What follows belongs to an exercise in optimizing a design on an open flow for small area and a short achievable clock period; a production flow would make more cautious choices. At most, simulation tests tie the RTL to the original design; equivalence was not proved. Not every run is shown, and edits may drop behaviour that the tests do not exercise. For runs 1, 5 and 6, only the layout was checked, not whether the RTL still works. The clock cells of runs 1 and 8 to 11 come from the design's own scripts or RTL, not from TritonCTS. The clock port is modelled as an ideal driver, which makes a skipped or thinned clock tree look cheaper than it is; a real chip needs a root buffer or a tree. No activity file was given, so power comes from the tool's default toggle rates.

==> flow/design.v, too long to show whole: its modules and the start of the top module <==
// module mips_exu: 50 lines
// module full_adder: 7 lines
// module mux21: 6 lines
// module nmux21: 17 lines
// module zero_check: 7 lines
// module equality_check: 14 lines
// module nadder: 28 lines
// module nincrementer: 16 lines
// module au: 21 lines
// module logical_unit: 38 lines
// module alu: 47 lines
// module bslc: 21 lines
// module slc: 30 lines
// module srlc: 33 lines
// module su: 27 lines
// module bce: 19 lines
// module exu_g_a21o: 3 lines
// module exu_g_a21oi: 3 lines
// module exu_g_a222oi: 3 lines
// module exu_g_a22o: 3 lines
// module exu_g_inv: 3 lines
// module exu_g_mux2i: 3 lines
// module exu_g_nand2: 3 lines
// module exu_g_nand3: 3 lines
// module exu_g_nor2: 3 lines
// module exu_g_o21ai: 3 lines
// module exu_g_o22ai: 3 lines
// module exu_g_or3: 3 lines
// module exu_g_or4: 3 lines
// module exu_g_xnor2: 3 lines
// module exu_g_xor2: 3 lines
// module exu_alu_t0: 3 lines
// module exu_alu_u1n: 3 lines
// module exu_alu_lui: 3 lines
// module exu_bit0: 11 lines
// module exu_alu_flags: 15 lines
// module exu_bce: 19 lines
// module exu_sh_dec3: 17 lines
// module exu_sh_deca: 21 lines
// module exu_core: 1090 lines
module mips_exu (
    input  logic        clk,
    input  logic [31:0] a,
    input  logic [31:0] b,
    input  logic [4:0]  sa,
    input  logic [3:0]  af,
    input  logic        i,
    input  logic [1:0]  sf,
    input  logic [3:0]  bf,
    output logic [31:0] alures,
    output logic        ovfalu,
    output logic [31:0] sures,
    output logic        bcres
);
  // ...
==> flow/flow/run.sh <==
#!/bin/bash
# The standard layout (standard.sh), except:
# - the port buffers are plain buffers (sky130_fd_sc_hd__buf_1) instead of the
#   delay cells buffer_ports picks by default; every port still gets its own
#   buffer;
# - the clock tree is built by flow/clock_tree.tcl instead of ORFS's CTS: two
#   balanced levels of clkbuf_8 (4 roots on the clock port, 12 leaves), every
#   flip-flop behind the same two stages.
# Each tool's output goes to a log file here: standard_place.log,
# clock_tree.log, standard_finish.log (and ORFS's own logs under orfs/logs/).
set -euo pipefail
cd "$(dirname "$0")/.."
BUF="-buffer_cell sky130_fd_sc_hd__buf_1"
export BUFFER_PORTS_ARGS="$BUF"
bash standard.sh BUFFER_PORTS_ARGS="$BUF" place > standard_place.log 2>&1
RES=orfs/results/$FLOW_PLATFORM/mips_exu/base
LOGD=orfs/logs/$FLOW_PLATFORM/mips_exu/base
RESULTS=$PWD/$RES NLEAF=12 LEAFBUF=sky130_fd_sc_hd__clkbuf_8 NROOT=4 ROOTBUF=sky130_fd_sc_hd__clkbuf_8 \
  LIB=$FLOW_HOME/platforms/$FLOW_PLATFORM/lib/sky130_fd_sc_hd__tt_025C_1v80.lib \
  PLATFORM_DIR=$FLOW_HOME/platforms/$FLOW_PLATFORM \
  openroad -exit flow/clock_tree.tcl > clock_tree.log 2>&1
cp clock_tree.log $LOGD/4_1_cts.log
cp $RES/4_1_cts.odb $RES/4_cts.odb
bash standard.sh BUFFER_PORTS_ARGS="$BUF" finish > standard_finish.log 2>&1
==> flow/flow/clock_tree.tcl <==
# Clock tree in place of ORFS's CTS step (reads 3_place.odb, writes
# 4_1_cts.odb and 4_cts.sdc): the flip-flops are split into NLEAF clusters
# (balanced k-means on their placed locations), each driven by a LEAFBUF
# buffer at its centre; the leaf buffers are split the same way into NROOT
# groups, each driven by a ROOTBUF buffer that the clock port drives.
# Every flip-flop sees the same two buffer stages.
set R $::env(RESULTS)
read_db $R/3_place.odb
read_liberty $::env(LIB)
read_sdc $R/3_place.sdc
source $::env(PLATFORM_DIR)/setRC.tcl
set block [ord::get_db_block]
set dbu [$block getDbUnitsPerMicron]

# balanced k-means: returns the cluster of each point
proc kmeans {xs ys k} {
  set n [llength $xs]
  set cap [expr {int(ceil(double($n) / $k))}]
  set xmin [tcl::mathfunc::min {*}$xs]; set xmax [tcl::mathfunc::max {*}$xs]
  set ymin [tcl::mathfunc::min {*}$ys]; set ymax [tcl::mathfunc::max {*}$ys]
  set cx {}; set cy {}
  for {set c 0} {$c < $k} {incr c} {
    set a [expr {2.0 * 3.14159265 * ($c + 0.5) / $k}]
    lappend cx [expr {($xmin + $xmax) / 2.0 + cos($a) * ($xmax - $xmin) / 3.0}]
    lappend cy [expr {($ymin + $ymax) / 2.0 + sin($a) * ($ymax - $ymin) / 3.0}]
  }
  set asg [lrepeat $n 0]
  for {set it 0} {$it < 40} {incr it} {
    set order {}
    for {set i 0} {$i < $n} {incr i} {
      set ds {}
      for {set c 0} {$c < $k} {incr c} {
        lappend ds [expr {hypot([lindex $xs $i] - [lindex $cx $c], [lindex $ys $i] - [lindex $cy $c])}]
      }
      set s [lsort -real $ds]
      # points with the most to lose go first
      lappend order [list $i [expr {[lindex $s 1] - [lindex $s 0]}] $ds]
    }
    set order [lsort -real -decreasing -index 1 $order]
    set cnt [lrepeat $k 0]
    foreach e $order {
      lassign $e i regret ds
      set best 1e30; set bc 0
      for {set c 0} {$c < $k} {incr c} {
        if {[lindex $cnt $c] >= $cap} { continue }
        if {[lindex $ds $c] < $best} { set best [lindex $ds $c]; set bc $c }
      }
      lset asg $i $bc
      lset cnt $bc [expr {[lindex $cnt $bc] + 1}]
    }
    set sx [lrepeat $k 0.0]; set sy [lrepeat $k 0.0]
    for {set i 0} {$i < $n} {incr i} {
      set c [lindex $asg $i]
      lset sx $c [expr {[lindex $sx $c] + [lindex $xs $i]}]
      lset sy $c [expr {[lindex $sy $c] + [lindex $ys $i]}]
    }
    for {set c 0} {$c < $k} {incr c} {
      if {[lindex $cnt $c] > 0} {
        lset cx $c [expr {[lindex $sx $c] / [lindex $cnt $c]}]
        lset cy $c [expr {[lindex $sy $c] / [lindex $cnt $c]}]
      }
    }
  }
  return [list $asg $cx $cy]
}

proc pin_xy {pin} {
  set box [[sta::sta_to_db_inst [$pin instance]] getBBox]
  return [list [expr {([$box xMin] + [$box xMax]) / 2.0}] [expr {([$box yMin] + [$box yMax]) / 2.0}]]
}

# insert one buffer per cluster of the given load pins on net clk
proc buffer_clusters {pins xs ys k cell prefix} {
  global dbu
  lassign [kmeans $xs $ys $k] asg cx cy
  set bufs {}
  for {set c 0} {$c < $k} {incr c} {
    set load {}
    for {set i 0} {$i < [llength $pins]} {incr i} {
      if {[lindex $asg $i] == $c} { lappend load [lindex $pins $i] }
    }
    if {![llength $load]} { continue }
    set x [expr {[lindex $cx $c] / $dbu}]
    set y [expr {[lindex $cy $c] / $dbu}]
    puts "$prefix$c: [llength $load] loads at ($x, $y)"
    set before [llength [$::block getInsts]]
    set r [insert_buffer -buffer_cell $cell -net clk -load_pins $load -location [list $x $y] \
      -buffer_name ${prefix}$c -net_name ${prefix}net_$c]
    puts "inserted: $r"
    lappend bufs $r
  }
  return $bufs
}

set sinks {}
foreach pin [get_pins -of_objects [get_nets clk]] {
  if {[get_property $pin direction] eq "input"} { lappend sinks $pin }
}
puts "clock sinks: [llength $sinks]"
set xs {}; set ys {}
foreach p $sinks { lassign [pin_xy $p] x y; lappend xs $x; lappend ys $y }
set leaves [buffer_clusters $sinks $xs $ys $::env(NLEAF) $::env(LEAFBUF) clkleaf_]
set leafpins {}; set xs {}; set ys {}
foreach b $leaves {
  lappend leafpins [get_pins -of_objects $b -filter "direction == input"]
  set box [[sta::sta_to_db_inst $b] getBBox]
  lappend xs [expr {([$box xMin] + [$box xMax]) / 2.0}]
  lappend ys [expr {([$box yMin] + [$box yMax]) / 2.0}]
}
if {$::env(NROOT) > 0} {
  buffer_clusters $leafpins $xs $ys $::env(NROOT) $::env(ROOTBUF) clkroot_
}
foreach net [$block getNets] {
  if {[string match clkleaf_net_* [$net getName]] || [string match clkroot_net_* [$net getName]] || [$net getName] eq "clk"} {
    $net setSigType CLOCK
  }
}
detailed_placement
check_placement -verbose
set_propagated_clock [all_clocks]
estimate_parasitics -placement
report_clock_latency
set worst 0
foreach pin [all_registers -clock_pins] {
  foreach rf {rise fall} {
    set s [get_property $pin slew_max_$rf]
    if {$s > $worst} { set worst $s }
  }
}
puts "worst flip-flop clock pin slew: $worst"
report_checks -path_delay max -to [all_outputs] -format end -group_path_count 1
write_db $R/4_1_cts.odb
write_sdc $R/4_cts.sdc
==> flow/standard.sh <==
#!/bin/bash
# synth_recipe.tcl (not shown) runs the flow's synth.tcl, then flattens the netlist and writes it again
# the make line also repeats each setting of config.mk as NAME=value (left out here)
make -C /OpenROAD-flow-scripts/flow DESIGN_CONFIG=/design/flow/config.mk WORK_HOME=/design/flow/orfs CLKGATE_MAP_FILE= SYNTH_SCRIPT=/design/flow/synth_recipe.tcl "${@:-finish}"
==> flow/config.mk <==
export PLATFORM = sky130hd
export DESIGN_NAME = mips_exu
export DESIGN_NICKNAME = mips_exu
export VERILOG_FILES = /design/flow/design.v
export SDC_FILE = /design/flow/constraint.sdc
export NUM_CORES = 4
export LEC_CHECK = 0
export CAP_MARGIN = 20
export CELL_PAD_IN_SITES_DETAIL_PLACEMENT = 1
export CORE_MARGIN = 2
export CORE_UTILIZATION = 35
export SLEW_MARGIN = 20
export SYNTH_HIERARCHICAL = 1
==> flow/constraint.sdc <==
create_clock -name core_clock -period 14.0 [get_ports {clk}]
set_input_delay 2.8000 -clock core_clock [delete_from_list [all_inputs] [get_ports {clk}]]
set_output_delay 2.8000 -clock core_clock [all_outputs]
set_load 0.01 [all_outputs]
run_1/floorplan.png
Scale bar: 50 µm. Pins as bars on the die edge.
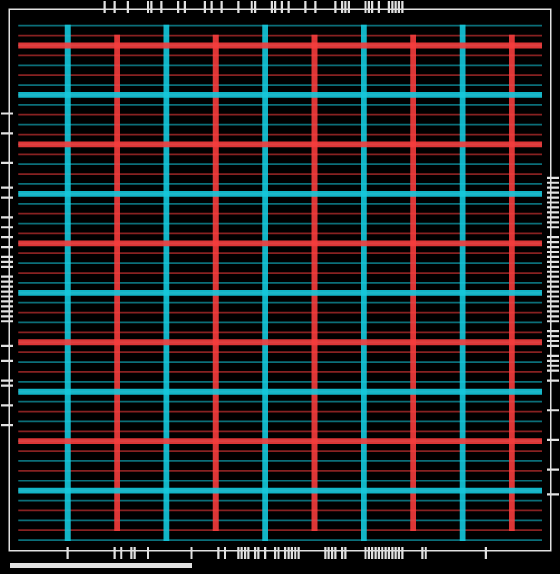
colour	net
cyan	VSS
red	VDD
rows	52
met1 rails	53
met5 straps	10
signal pins	147

run_1/class_map.png
Scale bar: 50 µm. Fill, decap, tap and diode cells in grey.
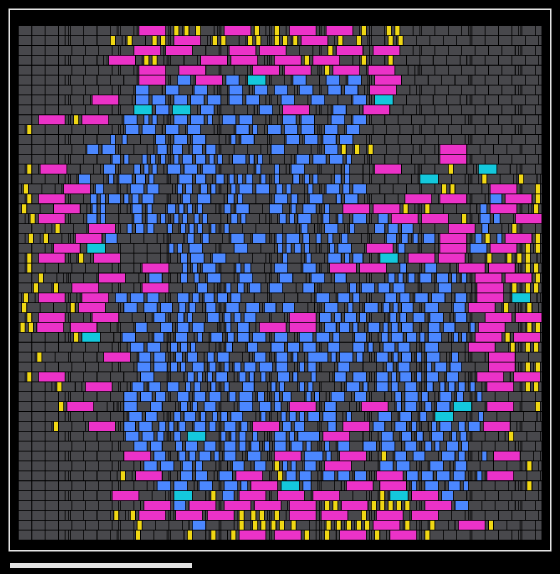
colour	class	cells	share of their area
yellow	remaining buffers and delay cells	146	6.8%
cyan	clock-net drivers	16	2.7%
blue	remaining logic cells	617	54%
magenta	registers	146	36%

run_1/clock_wires.png
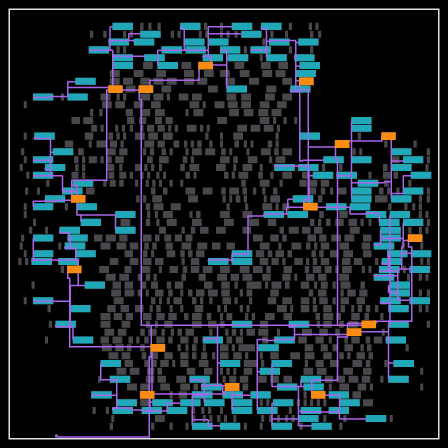
[purple] clock wires | length: 1,840 µm
[cyan] flip-flops | count: 146
[orange] clock-net drivers | count: 16
routed clock nets	17
flops lie	all over the die
Clock Power: 0.000230 W
clock share of power: 0.198
Worst-Skew Late Latency: 0.30 ns
Post-Route Skew: 0.0232 ns

==> impl_metrics.ini, run 1 <==
[status]
status = complete, no violations

[floorplan]
die_y_um = 148
pin_count = 147
fp.coreArea_um2 = 20400
dieArea_um2 = 22000
die_w_um = 148

[yosys]
synth_area_um2 = 7310
netlist_instances = 764
synth_top_area_share = 0.400
synthDistinctLibCells = 39
synthesis.nets = 845
yosysTopAreaCell = dfxtp_1

[global_routing]
grt_pass1_vias = 6992
overflow = 0
grt_pass1_wl_um = 38600

[routing]
antenna_left = 0
firstDrtPassIters = 10
drt_iter0_markers = 1169
vias = 7095

[final_layout]
antenna_cells = 0
nNetsFinal = 1008
nFillCells = 2440
areaGrowthSynthToFinish_pct = 15.1
drive_gt1_frac = 0.0443
finalInstanceArea_um2 = 8410

[critical_path]
critPathLaunchType = flip-flop
slowest_stage = dfxtp_1
critPathMaxFanout = 1
crit_path_end_kind = primary output
worstPathArrival_ns = 0.80
r2r_cells = 11
worstPathCellList = buf_1
worstSetupPathType = reg -> out

[timing]
maxSlewViolCount = 0
fin_crit_sh = 0.257
finalSetupTns_ns = 0
rsz0062_at_grt = no
hold_viol = 0

[placement]
place_hpwl_um = 18900
placed_cells = 1179
place.gp.congestion = 0.936

[hold_path]
min_path_cells = 2
min_path_type = reg -> reg
## run 1: kinds of logic after synthesis
family	share of synthesized area
simple gates	0.132
mux	0.0932
compound gates	0.218
buf+inv	0.0320
flops	0.400
xor+xnor	0.125
## run 1: cells in the mapped netlist (all sizes together)
library cell  number
a21boi             1
a21o               8
a21oi             20
a222oi            96
a22o              16
and2               5
and2b              1
and3               1
and4               1
buf                1
dfxtp            146
inv               61
mux2i             68
nand2             59
nand2b             6
nand3             56
nand3b             1
nand4              1
nor2              38
nor2b              1
nor3               1
nor3b              1
nor4b              1
o21a               1
o21ai             44
o21bai             1
o221ai             1
o22ai              1
or2                1
or3                1
or4               21
xnor2             21
xor2              82
## run 1: power breakdown
| group | leakage [nW] | switching [W] | total, W | internal, W |
|---|---|---|---|---|
| sequential | 1.23 | 0.0000377 | 0.000519 | 0.000481 |
| clock | 0.115 | 0.000127 | 0.000230 | 0.000103 |
| combinational | 2.15 | 0.000262 | 0.000413 | 0.000151 |
| total | 3.49 | 0.000426 | 0.00116 | 0.000735 |
## run 1: layout by cell type (no fill, tap or decap), types with 3 or more instances in the layout
cell type and instances:
mux2i_1 68, a21oi_2 18, and2_1 3, xnor2_1 20, o21ai_0 4, or4_1 21, a22o_1 16, a21o_1 8
nand3_1 56, nand2_1 59, inv_1 61, buf_1 146, dfxtp_1 146, nor2_1 38, clkbuf_8 16, a222oi_1 96
o21ai_1 40, nand2b_1 5, xor2_1 82
## run 1: layer usage
layer | share of wire | track usage | vias up
li1 | - | - | 3249
met1 | 0.44 | 0.305 | 3451
met2 | 0.45 | 0.346 | 344
met3 | 0.078 | 0.0285 | 51
met4 | 0.033 | 0.0662 | 0
met5 | 0 | 0 | -
## run 1: per-stage QoR
stage	setup WS (ns)	hold slack, ns	util
after floorplan	10.87	0.450	-
after global placement	10.66	0.470	0.402
after detailed placement	10.60	0.476	0.402
after global routing	10.32	0.558	0.413
final	10.40	0.493	0.413
## run 1: area by class of cell
class	count	area [µm²]	area share
clock buffers	16	220	0.0262
inverters	61	229	0.0272
multi-input cells	556	4150	0.494
flip-flops and latches	146	2920	0.348
well taps	270	338	0.0402
repair buffers	146	548	0.0652
run_1/routed.png
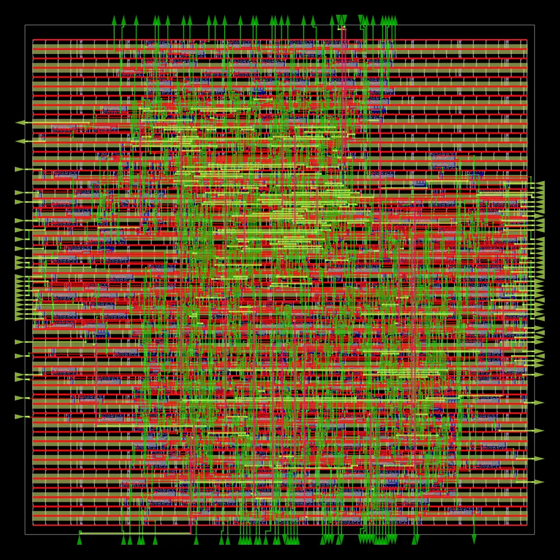

--- run 2: outline of the changes from run 1 ---
flow/design.v: 1609 -> 1650 lines; modules unchanged: 32
  exu_alu_ctl: new, 27 lines
  exu_alu_flags: edited, 15 -> 15 lines
  exu_sh_ctl: new, 36 lines
  exu_core: edited, 1090 -> 1118 lines
  removed: exu_g_or3, exu_alu_t0, exu_alu_u1n, exu_alu_lui, exu_sh_dec3, exu_sh_deca
==> module exu_alu_flags as of run 2 <==
module exu_alu_flags (
    input  logic [3:0] af,
    input  logic coutn, zn31, a31, c31n,
    output logic negn, sltn, ovfalu
);
logic cout, p31, s31, neg, ovf;
assign cout = ~coutn;
assign p31  = ~zn31;
assign s31  = p31 ^ ~c31n;
assign neg  = af[0] ? (af[1] & ~cout) : (p31 ^ cout);
assign ovf  = ~af[0] & (s31 ^ a31) & ~p31;
assign negn = ~neg;
assign sltn = ~af[3];
assign ovfalu = ovf & ~af[3] & ~af[2];
endmodule
==> module exu_sh_ctl as of run 2 <==
module exu_sh_ctl (
    input  logic [4:0] sa,
    input  logic [1:0] sf,
    input  logic sign,
    output logic sA0, sA1, sA2, sA3, sAr1, sAr2, sAr3, Fn1, Fn2, Fn3,
    output logic sB0, sB1, sB2, sC0, sC1, sC2, nar, fs, fsn
);
logic arith;
logic [4:0] r;
logic [3:0] qa;
assign arith = sf[1] & sf[0];
assign r = sf[1] ? sa : (5'd0 - sa);
assign qa = 4'b0001 << r[4:3];
assign {sA3, sA2, sA1, sA0} = qa;
always_comb begin
    case (r[2:0])
        3'd0: {sB2, sB1, sB0, sC2, sC1, sC0} = 6'b001_001;
        3'd1: {sB2, sB1, sB0, sC2, sC1, sC0} = 6'b001_010;
        3'd2: {sB2, sB1, sB0, sC2, sC1, sC0} = 6'b001_100;
        3'd3: {sB2, sB1, sB0, sC2, sC1, sC0} = 6'b010_001;
        3'd4: {sB2, sB1, sB0, sC2, sC1, sC0} = 6'b010_010;
        3'd5: {sB2, sB1, sB0, sC2, sC1, sC0} = 6'b010_100;
        3'd6: {sB2, sB1, sB0, sC2, sC1, sC0} = 6'b100_001;
        default: {sB2, sB1, sB0, sC2, sC1, sC0} = 6'b100_010;
    endcase
end
assign sAr1 = qa[1] & ~arith;
assign sAr2 = qa[2] & ~arith;
assign sAr3 = qa[3] & ~arith;
assign Fn1 = ~(arith & sign & (qa[1] | qa[2] | qa[3]));
assign Fn2 = ~(arith & sign & (qa[2] | qa[3]));
assign Fn3 = ~(arith & sign & qa[3]);
assign nar = ~arith;
assign fs  = arith & sign;
assign fsn = arith & ~sign;
endmodule
==> module exu_alu_ctl as of run 2 <==
module exu_alu_ctl (
    input  logic [3:0] af,
    input  logic i,
    output logic T0, T3, U1n, lm, cin, cinn, enn, en, lui
);
logic sub, U1;
assign sub = af[1];
assign lm  = af[2] & ~af[3];
always_comb begin
    if (!lm) begin
        T0 = sub; T3 = sub; U1 = ~sub;
    end else begin
        case (af[1:0])
            2'b00:   begin T0 = 1'b0; T3 = 1'b1; U1 = 1'b0; end
            2'b01:   begin T0 = 1'b0; T3 = 1'b1; U1 = 1'b1; end
            2'b10:   begin T0 = 1'b0; T3 = 1'b0; U1 = 1'b1; end
            default: begin T0 = ~i;   T3 = 1'b0; U1 = 1'b0; end
        endcase
    end
end
assign U1n  = ~U1;
assign cin  = sub & ~lm;
assign cinn = ~cin;
assign en   = ~af[3];
assign enn  = af[3];
assign lui  = lm & af[1] & af[0] & i;
endmodule
==> flow/flow/run.sh (replaced) <==
#!/bin/bash
# The standard layout, except that the port buffers are plain buffers
# (sky130_fd_sc_hd__buf_1) instead of the delay cells buffer_ports picks
# by default. Every port still gets its own buffer.
set -euo pipefail
cd "$(dirname "$0")/.."
export BUFFER_PORTS_ARGS="-buffer_cell sky130_fd_sc_hd__buf_1"
bash standard.sh BUFFER_PORTS_ARGS="$BUFFER_PORTS_ARGS" finish > standard_flow.log 2>&1
--- a/flow/config.mk
+++ b/flow/config.mk
@@ -7,5 +7,4 @@
 export LEC_CHECK = 0
 export CAP_MARGIN = 20
-export CELL_PAD_IN_SITES_DETAIL_PLACEMENT = 1
 export CORE_MARGIN = 2
 export CORE_UTILIZATION = 35
removed: flow/flow/clock_tree.tcl
run_2/routed.png
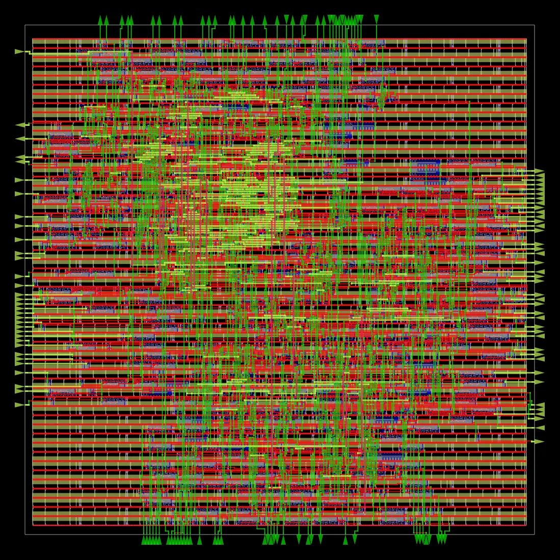
Top Metal Used: met4
final WL: 24,200 µm

==> impl_metrics.ini, run 2 <==
[status]
status = complete, no violations

[timing]
fin_crit_sh = 0.267
maxSlewViolCount = 0
hold_viol = 0
finalSetupTns_ns = 0
rsz0062_at_grt = no
skew_ns = 0.0104

[routing]
antenna_left = 0
wl_met1_um = 10700
wl_met3_um = 2240
vias = 7109
firstDrtPassIters = 13
drt_iter0_markers = 1574

[hold_path]
min_path_type = reg -> reg
min_path_cells = 1

[critical_path]
worstSetupPathType = reg -> out
critPathMaxFanout = 1
slowest_stage = dfxtp_1
crit_path_end_kind = primary output
critPathLaunchType = flip-flop
worstPathArrival_ns = 0.94
worstPathCellList = buf_1

[yosys]
synth_area_um2 = 7570
netlist_instances = 808

[placement]
place_hpwl_um = 17700
placed_cells = 1226
place.gp.congestion = 0.955

[final_layout]
final_cell_mix = 146 x dfxtp_1, 146 x buf_1, 96 x a222oi_1, 92 x inv_1, 82 x xor2_1
nFillCells = 2145
regArea_um2 = 2920
multi_input_area_um2 = 4260
nNetsFinal = 1055

[global_routing]
overflow = 0
grt_pass1_vias = 6626
grt_pass1_wl_um = 36600

[floorplan]
fp.coreArea_um2 = 21100
die_w_um = 151
pin_count = 147
dieArea_um2 = 22800

[cts]
insertion_delay_ns = 0.42
run_2/clock_wires.png
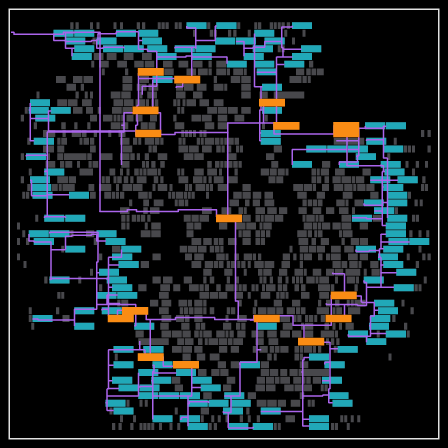
[cyan] flip-flops | count: 146
[purple] clock wires | length: 1,880 µm
[orange] clock-net drivers | count: 17
flops lie	all over the die

[run 2: cell type report]
| class | count | area share |
|---|---|---|
| clock buffer | 19 | 0.0479 |
| clock inverter | 12 | 0.0202 |
| inverter | 92 | 0.0382 |
| multi-input combinational | 566 | 0.471 |
| sequential | 146 | 0.323 |
| tap | 275 | 0.0380 |
| timing repair buffer | 147 | 0.0614 |
[run 2: layer usage]
layer | track usage | vias to the layer above
li1 | - | 3379
met2 | 0.321 | 420
met4 | 0.0706 | 0
met1 | 0.292 | 3258
met5 | 0 | -
met3 | 0.0527 | 52
[run 2: power breakdown]
part	internal (W)	switching, W	total, W
registers	0.000478	0.0000379	0.000516
logic	0.000144	0.000234	0.000379
clock network	0.000298	0.000179	0.000477
[run 2: metrics by stage]
| step | power (W) | setup slack, ns | utilization | cell area [µm²] | hold WS [ns] |
|---|---|---|---|---|---|
| finish | 0.00137 | 10.26 | 0.429 | 9050 | 0.502 |
| global route | 0.00144 | 10.23 | 0.429 | 9050 | 0.524 |
| CTS | 0.00138 | 10.25 | 0.429 | 9050 | 0.505 |
| detailed placement | 0.000897 | 10.55 | 0.400 | 8430 | 0.486 |
| global placement | 0.000894 | 10.58 | 0.400 | 8430 | 0.481 |
| floorplan | 0.000779 | 10.87 | - | 7570 | 0.450 |
run_2/layers.png
Only two layers are drawn.
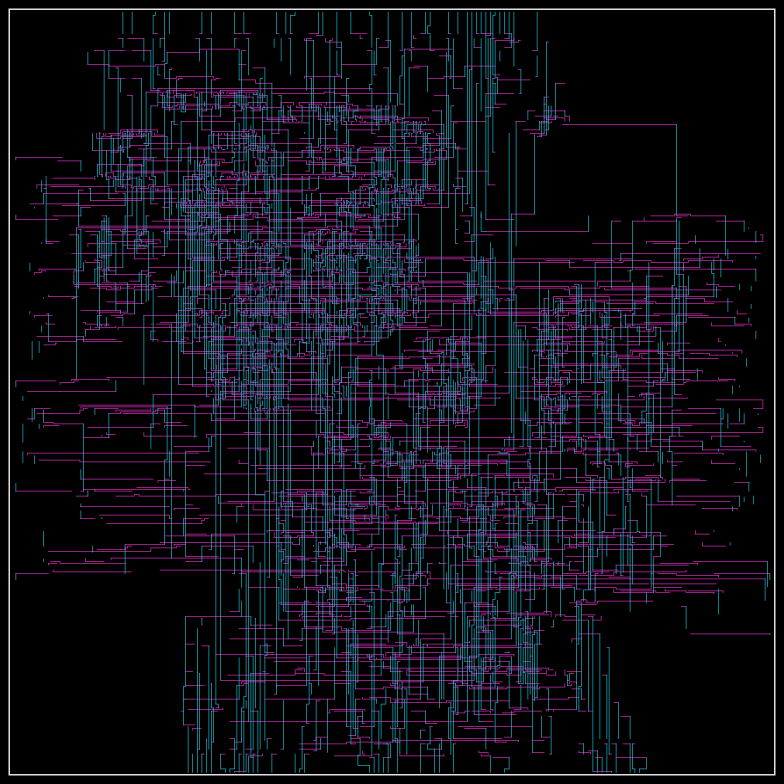

--- run 3 (diff from run 2) ---
==> flow/run.sh (new file) <==
#!/bin/bash
# synth_recipe.tcl (not shown) runs the flow's synth.tcl, then flattens the netlist and writes it again
# the make line also repeats each setting of config.mk as NAME=value (left out here)
make -C /OpenROAD-flow-scripts/flow DESIGN_CONFIG=/design/flow/config.mk WORK_HOME=/design/flow/orfs CLKGATE_MAP_FILE= SYNTH_SCRIPT=/design/flow/synth_recipe.tcl finish
removed: flow/flow/run.sh
removed: flow/standard.sh
run_3/layers.png
Only two layers are drawn.
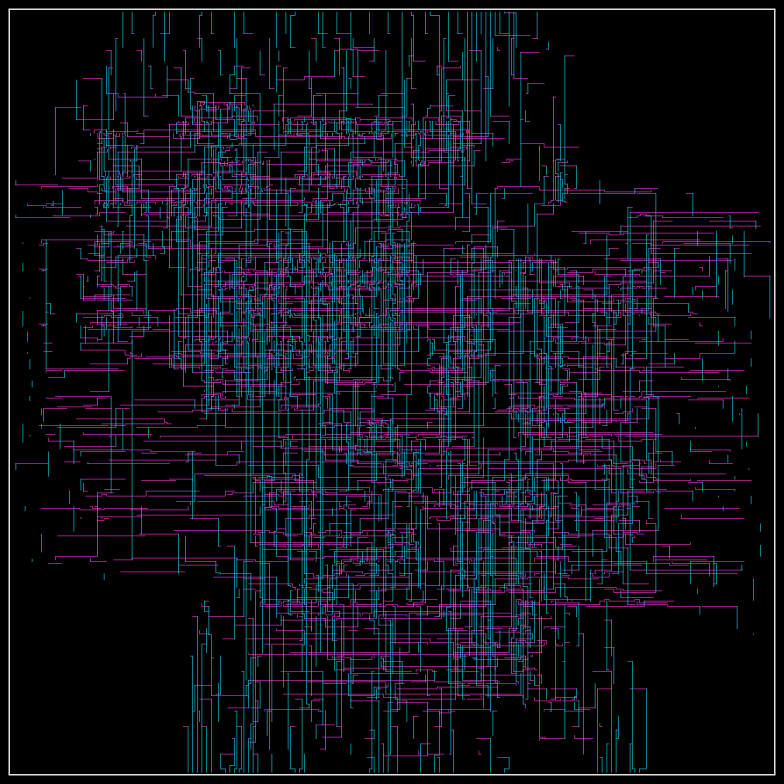
colour	layer	wire length
cyan	M2	10,700 µm
magenta	M1	10,700 µm
vias after detailed routing: 7,120
Avg WL per Cell: 19.3 µm

==> impl_metrics.ini, run 3 <==
[timing]
fmax_ghz = 0.242
rsz0062_at_grt = no
fin_crit_sh = 0.295
hold_viol = 0
maxSlewViolCount = 0
whs_ns = 0.492
skew_ns = 0.00985
finalSetupTns_ns = 0
slew_headroom = 0.463
min_period_ns = 4.13

[final_layout]
antenna_cells = 0
drive_gt1_frac = 0.0631
nNetsFinal = 1055
final_cell_mix = 146 x dfxtp_1, 146 x clkdlybuf4s50_1, 96 x a222oi_1, 92 x inv_1, 82 x xor2_1
areaGrowthSynthToFinish_pct = 31.4
multi_input_area_um2 = 4260
nFillCells = 2055
regArea_um2 = 2920

[placement]
place_hpwl_um = 18000
place.gp.congestion = 0.914

[hold_path]
min_path_type = reg -> reg
min_path_cells = 1

[pwr]
swShare = 0.311
seq_power_share = 0.361
p_comb_frac = 0.317
p_sw_w = 0.000445
power.share.clock = 0.321
power.internal_w = 0.000985
powerDensity_nw_per_um2 = 144

[cts]
post-cts-setup-buffers = 0
insertion_delay_ns = 0.42
clock_path_buffers = 2

[critical_path]
critPathBufInv = 1
r2r_cells = 12
critPathLaunchType = flip-flop
worstPathCellList = clkdlybuf4s50_1
crit_path_end_kind = primary output
worstSetupPathType = reg -> out
critPathMaxFanout = 1
worstPathArrival_ns = 1.33
slowest_stage = clkdlybuf4s50_1

[global_routing]
grtUsageMet3 = 0.0509
top_usage_layer = met2
met2_usage = 0.324
grt_pass1_vias = 6753
grt_pass1_wl_um = 37300
grt_antenna_before_repair = 0
overflow = 0
met1_usage = 0.293

[floorplan]
pin_count = 147
dieArea_um2 = 22800

[routing]
antenna_left = 0
firstDrtPassIters = 12
routed_wl_um = 24300
drt_iter0_markers = 1237

[status]
status = complete, no violations

[yosys]
netlist_instances = 808
synthesis.nets = 893
synth_area_um2 = 7570
run_3/floorplan.png
Scale bar: 50 µm. Pins as bars on the die edge.
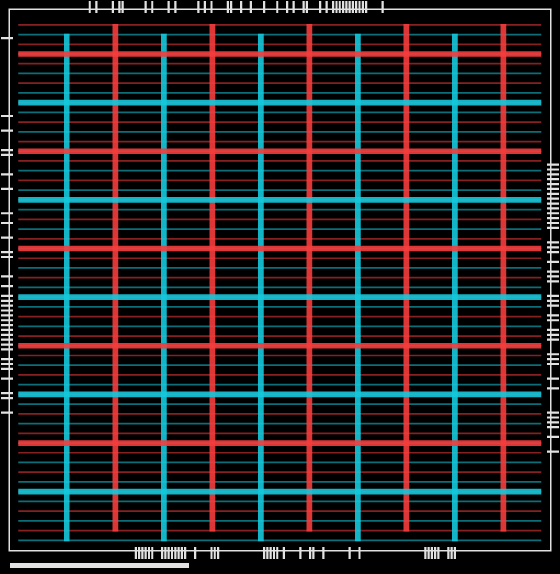
colour	net
cyan	VSS
red	VDD
rows	53
signal pins	147
Die Wd: 151 µm
die height: 151 µm
CORE AREA: 21,100 µm²
Worst VDD drop: 0.0692 mV

## run 3: routing by layer
layer / vias up / wire, µm / share of wire
li1: 3376 / - / -
met1: 3318 / 10700 / 0.44
met2: 389 / 10700 / 0.44
met3: 37 / 2270 / 0.093
met4: 0 / 555 / 0.023
met5: - / 0 / 0
## run 3: area by class of cell
cell class | count | share of cell area
multi-input cells | 566 | 0.429
flip-flops and latches | 146 | 0.294
repair buffers | 147 | 0.148
clock buffers | 21 | 0.0463
inverters | 92 | 0.0347
well taps | 275 | 0.0346
clock inverters | 10 | 0.0135
## run 3: metrics by stage
| step | util | setup WS (ns) | cells | area, µm² | power (W) |
|---|---|---|---|---|---|
| after floorplan | - | 10.87 | 808 | 7570 | 0.000779 |
| after global placement | 0.443 | 10.30 | 1226 | 9340 | 0.000972 |
| after detailed placement | 0.443 | 10.30 | 1226 | 9340 | 0.000972 |
| after CTS | 0.471 | 9.85 | 1257 | 9940 | 0.00143 |
| after global routing | 0.471 | 9.82 | 1257 | 9940 | 0.00150 |
| final | 0.471 | 9.87 | 1257 | 9940 | 0.00143 |
## run 3: power groups by stage
stage | Combinational (W) | Sequential, W | Clock (W)
6_report | 0.000454 | 0.000516 | 0.000460
4_1_cts | 0.000449 | 0.000517 | 0.000469
3_3_place_gp | 0.000447 | 0.000524 | 0
2_1_floorplan | 0.000240 | 0.000539 | 0
3_5_place_dp | 0.000447 | 0.000525 | 0
5_1_grt | 0.000490 | 0.000522 | 0.000491
run_3/routed.png
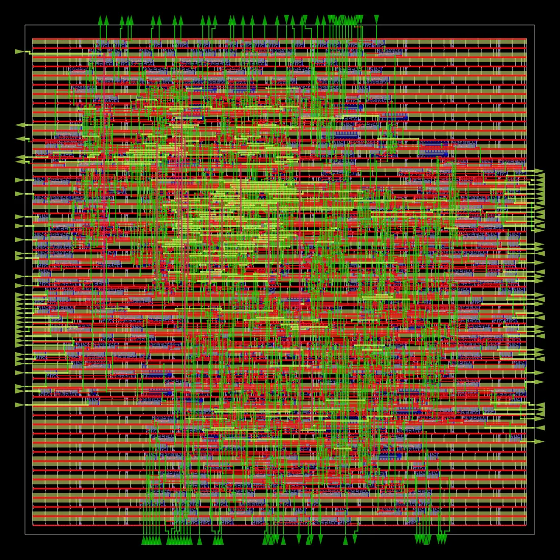

## Run 4: large edit since run 3, in outline
flow/design.v: 1650 -> 1588 lines; modules unchanged: 35
  exu_core: edited, 1118 -> 1056 lines
==> flow/flow/run.sh (new file) <==
#!/bin/bash
# The standard layout, except that the port buffers are plain buffers
# (sky130_fd_sc_hd__buf_1) instead of the delay cells buffer_ports picks
# by default. Every port still gets its own buffer.
set -euo pipefail
cd "$(dirname "$0")/.."
export BUFFER_PORTS_ARGS="-buffer_cell sky130_fd_sc_hd__buf_1"
bash standard.sh BUFFER_PORTS_ARGS="$BUFFER_PORTS_ARGS" finish > standard_flow.log 2>&1
==> flow/standard.sh (new file) <==
#!/bin/bash
# synth_recipe.tcl (not shown) runs the flow's synth.tcl, then flattens the netlist and writes it again
# the make line also repeats each setting of config.mk as NAME=value (left out here)
make -C /OpenROAD-flow-scripts/flow DESIGN_CONFIG=/design/flow/config.mk WORK_HOME=/design/flow/orfs CLKGATE_MAP_FILE= SYNTH_SCRIPT=/design/flow/synth_recipe.tcl "${@:-finish}"
removed: flow/run.sh
run_4/routed.png
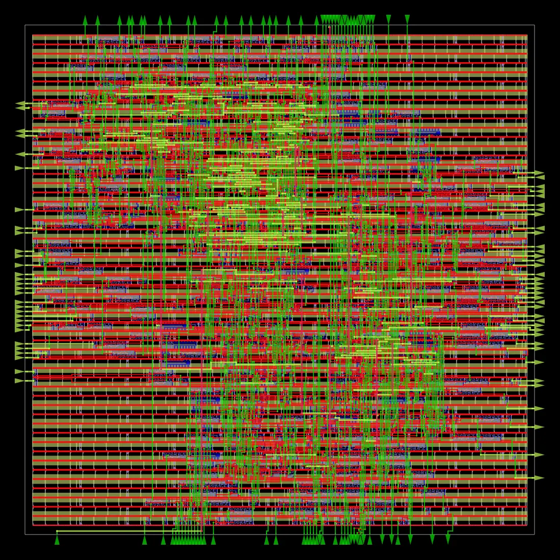
Met2 Wirelength: 10,400 µm
GRT Resource Usage Total: 0.206

==> impl_metrics.ini, run 4 <==
[critical_path]
worstPathArrival_ns = 4.11
critPathBufInv = 3
slowest_stage = dfxtp_1
worstPathCellList = inv_1 -> nand2_1 -> nand3_1 -> o21ai_1 -> a21oi_2 -> o21ai_1 -> a21oi_2 -> inv_1 -> a21oi_2 -> o21ai_1 -> a21oi_2 -> o21ai_1 -> inv_1 -> xor2_1 -> nor4_2
crit_path_end_kind = flip-flop
critPathLaunchType = flip-flop

[routing]
firstDrtPassIters = 12
drt-wirelength-per-cell_um = 19.0
vias = 6923
drt_iter0_markers = 1307

[timing]
rsz0062_at_grt = no
maxSlewViolCount = 0
finalSetupTns_ns = 0
whs_ns = 0.484
fin_crit_sh = 0.269
hold_viol = 0
skew_ns = 0.0111
fin_ws_ns = 10.23
min_period_ns = 3.77
fmax_ghz = 0.265

[floorplan]
pin_count = 147
fp.coreArea_um2 = 21000

[global_routing]
grt_pass1_vias = 6235
grt_antenna_before_repair = 0
overflow = 0

[pwr]
seq_power_share = 0.384
p_comb_frac = 0.278
powerDensity_nw_per_um2 = 151
power.internal_w = 0.000891
power.share.clock = 0.338
p_sw_w = 0.000455
swShare = 0.338

[hold_path]
min_path_type = reg -> reg

[cts]
post-cts-setup-buffers = 0
clock_path_buffers = 2

[status]
status = complete, no violations

[final_layout]
areaGrowthSynthToFinish_pct = 19.5
final_cell_mix = 146 x dfxtp_1, 146 x buf_1, 96 x a222oi_1, 82 x xor2_1, 68 x mux2i_1
nNetsFinal = 1023

[yosys]
synth_area_um2 = 7450

[placement]
post-place-ws_ns = 10.34
postPlaceCellArea_um2 = 8310
run_4/floorplan.png
Scale bar: 50 µm. Pins as bars on the die edge.
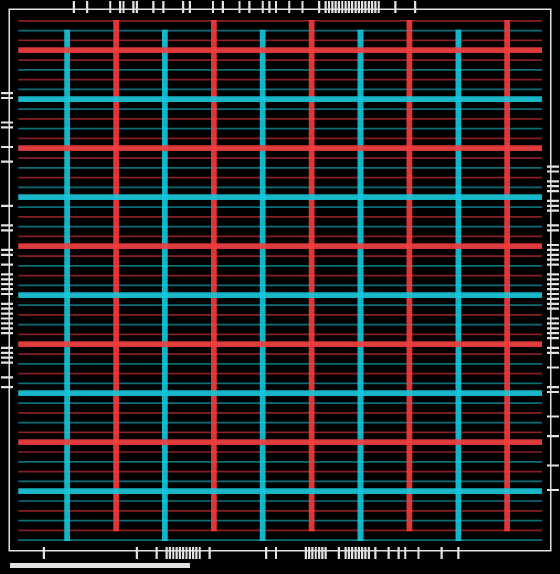
colour	net
red	VDD
cyan	VSS
signal pins	147
met1 rails	54
met4 straps	10
Die Wd: 150 µm
Worst VDD drop: 0.0764 mV

[run 4: routing by layer]
| layer | GRT usage | routed length, µm |
|---|---|---|
| met1 | 0.289 | 10500 |
| met2 | 0.312 | 10400 |
| met3 | 0.0421 | 2070 |
| met4 | 0.0741 | 438 |
| met5 | 0 | 0 |
[run 4: stage by stage]
step,instances,utilization,total power (W)
2_1_floorplan,777,-,0.000776
3_3_place_gp,1194,0.396,0.000891
3_5_place_dp,1194,0.396,0.000892
4_1_cts,1226,0.425,0.00135
5_1_grt,1226,0.425,0.00142
6_report,1226,0.425,0.00135
[run 4: worst register-to-register path, delay by kind of cell (launching register included)]
kind	cells	cell delay, ns
AND/OR/NAND/NOR	3	0.54
flip-flops	1	0.89
XOR/XNOR	1	0.17
AO/OA/AOI/OAI	8	1.66
buffers and inverters	3	0.43
[run 4: final cells by class]
type                    count  area, µm²
flip-flops and latches    146       2920
repair buffers            146        548
well taps                 275        344
fillers                  2115      12100
clock inverters            13        150
inverters                  61        229
multi-input cells         566       4260
clock buffers              19        443
[run 4: power groups by stage]
| stage | Clock, W | Combinational, W | Sequential, W |
|---|---|---|---|
| 2_1_floorplan | 0 | 0.000237 | 0.000539 |
| 3_3_place_gp | 0 | 0.000366 | 0.000525 |
| 3_5_place_dp | 0 | 0.000366 | 0.000526 |
| 4_1_cts | 0.000466 | 0.000368 | 0.000517 |
| 5_1_grt | 0.000484 | 0.000410 | 0.000523 |
| 6_report | 0.000455 | 0.000374 | 0.000517 |
run_4/layers.png
Only two layers are drawn.
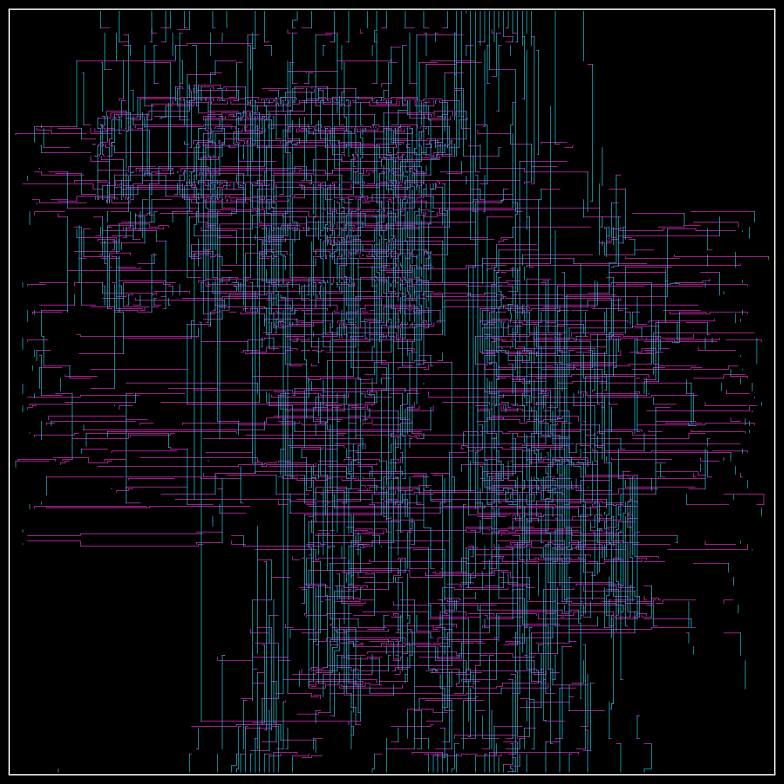

## Run 5: large edit since run 4, in outline
flow/design.v: 1588 -> 1602 lines; modules unchanged: 33
  exu_g_or3: new, 3 lines
  exu_alu_t0: new, 3 lines
  exu_alu_u1n: new, 3 lines
  exu_alu_lui: new, 3 lines
  exu_sh_dec3: new, 17 lines
  exu_sh_deca: new, 21 lines
  exu_core: edited, 1056 -> 1083 lines
  removed: exu_alu_ctl, exu_sh_ctl
==> module exu_alu_lui as of run 5 <==
module exu_alu_lui (input logic lm, input logic [1:0] af, input logic i, output logic y);
assign y = lm & af[1] & af[0] & i;
endmodule
==> module exu_sh_dec3 as of run 5 <==
module exu_sh_dec3 (
    input  logic [2:0] r,
    output logic sB0, sB1, sB2, sC0, sC1, sC2
);
always_comb begin
    case (r)
        3'd0: {sB2, sB1, sB0, sC2, sC1, sC0} = 6'b001_001;
        3'd1: {sB2, sB1, sB0, sC2, sC1, sC0} = 6'b001_010;
        3'd2: {sB2, sB1, sB0, sC2, sC1, sC0} = 6'b001_100;
        3'd3: {sB2, sB1, sB0, sC2, sC1, sC0} = 6'b010_001;
        3'd4: {sB2, sB1, sB0, sC2, sC1, sC0} = 6'b010_010;
        3'd5: {sB2, sB1, sB0, sC2, sC1, sC0} = 6'b010_100;
        3'd6: {sB2, sB1, sB0, sC2, sC1, sC0} = 6'b100_001;
        default: {sB2, sB1, sB0, sC2, sC1, sC0} = 6'b100_010;
    endcase
end
endmodule
==> module exu_alu_t0 as of run 5 <==
module exu_alu_t0 (input logic lm, input logic [1:0] af, input logic i, output logic y);
assign y = lm ? (af[1] & af[0] & ~i) : af[1];
endmodule
==> module exu_alu_u1n as of run 5 <==
module exu_alu_u1n (input logic lm, input logic [1:0] af, output logic y);
assign y = lm ? ~(af[1] ^ af[0]) : af[1];
endmodule
==> module exu_sh_deca as of run 5 <==
module exu_sh_deca (
    input  logic [1:0] r43,
    input  logic [1:0] sf,
    input  logic sign,
    output logic sA0, sA1, sA2, sA3, sAr1, sAr2, sAr3, Fn1, Fn2, Fn3, nar, fs, fsn
);
logic arith;
logic [3:0] qa;
assign arith = sf[1] & sf[0];
assign qa = 4'b0001 << r43;
assign {sA3, sA2, sA1, sA0} = qa;
assign sAr1 = qa[1] & ~arith;
assign sAr2 = qa[2] & ~arith;
assign sAr3 = qa[3] & ~arith;
assign Fn1 = ~(arith & sign & (qa[1] | qa[2] | qa[3]));
assign Fn2 = ~(arith & sign & (qa[2] | qa[3]));
assign Fn3 = ~(arith & sign & qa[3]);
assign nar = ~arith;
assign fs  = arith & sign;
assign fsn = arith & ~sign;
endmodule
==> module exu_g_or3 as of run 5 <==
module exu_g_or3 (output logic y, input logic a, b, c);
assign y = a | b | c;
endmodule
--- a/flow/config.mk
+++ b/flow/config.mk
@@ -9,4 +9,5 @@
 export CORE_MARGIN = 2
 export CORE_UTILIZATION = 35
+export PLACE_DENSITY = 0.5
 export SLEW_MARGIN = 20
 export SYNTH_HIERARCHICAL = 1
run_5/layers.png
Only two layers are drawn.
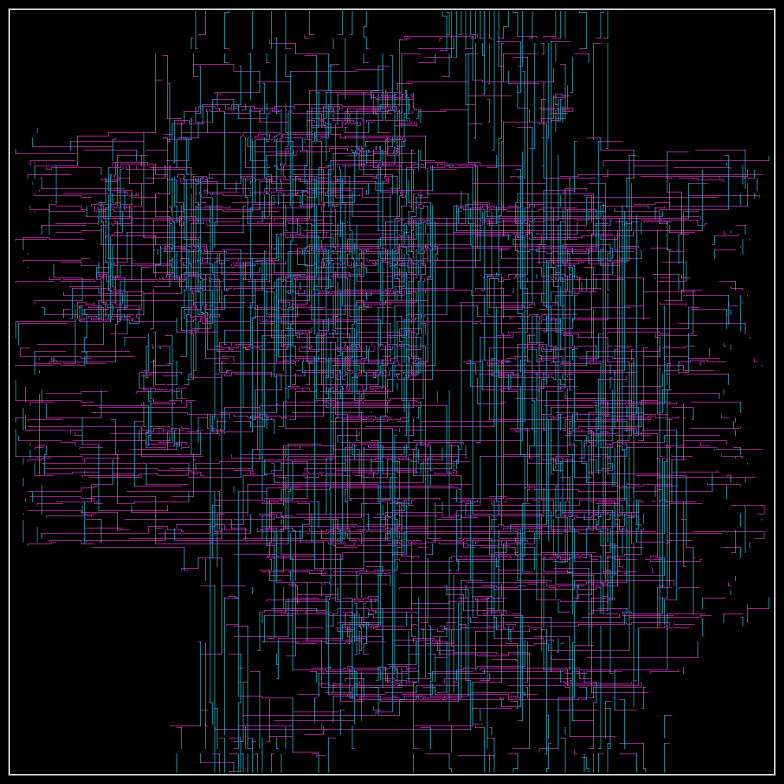
colour	layer	wire length
magenta	M1	11,200 µm
cyan	M2	10,900 µm

run_5/clock_wires.png
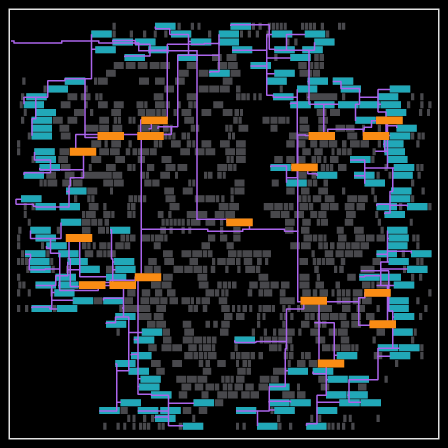
[purple] clock wires | length: 1,890 µm
[cyan] flip-flops | count: 146
[orange] clock-net drivers | count: 17
flops lie	all over the die
Post-Route Skew: 0.00720 ns
Clock Power: 0.000488 W
clock share of power: 0.345

==> impl_metrics.ini, run 5 <==
[timing]
whs_ns = 0.492
hold_viol = 0
maxSlewViolCount = 0
min_period_ns = 3.70
rsz0062_at_grt = no
slew_headroom = 0.457
fin_crit_sh = 0.265

[routing]
vias = 6855
drt_iter0_markers = 1160
firstDrtPassIters = 10
antenna_left = 0

[pwr]
ir_worst_vdd_mv = 0.0774
p_total_w = 0.00141
powerDensity_nw_per_um2 = 160

[yosys]
ys_async_sr_fraction = 0
synth-main-ff-cell = dfxtp_1
synthTopCellsByCount = 146 x dfxtp_1, 96 x a222oi_1, 83 x xor2_1
synth.most_common_cell = dfxtp_1
synth_area_um2 = 7300
synth_top_area_share = 0.400
yosysTopAreaCell = dfxtp_1
synthDistinctLibCells = 38
synthesis.nets = 843
netlist_instances = 762
synth_edf_count = 0

[global_routing]
grt.total_usage = 0.218
grt_pass1_wl_um = 36700
grt_antenna_before_repair = 0
overflow = 0

[placement]
place_hpwl_um = 17800
postPlaceCellArea_um2 = 8190
place.gp.congestion = 0.882

[floorplan]
pin_count = 147
fp.coreArea_um2 = 20400

[cts]
insertion_delay_ns = 0.42

[status]
status = complete, no violations

[final_layout]
nNetsFinal = 1008
antenna_cells = 0
final_util = 0.433
drive_gt1_frac = 0.0608
areaGrowthSynthToFinish_pct = 20.9

[hold_path]
min_path_cells = 2
min_path_type = reg -> reg

[critical_path]
worstPathCellList = buf_1
slowest_stage = dfxtp_1
worstSetupPathType = reg -> out
[run 5: cell type report]
cell class                      instances  area (µm²)
Timing Repair Buffer                  147         556
Multi-Input combinational cell        555        4150
Inverter                               60         225
Sequential cell                       146        2920
Clock buffer                           22         484
Tap cell                              270         338
Fill cell                            2062       11500
Clock inverter                          8         150
[run 5: metal layers]
metal,share of wire,GRT usage,vias up
met2,0.44,0.335,341
met1,0.46,0.306,3212
met3,0.075,0.0399,49
met5,0,0,-
li1,-,-,3253
met4,0.025,0.0800,0
[run 5: logic make-up after synthesis]
family / synth area share
xor+xnor: 0.126
simple gates: 0.132
mux: 0.0919
flops: 0.400
compound gates: 0.219
buf+inv: 0.0315
[run 5: worst register-to-register path, cell delays in order (launching register included)]
cell and delay (ns):
dfxtp_1 0.55, inv_1 0.33, xor2_1 0.32, nand3_1 0.13, o21ai_1 0.19, a21oi_2 0.08, o21ai_1 0.42, a21oi_2 0.19
inv_1 0.14, a21oi_2 0.09, o21ai_1 0.28, a21oi_2 0.11, o21ai_1 0.25, xnor2_1 0.12, a22o_1 0.24
[run 5: power by group]
group          total, W  internal [W]  switching, W
clock network  0.000488      0.000316      0.000172
registers      0.000519      0.000482     0.0000378
logic          0.000407      0.000151      0.000256
total           0.00141      0.000949      0.000466
[run 5: per-stage QoR]
stage               cells  setup WS (ns)
floorplan             762          10.87
global placement     1178          10.59
detailed placement   1178          10.46
CTS                  1208          10.26
global route         1208          10.07
finish               1208          10.30
run_5/class_map.png
Scale bar: 50 µm. Fill, decap, tap and diode cells in grey.
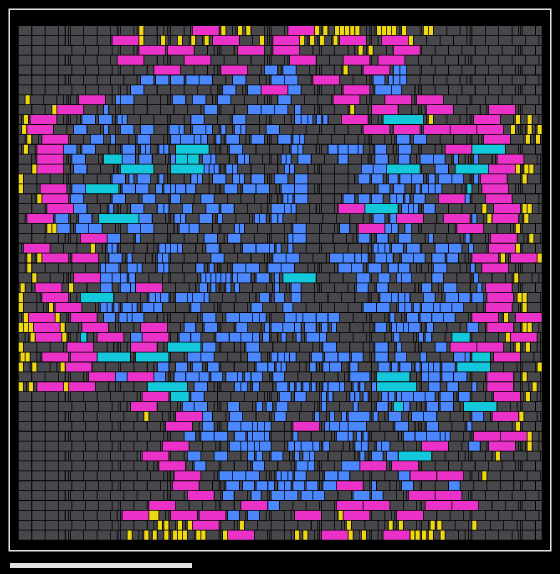

--- run 6 (diff from run 5) ---
--- a/flow/config.mk
+++ b/flow/config.mk
@@ -8,6 +8,6 @@
 export CAP_MARGIN = 20
 export CORE_MARGIN = 2
 export CORE_UTILIZATION = 35
-export PLACE_DENSITY = 0.5
+export CTS_BUF_LIST = sky130_fd_sc_hd__clkbuf_8
 export SLEW_MARGIN = 20
 export SYNTH_HIERARCHICAL = 1
run_6/class_map.png
Scale bar: 50 µm. Fill, decap, tap and diode cells in grey.
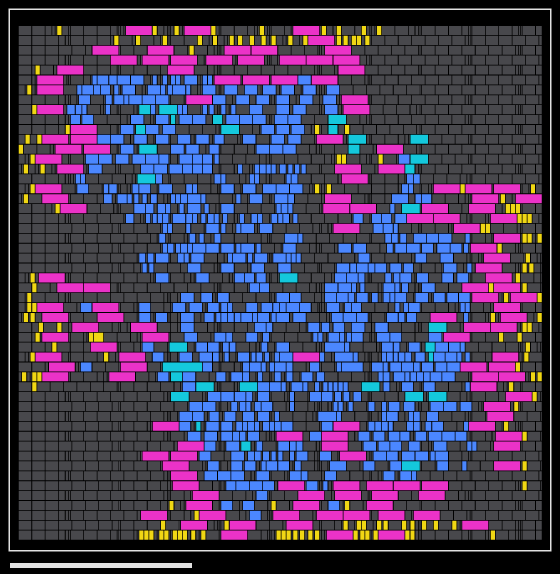
colour	class	cells	share of their area
cyan	clock drivers and dummy loads	32	4.5%
blue	remaining logic cells	615	53%
magenta	registers	146	36%
yellow	remaining buffers and delay cells	147	6.8%

==> impl_metrics.ini, run 6 <==
[final_layout]
drive_gt1_frac = 0.0606
nNetsFinal = 1008
areaGrowthSynthToFinish_pct = 17.3
antenna_cells = 0
instances_no_fill = 1210
finalInstanceArea_um2 = 8560
final_cell_mix = 146 x dfxtp_1, 146 x buf_1, 96 x a222oi_1, 83 x xor2_1, 67 x mux2i_1

[global_routing]
grt_antenna_before_repair = 0
grt.total_usage = 0.204
grt_pass1_vias = 6359
grt_pass1_wl_um = 35000

[critical_path]
critPathMaxFanout = 1
critPathLaunchType = flip-flop
critPathBufInv = 1
worstPathCellList = buf_1
worstSetupPathType = reg -> out

[yosys]
synthesis.nets = 843
synth.most_common_cell = dfxtp_1
synth_mux_area_frac = 0.0919
yosysTopAreaCell = dfxtp_1
synth_edf_count = 0
synthXorXnorAreaFrac = 0.126
synth_top_family_by_area = compound AO/OA/AOI/OAI gates
netlist_instances = 762
synth_compound_area_frac = 0.219
ys_async_sr_fraction = 0

[timing]
fin_crit_sh = 0.269
fmax_ghz = 0.266
rsz0062_at_grt = no
skew_ns = 0.0167

[placement]
postPlaceCellArea_um2 = 8190
place_hpwl_um = 16900
place.gp.congestion = 0.929

[status]
status = complete, no violations

[routing]
antenna_left = 0

[floorplan]
dieArea_um2 = 22000
fp.coreArea_um2 = 20400

[pwr]
ir_worst_vdd_mv = 0.0625
run_6/floorplan.png
Scale bar: 50 µm. Pins as bars on the die edge.
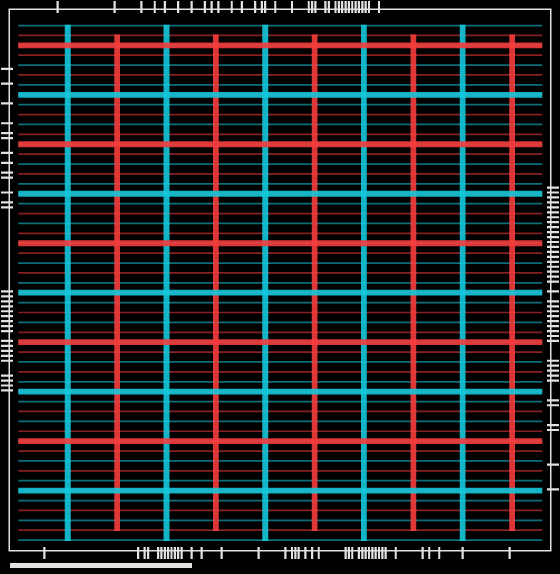
colour	net
cyan	VSS
red	VDD
met4 straps	10
signal pins	147
rows	52
met5 straps	10

## run 6: changes by cell type in the layout (fill, tap and decap cells not counted)
cell and delta:
clkbuf_16 -17, clkbuf_8 +15, clkinvlp_4 +5, bufinv_16 -3
inv_1 +3, clkbuf_1 -1, clkinv_2 -1, inv_6 +1
## run 6: cell type report
cell class              count  area, µm²
multi-input cells         555       4150
flip-flops and latches    146       2920
fillers                  2036      11800
inverters                  60        225
repair buffers            147        556
clock buffers              19        262
well taps                 270        338
clock inverters            13        113
## run 6: where the power goes
part	switching, W	leakage (nW)	internal, W
registers	0.0000374	1.23	0.000481
clock network	0.000166	0.181	0.000149
logic	0.000252	2.15	0.000151
## run 6: through the flow
step           setup slack [ns]  power [W]
3_3_place_gp              10.70   0.000920
4_1_cts                   10.20    0.00124
2_1_floorplan             10.87   0.000797
3_5_place_dp              10.54   0.000920
5_1_grt                   10.11    0.00130
6_report                  10.24    0.00124
## run 6: routing by layer
layer  up-vias  share of wire  GRT usage
met1      3166           0.45      0.288
met2       411           0.43      0.306
met5         -              0          0
met4         0          0.021     0.0714
li1       3258              -          -
met3        37          0.097     0.0479
## run 6: cell families after synthesis
family	Yosys count
simple gates	194
flops	146
compound gates	190
buf+inv	61
mux	67
xor+xnor	104
run_6/clock_wires.png
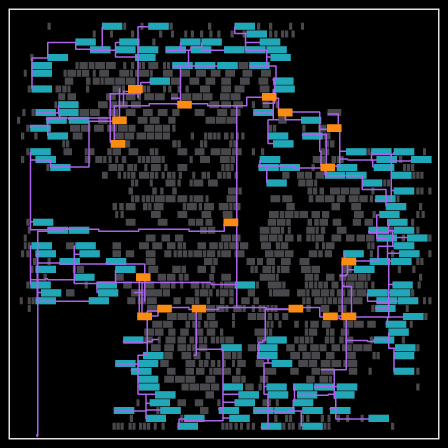

--- run 7 (diff from run 6) ---
--- a/flow/design.v
+++ b/flow/design.v
@@ -1047,161 +1047,161 @@
 exu_g_inv u44 (.y(n43), .a(U1n24));
 exu_g_inv u46 (.y(n45), .a(U1n24));
 exu_g_xor2 u47 (.y(x[0]), .a(a[0]), .b(b[0]));
-exu_g_mux2i u49 (.y(n48), .a0(n35), .a1(n39), .s(a[0]));
+exu_g_mux2i u49 (.y(n48), .a0(n35), .a1(n39), .s(b[0]));
 exu_g_mux2i u51 (.y(n50), .a0(n48), .a1(n43), .s(x[0]));
 exu_bit0 u53 (.a0(a[0]), .b0(b[0]), .af(af), .G0n(G0n52));
 exu_g_xor2 u54 (.y(x[1]), .a(a[1]), .b(b[1]));
-exu_g_mux2i u56 (.y(n55), .a0(n35), .a1(n39), .s(a[1]));
+exu_g_mux2i u56 (.y(n55), .a0(n35), .a1(n39), .s(b[1]));
 exu_g_mux2i u58 (.y(n57), .a0(n55), .a1(n43), .s(x[1]));
 exu_g_xor2 u60 (.y(n59), .a(x[1]), .b(n1));
 exu_g_nand3 u62 (.y(n61), .a(a[1]), .b(n59), .c(n11));
 exu_g_xor2 u63 (.y(x[2]), .a(a[2]), .b(b[2]));
-exu_g_mux2i u65 (.y(n64), .a0(n35), .a1(n39), .s(a[2]));
+exu_g_mux2i u65 (.y(n64), .a0(n35), .a1(n39), .s(b[2]));
 exu_g_mux2i u67 (.y(n66), .a0(n64), .a1(n43), .s(x[2]));
 exu_g_xor2 u69 (.y(n68), .a(x[2]), .b(n1));
 exu_g_nand3 u71 (.y(n70), .a(a[2]), .b(n68), .c(n11));
 exu_g_xor2 u72 (.y(x[3]), .a(a[3]), .b(b[3]));
-exu_g_mux2i u74 (.y(n73), .a0(n35), .a1(n39), .s(a[3]));
+exu_g_mux2i u74 (.y(n73), .a0(n35), .a1(n39), .s(b[3]));
 exu_g_mux2i u76 (.y(n75), .a0(n73), .a1(n43), .s(x[3]));
 exu_g_xor2 u78 (.y(n77), .a(x[3]), .b(n1));
 exu_g_nand3 u80 (.y(n79), .a(a[3]), .b(n77), .c(n11));
 exu_g_xor2 u81 (.y(x[4]), .a(a[4]), .b(b[4]));
-exu_g_mux2i u83 (.y(n82), .a0(n35), .a1(n39), .s(a[4]));
+exu_g_mux2i u83 (.y(n82), .a0(n35), .a1(n39), .s(b[4]));
 exu_g_mux2i u85 (.y(n84), .a0(n82), .a1(n43), .s(x[4]));
 exu_g_xor2 u87 (.y(n86), .a(x[4]), .b(n1));
 exu_g_nand3 u89 (.y(n88), .a(a[4]), .b(n86), .c(n11));
 exu_g_xor2 u90 (.y(x[5]), .a(a[5]), .b(b[5]));
-exu_g_mux2i u92 (.y(n91), .a0(n35), .a1(n39), .s(a[5]));
+exu_g_mux2i u92 (.y(n91), .a0(n35), .a1(n39), .s(b[5]));
 exu_g_mux2i u94 (.y(n93), .a0(n91), .a1(n43), .s(x[5]));
 exu_g_xor2 u96 (.y(n95), .a(x[5]), .b(n1));
 exu_g_nand3 u98 (.y(n97), .a(a[5]), .b(n95), .c(n11));
 exu_g_xor2 u99 (.y(x[6]), .a(a[6]), .b(b[6]));
-exu_g_mux2i u101 (.y(n100), .a0(n35), .a1(n39), .s(a[6]));
+exu_g_mux2i u101 (.y(n100), .a0(n35), .a1(n39), .s(b[6]));
 exu_g_mux2i u103 (.y(n102), .a0(n100), .a1(n43), .s(x[6]));
 exu_g_xor2 u105 (.y(n104), .a(x[6]), .b(n1));
 exu_g_nand3 u107 (.y(n106), .a(a[6]), .b(n104), .c(n11));
 exu_g_xor2 u108 (.y(x[7]), .a(a[7]), .b(b[7]));
-exu_g_mux2i u110 (.y(n109), .a0(n35), .a1(n39), .s(a[7]));
+exu_g_mux2i u110 (.y(n109), .a0(n35), .a1(n39), .s(b[7]));
 exu_g_mux2i u112 (.y(n111), .a0(n109), .a1(n43), .s(x[7]));
 exu_g_xor2 u114 (.y(n113), .a(x[7]), .b(n1));
 exu_g_nand3 u116 (.y(n115), .a(a[7]), .b(n113), .c(n11));
 exu_g_xor2 u117 (.y(x[8]), .a(a[8]), .b(b[8]));
-exu_g_mux2i u119 (.y(n118), .a0(n35), .a1(n39), .s(a[8]));
+exu_g_mux2i u119 (.y(n118), .a0(n35), .a1(n39), .s(b[8]));
 exu_g_mux2i u121 (.y(n120), .a0(n118), .a1(n43), .s(x[8]));
 exu_g_xor2 u123 (.y(n122), .a(x[8]), .b(n1));
 exu_g_nand3 u125 (.y(n124), .a(a[8]), .b(n122), .c(n11));
 exu_g_xor2 u126 (.y(x[9]), .a(a[9]), .b(b[9]));
-exu_g_mux2i u128 (.y(n127), .a0(n35), .a1(n39), .s(a[9]));
+exu_g_mux2i u128 (.y(n127), .a0(n35), .a1(n39), .s(b[9]));
 exu_g_mux2i u130 (.y(n129), .a0(n127), .a1(n43), .s(x[9]));
 exu_g_xor2 u132 (.y(n131), .a(x[9]), .b(n3));
 exu_g_nand3 u134 (.y(n133), .a(a[9]), .b(n131), .c(n13));
 exu_g_xor2 u135 (.y(x[10]), .a(a[10]), .b(b[10]));
-exu_g_mux2i u137 (.y(n136), .a0(n35), .a1(n39), .s(a[10]));
+exu_g_mux2i u137 (.y(n136), .a0(n35), .a1(n39), .s(b[10]));
 exu_g_mux2i u139 (.y(n138), .a0(n136), .a1(n43), .s(x[10]));
 exu_g_xor2 u141 (.y(n140), .a(x[10]), .b(n3));
 exu_g_nand3 u143 (.y(n142), .a(a[10]), .b(n140), .c(n13));
 exu_g_xor2 u144 (.y(x[11]), .a(a[11]), .b(b[11]));
-exu_g_mux2i u146 (.y(n145), .a0(n35), .a1(n39), .s(a[11]));
+exu_g_mux2i u146 (.y(n145), .a0(n35), .a1(n39), .s(b[11]));
 exu_g_mux2i u148 (.y(n147), .a0(n145), .a1(n43), .s(x[11]));
 exu_g_xor2 u150 (.y(n149), .a(x[11]), .b(n3));
 exu_g_nand3 u152 (.y(n151), .a(a[11]), .b(n149), .c(n13));
 exu_g_xor2 u153 (.y(x[12]), .a(a[12]), .b(b[12]));
-exu_g_mux2i u155 (.y(n154), .a0(n35), .a1(n39), .s(a[12]));
+exu_g_mux2i u155 (.y(n154), .a0(n35), .a1(n39), .s(b[12]));
 exu_g_mux2i u157 (.y(n156), .a0(n154), .a1(n43), .s(x[12]));
 exu_g_xor2 u159 (.y(n158), .a(x[12]), .b(n3));
 exu_g_nand3 u161 (.y(n160), .a(a[12]), .b(n158), .c(n13));
 exu_g_xor2 u162 (.y(x[13]), .a(a[13]), .b(b[13]));
-exu_g_mux2i u164 (.y(n163), .a0(n35), .a1(n39), .s(a[13]));
+exu_g_mux2i u164 (.y(n163), .a0(n35), .a1(n39), .s(b[13]));
 exu_g_mux2i u166 (.y(n165), .a0(n163), .a1(n43), .s(x[13]));
 exu_g_xor2 u168 (.y(n167), .a(x[13]), .b(n3));
 exu_g_nand3 u170 (.y(n169), .a(a[13]), .b(n167), .c(n13));
 exu_g_xor2 u171 (.y(x[14]), .a(a[14]), .b(b[14]));
-exu_g_mux2i u173 (.y(n172), .a0(n35), .a1(n39), .s(a[14]));
+exu_g_mux2i u173 (.y(n172), .a0(n35), .a1(n39), .s(b[14]));
 exu_g_mux2i u175 (.y(n174), .a0(n172), .a1(n43), .s(x[14]));
 exu_g_xor2 u177 (.y(n176), .a(x[14]), .b(n3));
 exu_g_nand3 u179 (.y(n178), .a(a[14]), .b(n176), .c(n13));
 exu_g_xor2 u180 (.y(x[15]), .a(a[15]), .b(b[15]));
-exu_g_mux2i u182 (.y(n181), .a0(n35), .a1(n39), .s(a[15]));
+exu_g_mux2i u182 (.y(n181), .a0(n35), .a1(n39), .s(b[15]));
 exu_g_mux2i u184 (.y(n183), .a0(n181), .a1(n43), .s(x[15]));
 exu_g_xor2 u186 (.y(n185), .a(x[15]), .b(n3));
 exu_g_nand3 u188 (.y(n187), .a(a[15]), .b(n185), .c(n13));
 exu_g_xor2 u189 (.y(x[16]), .a(a[16]), .b(b[16]));
-exu_g_mux2i u191 (.y(n190), .a0(n37), .a1(n41), .s(a[16]));
+exu_g_mux2i u191 (.y(n190), .a0(n37), .a1(n41), .s(b[16]));
 exu_g_mux2i u193 (.y(n192), .a0(n190), .a1(n45), .s(x[16]));
 exu_g_xor2 u195 (.y(n194), .a(x[16]), .b(n3));
 exu_g_nand3 u197 (.y(n196), .a(a[16]), .b(n194), .c(n13));
 exu_g_xor2 u198 (.y(x[17]), .a(a[17]), .b(b[17]));
-exu_g_mux2i u200 (.y(n199), .a0(n37), .a1(n41), .s(a[17]));
+exu_g_mux2i u200 (.y(n199), .a0(n37), .a1(n41), .s(b[17]));
 exu_g_mux2i u202 (.y(n201), .a0(n199), .a1(n45), .s(x[17]));
 exu_g_xor2 u204 (.y(n203), .a(x[17]), .b(n5));
 exu_g_nand3 u206 (.y(n205), .a(a[17]), .b(n203), .c(n15));
 exu_g_xor2 u207 (.y(x[18]), .a(a[18]), .b(b[18]));
-exu_g_mux2i u209 (.y(n208), .a0(n37), .a1(n41), .s(a[18]));
+exu_g_mux2i u209 (.y(n208), .a0(n37), .a1(n41), .s(b[18]));
 exu_g_mux2i u211 (.y(n210), .a0(n208), .a1(n45), .s(x[18]));
 exu_g_xor2 u213 (.y(n212), .a(x[18]), .b(n5));
 exu_g_nand3 u215 (.y(n214), .a(a[18]), .b(n212), .c(n15));
 exu_g_xor2 u216 (.y(x[19]), .a(a[19]), .b(b[19]));
-exu_g_mux2i u218 (.y(n217), .a0(n37), .a1(n41), .s(a[19]));
+exu_g_mux2i u218 (.y(n217), .a0(n37), .a1(n41), .s(b[19]));
 exu_g_mux2i u220 (.y(n219), .a0(n217), .a1(n45), .s(x[19]));
 exu_g_xor2 u222 (.y(n221), .a(x[19]), .b(n5));
 exu_g_nand3 u224 (.y(n223), .a(a[19]), .b(n221), .c(n15));
 exu_g_xor2 u225 (.y(x[20]), .a(a[20]), .b(b[20]));
-exu_g_mux2i u227 (.y(n226), .a0(n37), .a1(n41), .s(a[20]));
+exu_g_mux2i u227 (.y(n226), .a0(n37), .a1(n41), .s(b[20]));
 exu_g_mux2i u229 (.y(n228), .a0(n226), .a1(n45), .s(x[20]));
 exu_g_xor2 u231 (.y(n230), .a(x[20]), .b(n5));
 exu_g_nand3 u233 (.y(n232), .a(a[20]), .b(n230), .c(n15));
 exu_g_xor2 u234 (.y(x[21]), .a(a[21]), .b(b[21]));
-exu_g_mux2i u236 (.y(n235), .a0(n37), .a1(n41), .s(a[21]));
+exu_g_mux2i u236 (.y(n235), .a0(n37), .a1(n41), .s(b[21]));
 exu_g_mux2i u238 (.y(n237), .a0(n235), .a1(n45), .s(x[21]));
 exu_g_xor2 u240 (.y(n239), .a(x[21]), .b(n5));
 exu_g_nand3 u242 (.y(n241), .a(a[21]), .b(n239), .c(n15));
 exu_g_xor2 u243 (.y(x[22]), .a(a[22]), .b(b[22]));
-exu_g_mux2i u245 (.y(n244), .a0(n37), .a1(n41), .s(a[22]));
+exu_g_mux2i u245 (.y(n244), .a0(n37), .a1(n41), .s(b[22]));
 exu_g_mux2i u247 (.y(n246), .a0(n244), .a1(n45), .s(x[22]));
 exu_g_xor2 u249 (.y(n248), .a(x[22]), .b(n5));
 exu_g_nand3 u251 (.y(n250), .a(a[22]), .b(n248), .c(n15));
 exu_g_xor2 u252 (.y(x[23]), .a(a[23]), .b(b[23]));
-exu_g_mux2i u254 (.y(n253), .a0(n37), .a1(n41), .s(a[23]));
+exu_g_mux2i u254 (.y(n253), .a0(n37), .a1(n41), .s(b[23]));
 exu_g_mux2i u256 (.y(n255), .a0(n253), .a1(n45), .s(x[23]));
 exu_g_xor2 u258 (.y(n257), .a(x[23]), .b(n5));
 exu_g_nand3 u260 (.y(n259), .a(a[23]), .b(n257), .c(n15));
 exu_g_xor2 u261 (.y(x[24]), .a(a[24]), .b(b[24]));
-exu_g_mux2i u263 (.y(n262), .a0(n37), .a1(n41), .s(a[24]));
+exu_g_mux2i u263 (.y(n262), .a0(n37), .a1(n41), .s(b[24]));
 exu_g_mux2i u265 (.y(n264), .a0(n262), .a1(n45), .s(x[24]));
 exu_g_xor2 u267 (.y(n266), .a(x[24]), .b(n5));
 exu_g_nand3 u269 (.y(n268), .a(a[24]), .b(n266), .c(n15));
 exu_g_xor2 u270 (.y(x[25]), .a(a[25]), .b(b[25]));
-exu_g_mux2i u272 (.y(n271), .a0(n37), .a1(n41), .s(a[25]));
+exu_g_mux2i u272 (.y(n271), .a0(n37), .a1(n41), .s(b[25]));
 exu_g_mux2i u274 (.y(n273), .a0(n271), .a1(n45), .s(x[25]));
 exu_g_xor2 u276 (.y(n275), .a(x[25]), .b(n7));
 exu_g_nand3 u278 (.y(n277), .a(a[25]), .b(n275), .c(n17));
 exu_g_xor2 u279 (.y(x[26]), .a(a[26]), .b(b[26]));
-exu_g_mux2i u281 (.y(n280), .a0(n37), .a1(n41), .s(a[26]));
+exu_g_mux2i u281 (.y(n280), .a0(n37), .a1(n41), .s(b[26]));
 exu_g_mux2i u283 (.y(n282), .a0(n280), .a1(n45), .s(x[26]));
 exu_g_xor2 u285 (.y(n284), .a(x[26]), .b(n7));
 exu_g_nand3 u287 (.y(n286), .a(a[26]), .b(n284), .c(n17));
 exu_g_xor2 u288 (.y(x[27]), .a(a[27]), .b(b[27]));
-exu_g_mux2i u290 (.y(n289), .a0(n37), .a1(n41), .s(a[27]));
+exu_g_mux2i u290 (.y(n289), .a0(n37), .a1(n41), .s(b[27]));
 exu_g_mux2i u292 (.y(n291), .a0(n289), .a1(n45), .s(x[27]));
 exu_g_xor2 u294 (.y(n293), .a(x[27]), .b(n7));
 exu_g_nand3 u296 (.y(n295), .a(a[27]), .b(n293), .c(n17));
 exu_g_xor2 u297 (.y(x[28]), .a(a[28]), .b(b[28]));
-exu_g_mux2i u299 (.y(n298), .a0(n37), .a1(n41), .s(a[28]));
+exu_g_mux2i u299 (.y(n298), .a0(n37), .a1(n41), .s(b[28]));
 exu_g_mux2i u301 (.y(n300), .a0(n298), .a1(n45), .s(x[28]));
 exu_g_xor2 u303 (.y(n302), .a(x[28]), .b(n7));
 exu_g_nand3 u305 (.y(n304), .a(a[28]), .b(n302), .c(n17));
 exu_g_xor2 u306 (.y(x[29]), .a(a[29]), .b(b[29]));
-exu_g_mux2i u308 (.y(n307), .a0(n37), .a1(n41), .s(a[29]));
+exu_g_mux2i u308 (.y(n307), .a0(n37), .a1(n41), .s(b[29]));
 exu_g_mux2i u310 (.y(n309), .a0(n307), .a1(n45), .s(x[29]));
 exu_g_xor2 u312 (.y(n311), .a(x[29]), .b(n7));
 exu_g_nand3 u314 (.y(n313), .a(a[29]), .b(n311), .c(n17));
 exu_g_xor2 u315 (.y(x[30]), .a(a[30]), .b(b[30]));
-exu_g_mux2i u317 (.y(n316), .a0(n37), .a1(n41), .s(a[30]));
+exu_g_mux2i u317 (.y(n316), .a0(n37), .a1(n41), .s(b[30]));
 exu_g_mux2i u319 (.y(n318), .a0(n316), .a1(n45), .s(x[30]));
 exu_g_xor2 u321 (.y(n320), .a(x[30]), .b(n7));
 exu_g_nand3 u323 (.y(n322), .a(a[30]), .b(n320), .c(n17));
 exu_g_xor2 u324 (.y(x[31]), .a(a[31]), .b(b[31]));
-exu_g_mux2i u326 (.y(n325), .a0(n37), .a1(n41), .s(a[31]));
+exu_g_mux2i u326 (.y(n325), .a0(n37), .a1(n41), .s(b[31]));
 exu_g_mux2i u328 (.y(n327), .a0(n325), .a1(n45), .s(x[31]));
 exu_g_xor2 u330 (.y(n329), .a(x[31]), .b(n7));
 exu_g_nand3 u332 (.y(n331), .a(a[31]), .b(n329), .c(n17));
==> flow/flow/run.sh (replaced) <==
#!/bin/bash
# The standard layout (standard.sh), except that
# - the port buffers are plain buffers (sky130_fd_sc_hd__buf_1) instead of the
#   delay cells buffer_ports picks by default; every port still gets its own
#   buffer;
# - the clock tree uses clkbuf_8 below a clkbuf_16 root, without dummy loads.
# Its output goes to standard_flow.log here, and ORFS's per-step logs to
# orfs/logs/.
set -euo pipefail
cd "$(dirname "$0")/.."
BUF="-buffer_cell sky130_fd_sc_hd__buf_1"
CTS="-sink_clustering_enable -repair_clock_nets -buf_list sky130_fd_sc_hd__clkbuf_8 -root_buf sky130_fd_sc_hd__clkbuf_16 -dont_use_dummy_load"
export BUFFER_PORTS_ARGS="$BUF" CTS_ARGS="$CTS"
bash standard.sh BUFFER_PORTS_ARGS="$BUF" CTS_ARGS="$CTS" finish > standard_flow.log 2>&1
--- a/flow/config.mk
+++ b/flow/config.mk
@@ -6,8 +6,8 @@
 export NUM_CORES = 4
 export LEC_CHECK = 0
 export CAP_MARGIN = 20
+export CELL_PAD_IN_SITES_DETAIL_PLACEMENT = 1
 export CORE_MARGIN = 2
 export CORE_UTILIZATION = 35
-export CTS_BUF_LIST = sky130_fd_sc_hd__clkbuf_8
 export SLEW_MARGIN = 20
 export SYNTH_HIERARCHICAL = 1
run_7/clock_wires.png
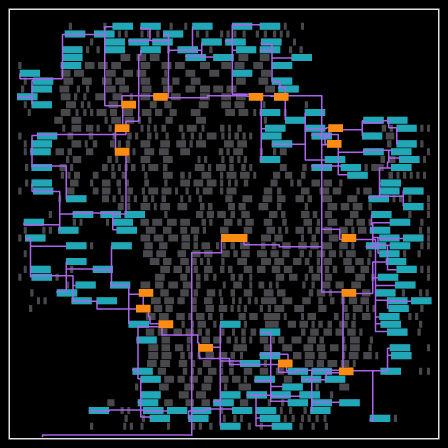
[orange] clock-net drivers | count: 17
[purple] clock wires | length: 1,790 µm
[cyan] flip-flops | count: 146
flops lie	all over the die
routed clock nets	18
clock share of power: 0.213
Clock Power: 0.000250 W
Worst-Skew Late Latency: 0.38 ns
Post-Route Skew: 0.0275 ns

run_7/routed.png
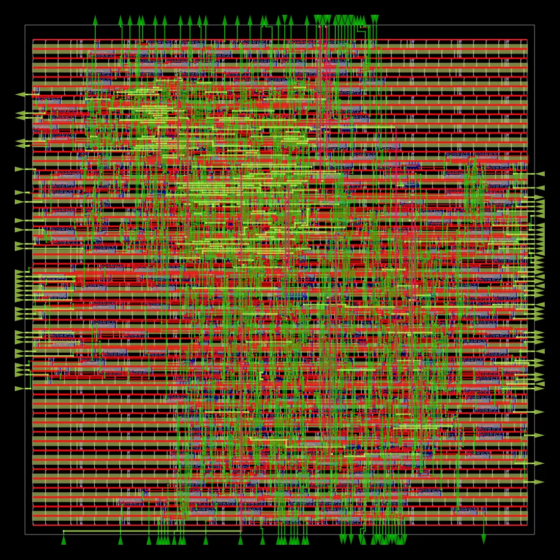
GRT Resource Usage Total: 0.219
metal3 WL: 1790 µm

==> impl_metrics.ini, run 7 <==
[pwr]
p_comb_frac = 0.347
power.internal_w = 0.000747
p_total_w = 0.00118
seq_power_share = 0.440
powerDensity_nw_per_um2 = 140

[final_layout]
finalInstanceArea_um2 = 8430
final_cell_mix = 146 x dfxtp_1, 146 x buf_1, 96 x a222oi_1, 83 x xor2_1, 67 x mux2i_1
nNetsFinal = 1008
nFillCells = 2427
drive_gt1_frac = 0.0486
areaGrowthSynthToFinish_pct = 15.5
antenna_cells = 0

[yosys]
yosysTopAreaCell = dfxtp_1
synth_fa_ha_area_frac = 0
synth_top_area_share = 0.400
synth_top_family_by_area = compound AO/OA/AOI/OAI gates
synth-main-ff-cell = dfxtp_1
synthDistinctLibCells = 38
synth_area_um2 = 7300
synth.most_common_cell = dfxtp_1
synth_simple_gate_area_frac = 0.132
synthXorXnorAreaFrac = 0.126
synthesis.nets = 843
synth_mux_area_frac = 0.0919
synthTopCellsByCount = 146 x dfxtp_1, 96 x a222oi_1, 83 x xor2_1
synth_edf_count = 0

[timing]
fin_crit_sh = 0.263
rsz0062_at_grt = no
fmax_ghz = 0.272
min_period_ns = 3.68
slew_headroom = 0.471
maxSlewViolCount = 0
whs_ns = 0.522
finalSetupTns_ns = 0
hold_viol = 0

[floorplan]
die_y_um = 148
fp.coreArea_um2 = 20400
pin_count = 147

[routing]
firstDrtPassIters = 11
drt_iter0_markers = 1104
drt-wirelength-per-cell_um = 20.4
vias = 6934
routed_wl_um = 24400

[status]
status = complete, no violations

[critical_path]
worstSetupPathType = reg -> out
critPathBufInv = 1
critPathMaxFanout = 1
slowest_stage = dfxtp_1
crit_path_end_kind = primary output
worstPathArrival_ns = 0.88

[global_routing]
grt_pass1_wl_um = 37600
grt_antenna_before_repair = 0
overflow = 0

[hold_path]
min_path_cells = 2
min_path_type = reg -> reg

[placement]
place_hpwl_um = 18400
place.gp.congestion = 0.936
-- run 7: cell families (layout without fill, tap and decap cells) --
family	Yosys count	in the layout
buf+inv	61	224
mux	67	67
flops	146	146
compound gates	190	190
xor+xnor	104	104
simple gates	194	194
-- run 7: layer usage --
metal | track usage | part of all wire | up-vias | routed length, µm
met3 | 0.0466 | 0.073 | 42 | 1790
met2 | 0.346 | 0.46 | 338 | 11100
met5 | 0 | 0 | - | 0
met1 | 0.297 | 0.44 | 3313 | 10900
met4 | 0.0776 | 0.026 | 0 | 640
li1 | - | - | 3241 | -
-- run 7: tightest hold or removal path: stages, from the launching register on --
cell      delay, ns
dfxtp_1        0.32
o21ai_0        0.07
o21bai_1       0.06
-- run 7: cell type report --
| cell class | instances | area (µm²) | area share |
|---|---|---|---|
| multi-input cells | 555 | 4150 | 0.492 |
| well taps | 270 | 338 | 0.0401 |
| repair buffers | 147 | 556 | 0.0659 |
| inverters | 60 | 225 | 0.0267 |
| clock buffers | 17 | 245 | 0.0291 |
| flip-flops and latches | 146 | 2920 | 0.347 |
-- run 7: power groups by stage --
stage | logic (W) | registers (W) | clock network (W)
2_1_floorplan | 0.000252 | 0.000545 | 0
3_3_place_gp | 0.000392 | 0.000527 | 0
3_5_place_dp | 0.000400 | 0.000527 | 0
4_1_cts | 0.000403 | 0.000519 | 0.000260
5_1_grt | 0.000443 | 0.000525 | 0.000276
6_report | 0.000408 | 0.000518 | 0.000250
-- run 7: through the flow --
| step | setup slack (ns) | util | cells |
|---|---|---|---|
| finish | 10.32 | 0.414 | 1195 |
| global route | 10.11 | 0.414 | 1195 |
| CTS | 10.29 | 0.414 | 1195 |
| detailed placement | 10.51 | 0.402 | 1178 |
| global placement | 10.72 | 0.402 | 1178 |
| floorplan | 10.87 | - | 762 |
run_7/class_map.png
Scale bar: 50 µm. Fill, decap, tap and diode cells in grey.
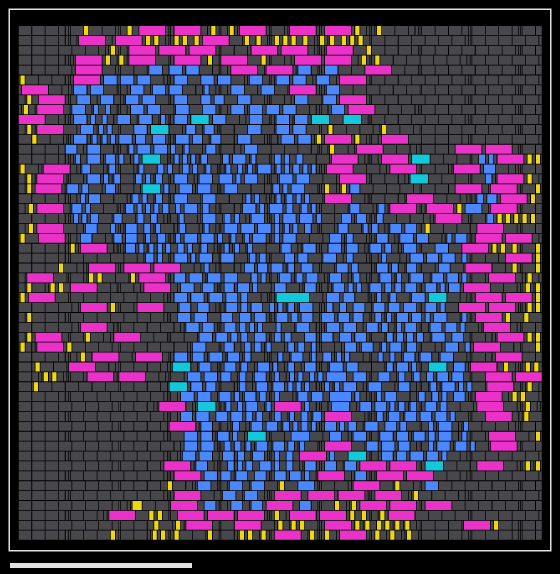

## Run 8: large edit since run 7, in outline
flow/design.v: 1602 -> 1604 lines; modules unchanged: 37
  exu_alu_flags: edited, 15 -> 15 lines
  exu_core: edited, 1083 -> 1088 lines
  removed: exu_g_or3
==> module exu_alu_flags as of run 8 <==
module exu_alu_flags (
    input  logic [3:0] af,
    input  logic coutn, zn31, a31,
    output logic negn, sltn, k0n, k1n
);
logic cout, p31, neg, ok;
assign cout = ~coutn;
assign p31  = ~zn31;
assign neg  = af[0] ? (af[1] & ~cout) : (p31 ^ cout);
assign negn = ~neg;
assign sltn = ~af[3];
assign ok   = ~af[0] & ~p31 & ~af[3] & ~af[2];
assign k0n  = ~(ok & a31);
assign k1n  = ~(ok & ~a31);
endmodule
==> flow/flow/run.sh (replaced) <==
#!/bin/bash
# The standard layout (standard.sh), except:
# - the port buffers are plain buffers (sky130_fd_sc_hd__buf_1) instead of the
#   delay cells buffer_ports picks by default; every port still gets its own
#   buffer;
# - the clock tree is built by flow/clock_tree.tcl instead of ORFS's CTS: two
#   balanced levels of clkbuf_8 (4 roots on the clock port, 12 leaves), every
#   flip-flop behind the same two stages.
# Each tool's output goes to a log file here: standard_place.log,
# clock_tree.log, standard_finish.log (and ORFS's own logs under orfs/logs/).
set -euo pipefail
cd "$(dirname "$0")/.."
BUF="-buffer_cell sky130_fd_sc_hd__buf_1"
export BUFFER_PORTS_ARGS="$BUF"
bash standard.sh BUFFER_PORTS_ARGS="$BUF" place > standard_place.log 2>&1
RES=orfs/results/$FLOW_PLATFORM/mips_exu/base
LOGD=orfs/logs/$FLOW_PLATFORM/mips_exu/base
RESULTS=$PWD/$RES NLEAF=12 LEAFBUF=sky130_fd_sc_hd__clkbuf_8 NROOT=4 ROOTBUF=sky130_fd_sc_hd__clkbuf_8 \
  LIB=$FLOW_HOME/platforms/$FLOW_PLATFORM/lib/sky130_fd_sc_hd__tt_025C_1v80.lib \
  PLATFORM_DIR=$FLOW_HOME/platforms/$FLOW_PLATFORM \
  openroad -exit flow/clock_tree.tcl > clock_tree.log 2>&1
cp clock_tree.log $LOGD/4_1_cts.log
cp $RES/4_1_cts.odb $RES/4_cts.odb
bash standard.sh BUFFER_PORTS_ARGS="$BUF" finish > standard_finish.log 2>&1
==> flow/flow/clock_tree.tcl (new file) <==
# Clock tree in place of ORFS's CTS step (reads 3_place.odb, writes
# 4_1_cts.odb and 4_cts.sdc): the flip-flops are split into NLEAF clusters
# (balanced k-means on their placed locations), each driven by a LEAFBUF
# buffer at its centre; the leaf buffers are split the same way into NROOT
# groups, each driven by a ROOTBUF buffer that the clock port drives.
# Every flip-flop sees the same two buffer stages.
set R $::env(RESULTS)
read_db $R/3_place.odb
read_liberty $::env(LIB)
read_sdc $R/3_place.sdc
source $::env(PLATFORM_DIR)/setRC.tcl
set block [ord::get_db_block]
set dbu [$block getDbUnitsPerMicron]

# balanced k-means: returns the cluster of each point
proc kmeans {xs ys k} {
  set n [llength $xs]
  set cap [expr {int(ceil(double($n) / $k))}]
  set xmin [tcl::mathfunc::min {*}$xs]; set xmax [tcl::mathfunc::max {*}$xs]
  set ymin [tcl::mathfunc::min {*}$ys]; set ymax [tcl::mathfunc::max {*}$ys]
  set cx {}; set cy {}
  for {set c 0} {$c < $k} {incr c} {
    set a [expr {2.0 * 3.14159265 * ($c + 0.5) / $k}]
    lappend cx [expr {($xmin + $xmax) / 2.0 + cos($a) * ($xmax - $xmin) / 3.0}]
    lappend cy [expr {($ymin + $ymax) / 2.0 + sin($a) * ($ymax - $ymin) / 3.0}]
  }
  set asg [lrepeat $n 0]
  for {set it 0} {$it < 40} {incr it} {
    set order {}
    for {set i 0} {$i < $n} {incr i} {
      set ds {}
      for {set c 0} {$c < $k} {incr c} {
        lappend ds [expr {hypot([lindex $xs $i] - [lindex $cx $c], [lindex $ys $i] - [lindex $cy $c])}]
      }
      set s [lsort -real $ds]
      # points with the most to lose go first
      lappend order [list $i [expr {[lindex $s 1] - [lindex $s 0]}] $ds]
    }
    set order [lsort -real -decreasing -index 1 $order]
    set cnt [lrepeat $k 0]
    foreach e $order {
      lassign $e i regret ds
      set best 1e30; set bc 0
      for {set c 0} {$c < $k} {incr c} {
        if {[lindex $cnt $c] >= $cap} { continue }
        if {[lindex $ds $c] < $best} { set best [lindex $ds $c]; set bc $c }
      }
      lset asg $i $bc
      lset cnt $bc [expr {[lindex $cnt $bc] + 1}]
    }
    set sx [lrepeat $k 0.0]; set sy [lrepeat $k 0.0]
    for {set i 0} {$i < $n} {incr i} {
      set c [lindex $asg $i]
      lset sx $c [expr {[lindex $sx $c] + [lindex $xs $i]}]
      lset sy $c [expr {[lindex $sy $c] + [lindex $ys $i]}]
    }
    for {set c 0} {$c < $k} {incr c} {
      if {[lindex $cnt $c] > 0} {
        lset cx $c [expr {[lindex $sx $c] / [lindex $cnt $c]}]
        lset cy $c [expr {[lindex $sy $c] / [lindex $cnt $c]}]
      }
    }
  }
  return [list $asg $cx $cy]
}

proc pin_xy {pin} {
  set box [[sta::sta_to_db_inst [$pin instance]] getBBox]
  return [list [expr {([$box xMin] + [$box xMax]) / 2.0}] [expr {([$box yMin] + [$box yMax]) / 2.0}]]
}

# insert one buffer per cluster of the given load pins on net clk
proc buffer_clusters {pins xs ys k cell prefix} {
  global dbu
  lassign [kmeans $xs $ys $k] asg cx cy
  set bufs {}
  for {set c 0} {$c < $k} {incr c} {
    set load {}
    for {set i 0} {$i < [llength $pins]} {incr i} {
      if {[lindex $asg $i] == $c} { lappend load [lindex $pins $i] }
    }
    if {![llength $load]} { continue }
    set x [expr {[lindex $cx $c] / $dbu}]
    set y [expr {[lindex $cy $c] / $dbu}]
    puts "$prefix$c: [llength $load] loads at ($x, $y)"
    set before [llength [$::block getInsts]]
    set r [insert_buffer -buffer_cell $cell -net clk -load_pins $load -location [list $x $y] \
      -buffer_name ${prefix}$c -net_name ${prefix}net_$c]
    puts "inserted: $r"
    lappend bufs $r
  }
  return $bufs
}

set sinks {}
foreach pin [get_pins -of_objects [get_nets clk]] {
  if {[get_property $pin direction] eq "input"} { lappend sinks $pin }
}
puts "clock sinks: [llength $sinks]"
set xs {}; set ys {}
foreach p $sinks { lassign [pin_xy $p] x y; lappend xs $x; lappend ys $y }
set leaves [buffer_clusters $sinks $xs $ys $::env(NLEAF) $::env(LEAFBUF) clkleaf_]
set leafpins {}; set xs {}; set ys {}
foreach b $leaves {
  lappend leafpins [get_pins -of_objects $b -filter "direction == input"]
  set box [[sta::sta_to_db_inst $b] getBBox]
  lappend xs [expr {([$box xMin] + [$box xMax]) / 2.0}]
  lappend ys [expr {([$box yMin] + [$box yMax]) / 2.0}]
}
if {$::env(NROOT) > 0} {
  buffer_clusters $leafpins $xs $ys $::env(NROOT) $::env(ROOTBUF) clkroot_
}
foreach net [$block getNets] {
  if {[string match clkleaf_net_* [$net getName]] || [string match clkroot_net_* [$net getName]] || [$net getName] eq "clk"} {
    $net setSigType CLOCK
  }
}
detailed_placement
check_placement -verbose
set_propagated_clock [all_clocks]
estimate_parasitics -placement
report_clock_latency
set worst 0
foreach pin [all_registers -clock_pins] {
  foreach rf {rise fall} {
    set s [get_property $pin slew_max_$rf]
    if {$s > $worst} { set worst $s }
  }
}
puts "worst flip-flop clock pin slew: $worst"
report_checks -path_delay max -to [all_outputs] -format end -group_path_count 1
write_db $R/4_1_cts.odb
write_sdc $R/4_cts.sdc
--- a/flow/config.mk
+++ b/flow/config.mk
@@ -9,5 +9,5 @@
 export CELL_PAD_IN_SITES_DETAIL_PLACEMENT = 1
 export CORE_MARGIN = 2
-export CORE_UTILIZATION = 35
+export CORE_UTILIZATION = 45
 export SLEW_MARGIN = 20
 export SYNTH_HIERARCHICAL = 1
run_8/class_map.png
Scale bar: 50 µm. Fill, decap, tap and diode cells in grey.
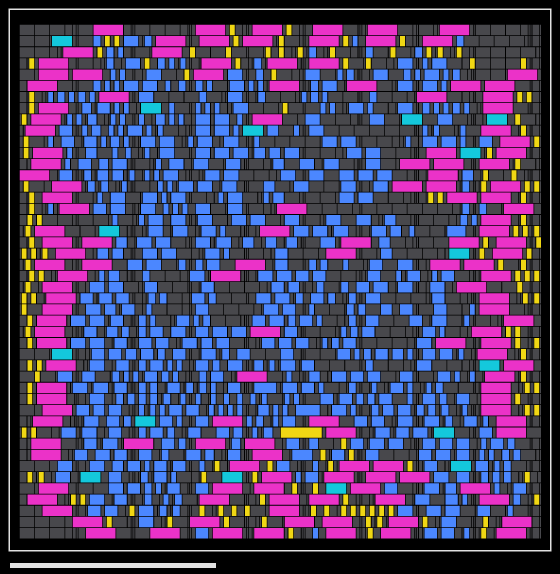
colour	class	cells	share of their area
magenta	registers	146	36%
yellow	remaining buffers and delay cells	147	7.1%
cyan	clock-net drivers	16	2.7%
blue	remaining logic cells	616	54%

run_8/floorplan.png
Scale bar: 50 µm. Pins as bars on the die edge.
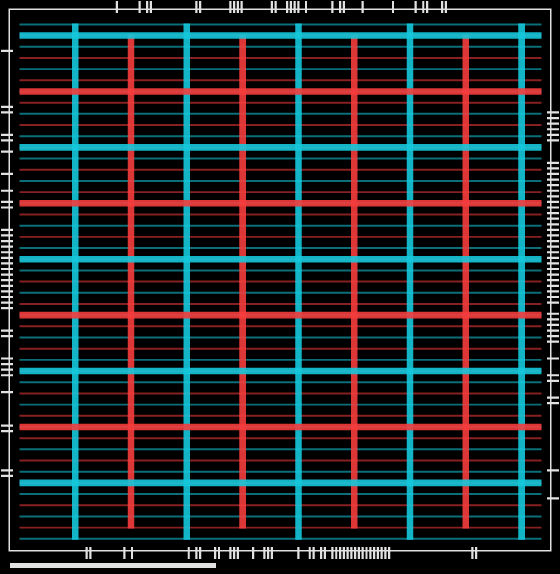
colour	net
red	VDD
cyan	VSS
met5 straps	9
rows	46
met4 straps	9
signal pins	147
met1 rails	47

==> impl_metrics.ini, run 8 <==
[status]
status = complete, no violations

[critical_path]
worstPathArrival_ns = 0.82
critPathLaunchType = flip-flop
r2r_cells = 10
critPathRequiredTime_ns = 11.20
critPathBufInv = 1
worstPathCellList = buf_1
crit_path_end_kind = primary output
slowest_stage = dfxtp_1
critPathMaxFanout = 1
worstSetupPathType = reg -> out

[timing]
maxSlewViolCount = 0
hold_viol = 0
rsz0062_at_grt = no
slew_headroom = 0.300
fin_crit_sh = 0.258
fin_ws_ns = 10.38
min_period_ns = 3.62
skew_ns = 0.0268
finalSetupTns_ns = 0

[global_routing]
grt_pass1_vias = 6976
grt_pass1_wl_um = 39500
grt_antenna_before_repair = 0
overflow = 0
grt.total_usage = 0.281

[routing]
vias = 7122
drt-wirelength-per-cell_um = 22.6
drt_iter0_markers = 1280
routed_wl_um = 25700
firstDrtPassIters = 15
antenna_left = 0

[floorplan]
die_w_um = 131
pin_count = 147
dieArea_um2 = 17300
fp.coreArea_um2 = 15900
die_y_um = 131

[yosys]
synth_area_um2 = 7300
synthTopCellsByCount = 146 x dfxtp_1, 96 x a222oi_1, 82 x xor2_1
synth-seq-area-share = 0.401
synth-main-ff-cell = dfxtp_1
synth.most_common_cell = dfxtp_1
synth_edf_count = 0
netlist_instances = 763
yosysTopAreaCell = dfxtp_1

[final_layout]
nFillCells = 1926
antenna_cells = 0
regArea_um2 = 2920
nNetsFinal = 1008
multi_input_area_um2 = 4150
drive_gt1_frac = 0.0454
final_cell_mix = 146 x dfxtp_1, 146 x buf_1, 96 x a222oi_1, 82 x xor2_1, 68 x mux2i_1
areaGrowthSynthToFinish_pct = 14.5

[pwr]
ir_worst_vdd_mv = 0.0727
powerDensity_nw_per_um2 = 142

[hold_path]
min_path_cells = 2

[placement]
numPortBuffers = 146
place_hpwl_um = 19400
place.gp.congestion = 0.927
post-place-ws_ns = 10.57
-- run 8: cell count changes in the layout (fill, tap and decap cells not counted), moves of 2 or more --
cell	delta
o21ai_0	-2
nand2b_1	+3
inv_1	-3
clkinv_1	+2
o21ai_1	+2
-- run 8: cells by family after synthesis --
family,count (synthesis),synth area share
AND/OR/NAND/NOR,196,0.132
buffers and inverters,60,0.0310
AO/OA/AOI/OAI,190,0.219
XOR/XNOR,103,0.125
flip-flops,146,0.401
multiplexers,68,0.0933
-- run 8: layer usage --
metal  vias to the layer above  share of wire  GRT usage
met5                         -              0          0
met4                         0          0.024     0.0773
met3                        43          0.078     0.0413
met2                       360           0.45      0.439
met1                      3476           0.44      0.405
li1                       3243              -          -
-- run 8: area by class of cell --
| class | instances | area share |
|---|---|---|
| Inverter | 59 | 0.0265 |
| Clock buffer | 16 | 0.0263 |
| Sequential cell | 146 | 0.350 |
| Timing Repair Buffer | 147 | 0.0689 |
| Tap cell | 216 | 0.0323 |
| Multi-Input combinational cell | 557 | 0.496 |
-- run 8: stage by stage --
stage | hold slack, ns | std cells | power (W) | cell area [µm²] | utilization
6_report | 0.487 | 1141 | 0.00119 | 8360 | 0.526
5_1_grt | 0.538 | 1141 | 0.00125 | 8360 | 0.526
3_5_place_dp | 0.489 | 1124 | 0.000951 | 8110 | 0.511
3_3_place_gp | 0.462 | 1124 | 0.000933 | 8110 | 0.511
2_1_floorplan | 0.450 | 763 | 0.000804 | 7300 | -
-- run 8: worst reg2reg max path, cell delays in order, from the launching register on --
cell,delay (ns)
dfxtp_1,0.47
nand2_1,0.11
xnor2_1,0.54
mux2i_1,0.30
inv_1,0.08
inv_1,0.36
a222oi_1,0.25
a21o_1,0.24
a222oi_1,0.79
a222oi_1,0.25
nand3_1,0.13
-- run 8: report_power, final --
part | switching, W | internal [W]
clock network | 0.000128 | 0.000103
logic | 0.000288 | 0.000156
registers | 0.0000333 | 0.000479
total | 0.000449 | 0.000738
run_8/routed.png
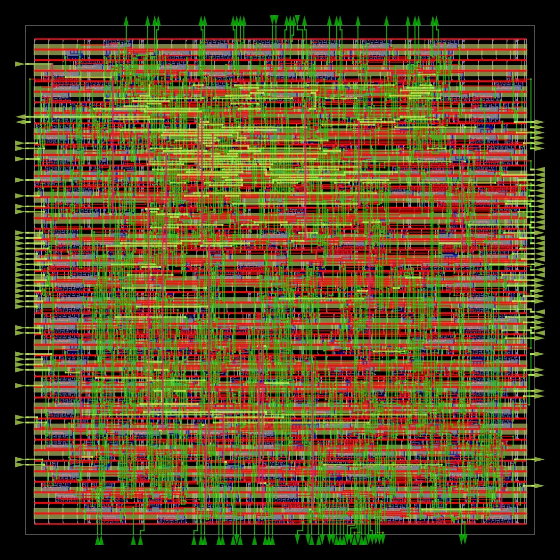

--- run 9 (diff from run 8) ---
--- a/flow/config.mk
+++ b/flow/config.mk
@@ -8,6 +8,6 @@
 export CAP_MARGIN = 20
 export CELL_PAD_IN_SITES_DETAIL_PLACEMENT = 1
 export CORE_MARGIN = 2
-export CORE_UTILIZATION = 45
+export CORE_UTILIZATION = 28
 export SLEW_MARGIN = 20
 export SYNTH_HIERARCHICAL = 1
run_9/routed.png
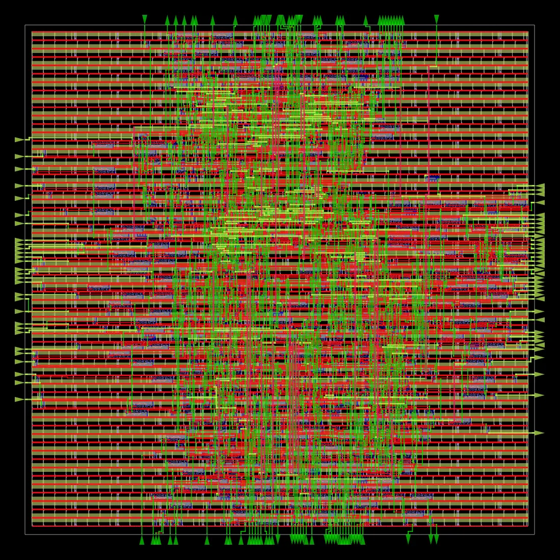
GRT Resource Usage Total: 0.181
Post-Route M1 WL: 11,200 µm
metal3 WL: 2070 µm
final WL: 26,000 µm

==> impl_metrics.ini, run 9 <==
[routing]
drt_iter0_markers = 982
vias = 6982
drt-wirelength-per-cell_um = 20.6
antenna_left = 0

[pwr]
swShare = 0.376
p_sw_w = 0.000444

[floorplan]
dieArea_um2 = 27400
die_y_um = 165

[final_layout]
antenna_cells = 0
nFillCells = 3078

[hold_path]
min_path_cells = 2

[timing]
slew_headroom = 0.289
finalSetupTns_ns = 0
rsz0062_at_grt = no
whs_ns = 0.512

[yosys]
yosysTopAreaCell = dfxtp_1
netlist_instances = 763

[critical_path]
critPathLaunchType = flip-flop
crit_path_end_kind = primary output
worstPathArrival_ns = 0.80

[global_routing]
grt_pass1_vias = 6999
met1_usage = 0.238

[placement]
placed_cells = 1244
numPortBuffers = 146

[status]
status = complete, no violations
run_9/clock_wires.png
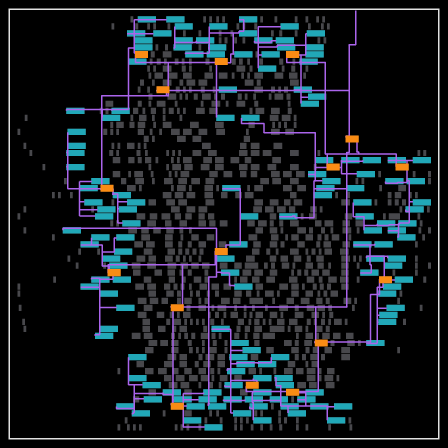
[purple] clock wires | length: 1,920 µm
[orange] clock-net drivers | count: 16
[cyan] flip-flops | count: 146
flops lie	all over the die
routed clock nets	17
Worst-Skew Late Latency: 0.31 ns
clock share of power: 0.199
Post-Route Skew: 0.0260 ns
Clock Power: 0.000235 W

-- run 9: changes by cell type in the layout (fill, tap and decap cells not counted), sizes merged --
cell  delta
buf      +1
-- run 9: logic make-up after synthesis --
logic type,synth area share
buf+inv,0.0310
compound gates,0.219
simple gates,0.132
mux,0.0933
flops,0.401
xor+xnor,0.125
-- run 9: power groups by stage --
stage	clock network [W]	registers (W)	logic, W
2_1_floorplan	0	0.000540	0.000264
3_3_place_gp	0	0.000521	0.000416
3_5_place_dp	0	0.000524	0.000424
5_1_grt	0.000259	0.000520	0.000475
6_report	0.000235	0.000513	0.000435
-- run 9: per-stage QoR --
| stage | area (µm²) | util | power [W] |
|---|---|---|---|
| 2_1_floorplan | 7300 | - | 0.000804 |
| 3_3_place_gp | 8270 | 0.320 | 0.000938 |
| 3_5_place_dp | 8270 | 0.320 | 0.000947 |
| 5_1_grt | 8500 | 0.329 | 0.00125 |
| 6_report | 8500 | 0.329 | 0.00118 |
-- run 9: area by class of cell --
class	instances	area, µm²	share of cell area
multi-input cells	557	4150	0.488
repair buffers	148	571	0.0671
well taps	335	419	0.0493
clock buffers	16	220	0.0259
flip-flops and latches	146	2920	0.344
inverters	59	221	0.0260
-- run 9: metal layers --
metal  up-vias  part of all wire
met4         0             0.046
met2       335              0.44
met1      3331              0.43
met3        69             0.080
li1       3247                 -
met5         -                 0
run_9/class_map.png
Scale bar: 50 µm. Fill, decap, tap and diode cells in grey.
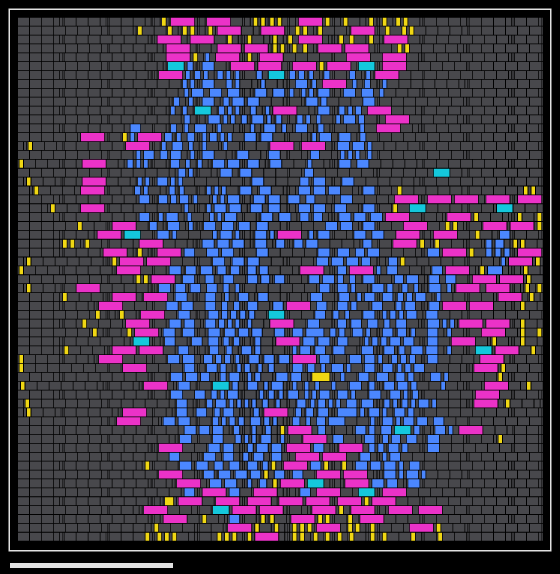

--- run 10 (diff from run 9) ---
--- a/flow/config.mk
+++ b/flow/config.mk
@@ -8,6 +8,6 @@
 export CAP_MARGIN = 20
 export CELL_PAD_IN_SITES_DETAIL_PLACEMENT = 1
 export CORE_MARGIN = 2
-export CORE_UTILIZATION = 28
+export CORE_UTILIZATION = 35
 export SLEW_MARGIN = 20
 export SYNTH_HIERARCHICAL = 1
run_10/class_map.png
Scale bar: 50 µm. Fill, decap, tap and diode cells in grey.
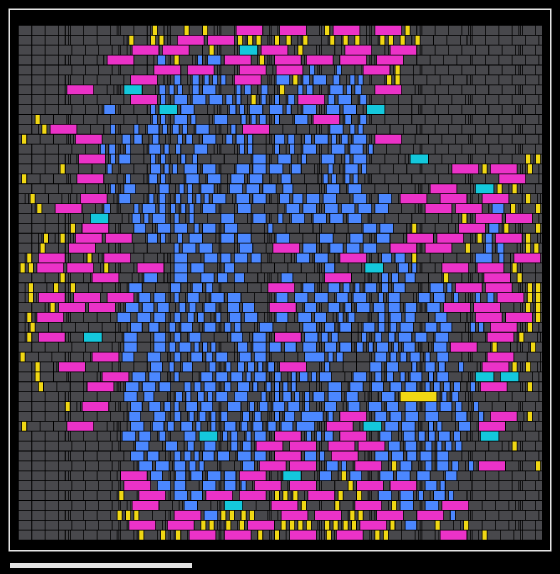
colour	class	cells	share of their area
magenta	registers	146	36%
blue	remaining logic cells	616	54%
cyan	clock-net drivers	16	2.7%
yellow	remaining buffers and delay cells	147	7.1%
CORE AREA: 20,400 µm²
Seq area share: 0.347
FP Rows: 52
Final Util: 0.414
post-route cell area: 8430 µm²

==> impl_metrics.ini, run 10 <==
[yosys]
ys_async_sr_fraction = 0
synth_top_area_share = 0.401
netlist_instances = 763
synthXorXnorAreaFrac = 0.125
synth-seq-area-share = 0.401
synth_area_um2 = 7300
synth_fa_ha_area_frac = 0
synthTopCellsByCount = 146 x dfxtp_1, 96 x a222oi_1, 82 x xor2_1
synth_mux_area_frac = 0.0933
yosysTopAreaCell = dfxtp_1
synth_edf_count = 0
synth-main-ff-cell = dfxtp_1
synth_simple_gate_area_frac = 0.132
synth_top_family_by_area = compound AO/OA/AOI/OAI gates
synth.most_common_cell = dfxtp_1

[critical_path]
critPathRequiredTime_ns = 11.20
slowest_stage = dfxtp_1
crit_path_end_kind = primary output
worstSetupPathType = reg -> out
critPathLaunchType = flip-flop
r2r_cells = 10
worstPathCellList = buf_1

[global_routing]
overflow = 0
grt_pass1_vias = 6715
grt_pass1_wl_um = 37700

[placement]
place.gp.congestion = 0.917
place_hpwl_um = 18500

[pwr]
powerDensity_nw_per_um2 = 140
seq_power_share = 0.435
p_comb_frac = 0.371
ir_worst_vdd_mv = 0.0433
power.share.clock = 0.194
p_sw_w = 0.000438
swShare = 0.373

[final_layout]
nNetsFinal = 1008
final_cell_mix = 146 x dfxtp_1, 146 x buf_1, 96 x a222oi_1, 82 x xor2_1, 68 x mux2i_1
areaGrowthSynthToFinish_pct = 15.5

[routing]
drt_iter0_markers = 1312
vias = 6968
drt-wirelength-per-cell_um = 20.6
antenna_left = 0
firstDrtPassIters = 13

[timing]
fmax_ghz = 0.279
skew_ns = 0.0277
rsz0062_at_grt = no
whs_ns = 0.529
fin_crit_sh = 0.256
slew_headroom = 0.262
hold_viol = 0

[floorplan]
dieArea_um2 = 22000
die_y_um = 148
die_w_um = 148

[hold_path]
min_path_type = reg -> reg
min_path_cells = 2

[status]
status = complete, no violations
run_10/routed.png
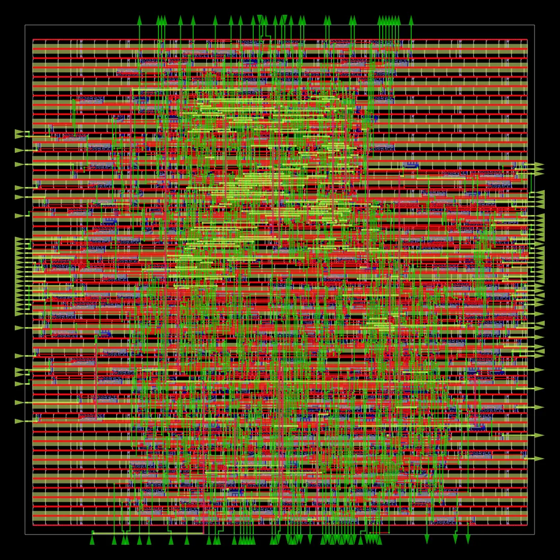
final WL: 24,600 µm
GRT Resource Usage Total: 0.213
Met2 Wirelength: 11,000 µm
metal3 WL: 1970 µm

## run 10: area by class of cell
type | instances | area (µm²)
multi-input cells | 557 | 4150
clock buffers | 16 | 220
inverters | 59 | 221
fillers | 2435 | 11900
flip-flops and latches | 146 | 2920
well taps | 270 | 338
repair buffers | 147 | 576
## run 10: power by group through the flow
stage | clock network (W) | registers (W) | logic, W
after detailed placement | 0 | 0.000522 | 0.000425
after global placement | 0 | 0.000522 | 0.000415
after global routing | 0.000254 | 0.000519 | 0.000469
after floorplan | 0 | 0.000540 | 0.000264
final | 0.000228 | 0.000512 | 0.000436
## run 10: routing by layer
layer,wire length [µm],GRT usage,up-vias
met5,0,0,-
met4,654,0.0505,0
met3,1970,0.0258,45
met2,11000,0.341,360
met1,11000,0.306,3321
li1,-,-,3242
## run 10: per-stage QoR
| step | area (µm²) | utilization | total power, W | cells | setup WS [ns] |
|---|---|---|---|---|---|
| after floorplan | 7300 | - | 0.000804 | 763 | 10.87 |
| after global placement | 8180 | 0.402 | 0.000936 | 1178 | 10.73 |
| after detailed placement | 8180 | 0.402 | 0.000947 | 1178 | 10.63 |
| after global routing | 8430 | 0.414 | 0.00124 | 1195 | 10.29 |
| final | 8430 | 0.414 | 0.00118 | 1195 | 10.42 |
## run 10: cells by family (layout without fill, tap and decap cells)
family | Yosys count | after routing
AOI/OAI and AO/OA | 190 | 190
xor gates and xnor gates | 103 | 103
buffers and inverters | 60 | 222
DFF | 146 | 146
muxes | 68 | 68
and+or+nand+nor | 196 | 196
run_10/clock_wires.png
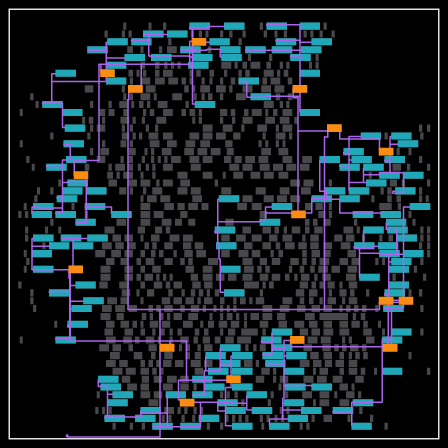

## Run 11: large edit since run 10, in outline
flow/design.v: 1604 -> 1635 lines; modules unchanged: 35
  exu_sh_dec3: edited, 17 -> 17 lines
  exu_sh_deca: edited, 21 -> 21 lines
  exu_core: edited, 1088 -> 1122 lines
  removed: exu_g_a22o
==> module exu_sh_deca as of run 11 <==
module exu_sh_deca (
    input  logic [1:0] r43,
    input  logic [1:0] sf,
    input  logic sign,
    output logic sA0, sA1, sA2, sA3, sAr1, sAr2, sAr3, Fn1, Fn2, Fn3, nar, fs, fsn
);
logic arith;
logic [3:0] qa;
assign arith = sf[1] & sf[0];
assign qa = 4'b0001 << r43;
assign {sA3, sA2, sA1, sA0} = ~qa;           
assign sAr1 = ~(qa[1] & ~arith);
assign sAr2 = ~(qa[2] & ~arith);
assign sAr3 = ~(qa[3] & ~arith);
assign Fn1 = ~(arith & sign & (qa[1] | qa[2] | qa[3]));
assign Fn2 = ~(arith & sign & (qa[2] | qa[3]));
assign Fn3 = ~(arith & sign & qa[3]);
assign nar = ~arith;
assign fs  = arith & sign;
assign fsn = arith & ~sign;
endmodule
==> module exu_sh_dec3 as of run 11 <==
module exu_sh_dec3 (
    input  logic [2:0] r,
    output logic sB0, sB1, sB2, sC0, sC1, sC2
);
always_comb begin
    case (r)
        3'd0: {sB2, sB1, sB0, sC2, sC1, sC0} = 6'b110110;
        3'd1: {sB2, sB1, sB0, sC2, sC1, sC0} = 6'b110101;
        3'd2: {sB2, sB1, sB0, sC2, sC1, sC0} = 6'b110011;
        3'd3: {sB2, sB1, sB0, sC2, sC1, sC0} = 6'b101110;
        3'd4: {sB2, sB1, sB0, sC2, sC1, sC0} = 6'b101101;
        3'd5: {sB2, sB1, sB0, sC2, sC1, sC0} = 6'b101011;
        3'd6: {sB2, sB1, sB0, sC2, sC1, sC0} = 6'b011110;
        default: {sB2, sB1, sB0, sC2, sC1, sC0} = 6'b011101;
    endcase
end
endmodule
--- a/flow/flow/run.sh
+++ b/flow/flow/run.sh
@@ -5,5 +5,6 @@
 #   buffer;
 # - the clock tree is built by flow/clock_tree.tcl instead of ORFS's CTS: two
-#   balanced levels of clkbuf_8 (4 roots on the clock port, 12 leaves), every
+#   balanced levels of clock inverters (4 clkinv_8 roots on the clock port,
+#   12 clkinv_4 leaves, so the flip-flops see the clock uninverted), every
 #   flip-flop behind the same two stages.
 # Each tool's output goes to a log file here: standard_place.log,
@@ -16,5 +17,5 @@
 RES=orfs/results/$FLOW_PLATFORM/mips_exu/base
 LOGD=orfs/logs/$FLOW_PLATFORM/mips_exu/base
-RESULTS=$PWD/$RES NLEAF=12 LEAFBUF=sky130_fd_sc_hd__clkbuf_8 NROOT=4 ROOTBUF=sky130_fd_sc_hd__clkbuf_8 \
+RESULTS=$PWD/$RES NLEAF=12 LEAFBUF=sky130_fd_sc_hd__clkinv_4 NROOT=4 ROOTBUF=sky130_fd_sc_hd__clkinv_8 \
   LIB=$FLOW_HOME/platforms/$FLOW_PLATFORM/lib/sky130_fd_sc_hd__tt_025C_1v80.lib \
   PLATFORM_DIR=$FLOW_HOME/platforms/$FLOW_PLATFORM \
--- a/flow/flow/clock_tree.tcl
+++ b/flow/flow/clock_tree.tcl
@@ -1,3 +1,3 @@
-# Clock tree in place of ORFS's CTS step (reads 3_place.odb, writes
+# Clock tree (buffers or inverters) in place of ORFS's CTS step (reads 3_place.odb, writes
 # 4_1_cts.odb and 4_cts.sdc): the flip-flops are split into NLEAF clusters
 # (balanced k-means on their placed locations), each driven by a LEAFBUF
@@ -70,4 +70,28 @@
 }
 
+# a clock buffer or inverter (master cell) at (x, y) um, driving the given
+# load pins (STA pins on net clk) through a new net; returns its STA instance
+proc insert_driver {cell loads x y name netname} {
+  global block dbu
+  set master [[ord::get_db] findMaster $cell]
+  set inst [odb::dbInst_create $block $master $name]
+  set net [odb::dbNet_create $block $netname]
+  $net setSigType CLOCK
+  set clk [$block findNet clk]
+  foreach p $loads {
+    set it [sta::sta_to_db_pin $p]
+    $it disconnect
+    $it connect $net
+  }
+  foreach mt [$master getMTerms] {
+    set it [$inst findITerm [$mt getName]]
+    if {[$mt getSigType] eq "POWER" || [$mt getSigType] eq "GROUND"} { continue }
+    if {[$mt getIoType] eq "INPUT"} { $it connect $clk } else { $it connect $net }
+  }
+  $inst setLocation [expr {int($x * $dbu)}] [expr {int($y * $dbu)}]
+  $inst setPlacementStatus PLACED
+  return [sta::find_instance $name]
+}
+
 # insert one buffer per cluster of the given load pins on net clk
 proc buffer_clusters {pins xs ys k cell prefix} {
@@ -84,8 +108,5 @@
     set y [expr {[lindex $cy $c] / $dbu}]
     puts "$prefix$c: [llength $load] loads at ($x, $y)"
-    set before [llength [$::block getInsts]]
-    set r [insert_buffer -buffer_cell $cell -net clk -load_pins $load -location [list $x $y] \
-      -buffer_name ${prefix}$c -net_name ${prefix}net_$c]
-    puts "inserted: $r"
+    set r [insert_driver $cell $load $x $y ${prefix}$c ${prefix}net_$c]
     lappend bufs $r
   }
run_11/clock_wires.png
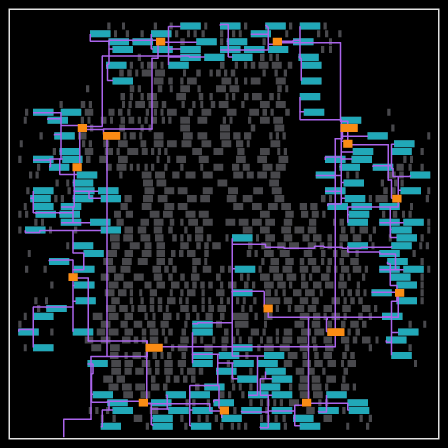
[purple] clock wires | length: 1,790 µm
[orange] clock-net drivers | count: 16
[cyan] flip-flops | count: 146
flops lie	all over the die
routed clock nets	17

run_11/routed.png
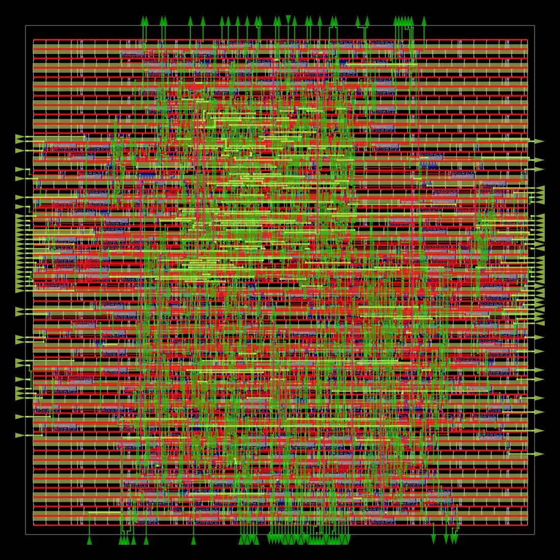
metal3 WL: 2030 µm
final WL: 24,400 µm
Avg WL per Cell: 20.2 µm
vias after detailed routing: 6,933
Post-Route M1 WL: 10,900 µm

==> impl_metrics.ini, run 11 <==
[global_routing]
grt_pass1_vias = 6826
grt_pass1_wl_um = 37400
grt.total_usage = 0.210

[critical_path]
crit_path_end_kind = primary output
critPathMaxFanout = 1
worstPathCellList = buf_1
critPathLaunchType = flip-flop
critPathBufInv = 1
r2r_cells = 8
critPathRequiredTime_ns = 11.20
worstSetupPathType = reg -> out

[hold_path]
min_path_cells = 2

[final_layout]
antenna_cells = 0
drive_gt1_frac = 0.0415

[pwr]
p_sw_w = 0.000448
power.internal_w = 0.000660
p_comb_frac = 0.376
p_total_w = 0.00111
power.share.clock = 0.161
powerDensity_nw_per_um2 = 133

[floorplan]
pin_count = 147
rows = 52
fp.coreArea_um2 = 20400
die_y_um = 148

[yosys]
synth-main-ff-cell = dfxtp_1
synth-seq-area-share = 0.401
synth_edf_count = 0
synth_top_family_by_area = compound AO/OA/AOI/OAI gates
ys_async_sr_fraction = 0
synth_simple_gate_area_frac = 0.140
synth_fa_ha_area_frac = 0
synth_compound_area_frac = 0.209
synthTopCellsByCount = 146 x dfxtp_1, 96 x a222oi_1, 86 x xor2_1
synthesis.nets = 860
synthDistinctLibCells = 33
synth_top_area_share = 0.401

[placement]
numPortBuffers = 146
place.gp.congestion = 0.934

[routing]
drt_iter0_markers = 1087
antenna_left = 0

[timing]
fin_crit_sh = 0.246
skew_ns = 0.0222
min_period_ns = 3.45
maxSlewViolCount = 0

[status]
status = complete, no violations
run 11: cell types whose count changed after synthesis, moves of 2 or more:
cell	before	now
xnor2_1	20	16
o21ai_1	41	57
nor2b_1	0	2
xor2_1	82	86
and2_1	3	0
nand2b_1	5	10
nand3_1	56	58
a22o_1	16	0
o21ai_0	4	2
nand2_1	59	77
run 11: power by group through the flow:
stage | combinational (W) | clock, W | sequential [W]
finish | 0.000417 | 0.000178 | 0.000512
global route | 0.000452 | 0.000207 | 0.000520
floorplan | 0.000257 | 0 | 0.000540
global placement | 0.000401 | 0 | 0.000521
detailed placement | 0.000409 | 0 | 0.000523
run 11: logic make-up after synthesis:
logic type | Yosys count
and+or+nand+nor | 214
AOI/OAI and AO/OA | 187
buffers and inverters | 60
xor gates and xnor gates | 103
DFF | 146
muxes | 69
run 11: final cells by class:
cell class	instances	area (µm²)
sequential	146	2920
inverter	75	392
tap	270	338
fill	2446	12000
timing repair buffer	146	548
multi-input combinational	573	4140
run 11: per-layer routing:
metal,vias to the layer above,share of wire,GRT usage
met5,-,0,0
met4,0,0.029,0.0529
met3,47,0.083,0.0344
met2,328,0.44,0.331
met1,3271,0.45,0.301
li1,3287,-,-
run 11: per-stage QoR:
step,worst slack (ns),instances,hold WS [ns],cell area [µm²],util
after floorplan,10.87,779,0.450,7290,-
after global routing,10.24,1210,0.510,8340,0.410
after global placement,10.72,1194,0.468,8170,0.401
final,10.55,1210,0.508,8340,0.410
after detailed placement,10.66,1194,0.500,8170,0.401

==> screenshots <==
Clock network drawn from the DEF.
image #1
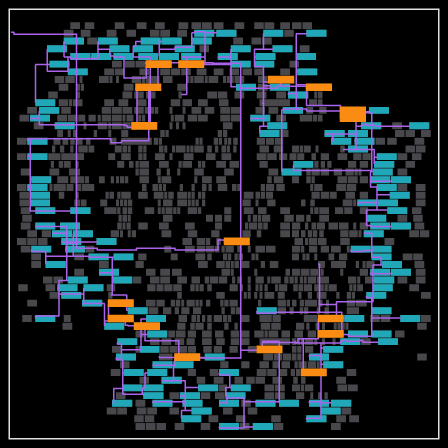
image #2
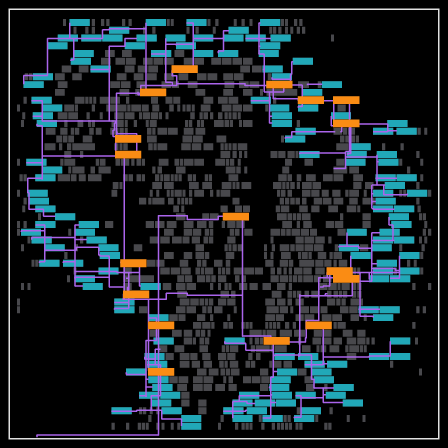
image #3
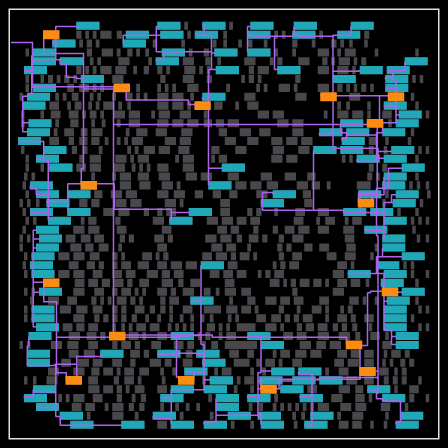
Image #3 is run 8.
Image #2 is run 4.
Image #1 is run 3.

Key to image #1:
[purple] clock wires | length: 1,910 µm
[cyan] flip-flops | count: 146
[orange] clock-net drivers | count: 17
routed clock nets	18


==> gallery <==
Signal wires by layer.
Only two layers are drawn.
panel A
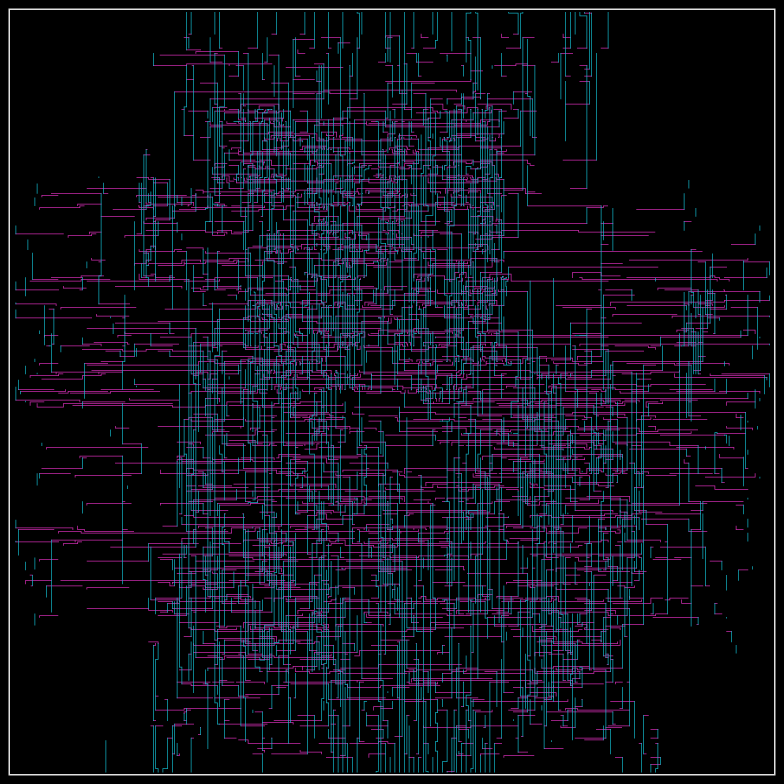
panel B
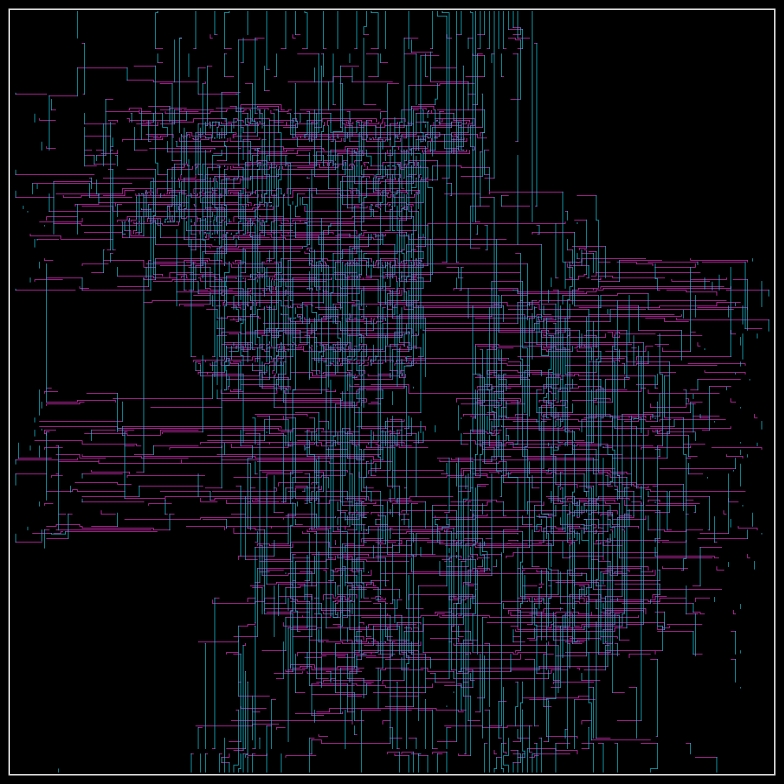
panel C
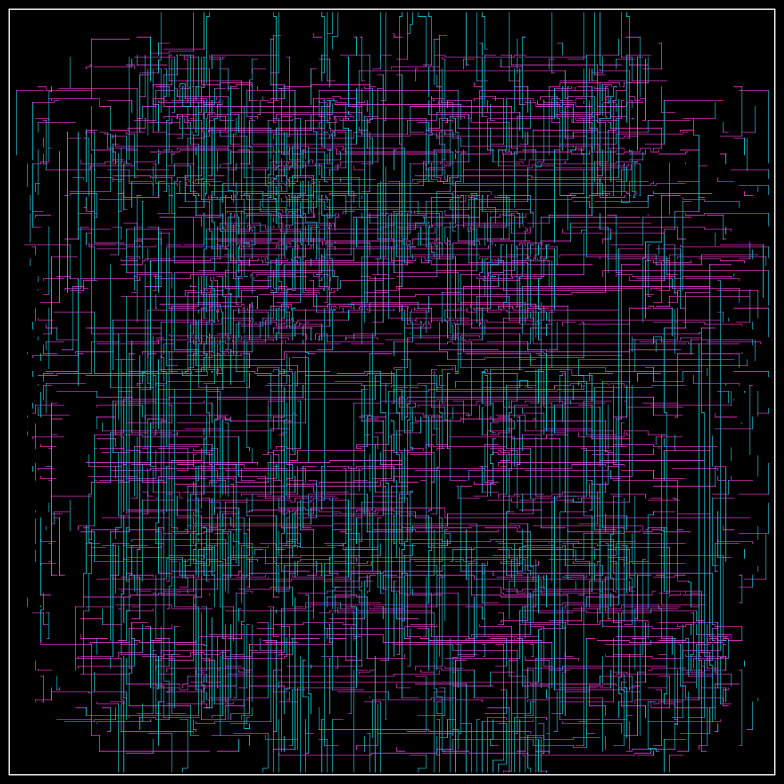
run 8: panel C
run 6: panel B
run 11: panel A

-- port drivers added, routing unchanged --
No port has a modelled driver above. Below, the same layouts with a new extraction and two added sets of constraints. Step 1 sets driving cells, clkbuf_16 on the clock port and buf_2 on the other inputs (assumed; they add their load-dependent delay and slew). Step 2, shift: input delay + t, output delay - t, t = (earliest + latest rising clock arrival at the registers) / 2. This alone moves slack from input paths to output paths. Three values: ideal ports, drivers, drivers and shift; two values: the first two.
| run | t (ns) | setup slack, ns | hold WS [ns] | cell pins on the clock port's net |
|---|---|---|---|---|
| run 1 | 0.380 | 10.395 / 10.304 / 10.490 | 0.493 / 0.493 / 0.493 | 4 |
| run 2 | 0.465 | 10.262 / 10.214 / 10.478 | 0.502 / 0.502 / 0.502 | 1 |
| run 3 | 0.468 | 9.871 / 9.822 / 10.290 | 0.492 / 0.492 / 0.492 | 1 |
| run 4 | 0.467 | 10.231 / 10.231 / 10.231 | 0.484 / 0.484 / 0.484 | 1 |
| run 5 | 0.465 | 10.295 / 10.249 / 10.461 | 0.492 / 0.492 / 0.492 | 1 |
| run 6 | 0.481 | 10.236 / 10.196 / 10.479 | 0.500 / 0.500 / 0.500 | 1 |
| run 7 | 0.412 | 10.321 / 10.277 / 10.447 | 0.522 / 0.522 / 0.522 | 1 |
| run 8 | 0.378 | 10.384 / 10.293 / 10.412 | 0.487 / 0.487 / 0.487 | 4 |
| run 9 | 0.379 | 10.404 / 10.322 / 10.545 | 0.512 / 0.512 / 0.512 | 4 |
| run 10 | 0.366 | 10.417 / 10.330 / 10.525 | 0.529 / 0.529 / 0.529 | 4 |
| run 11 | 0.295 | 10.553 / 10.397 / 10.589 | 0.508 / 0.508 / 0.508 | 4 |
After both steps setup and hold are still met in every run listed.
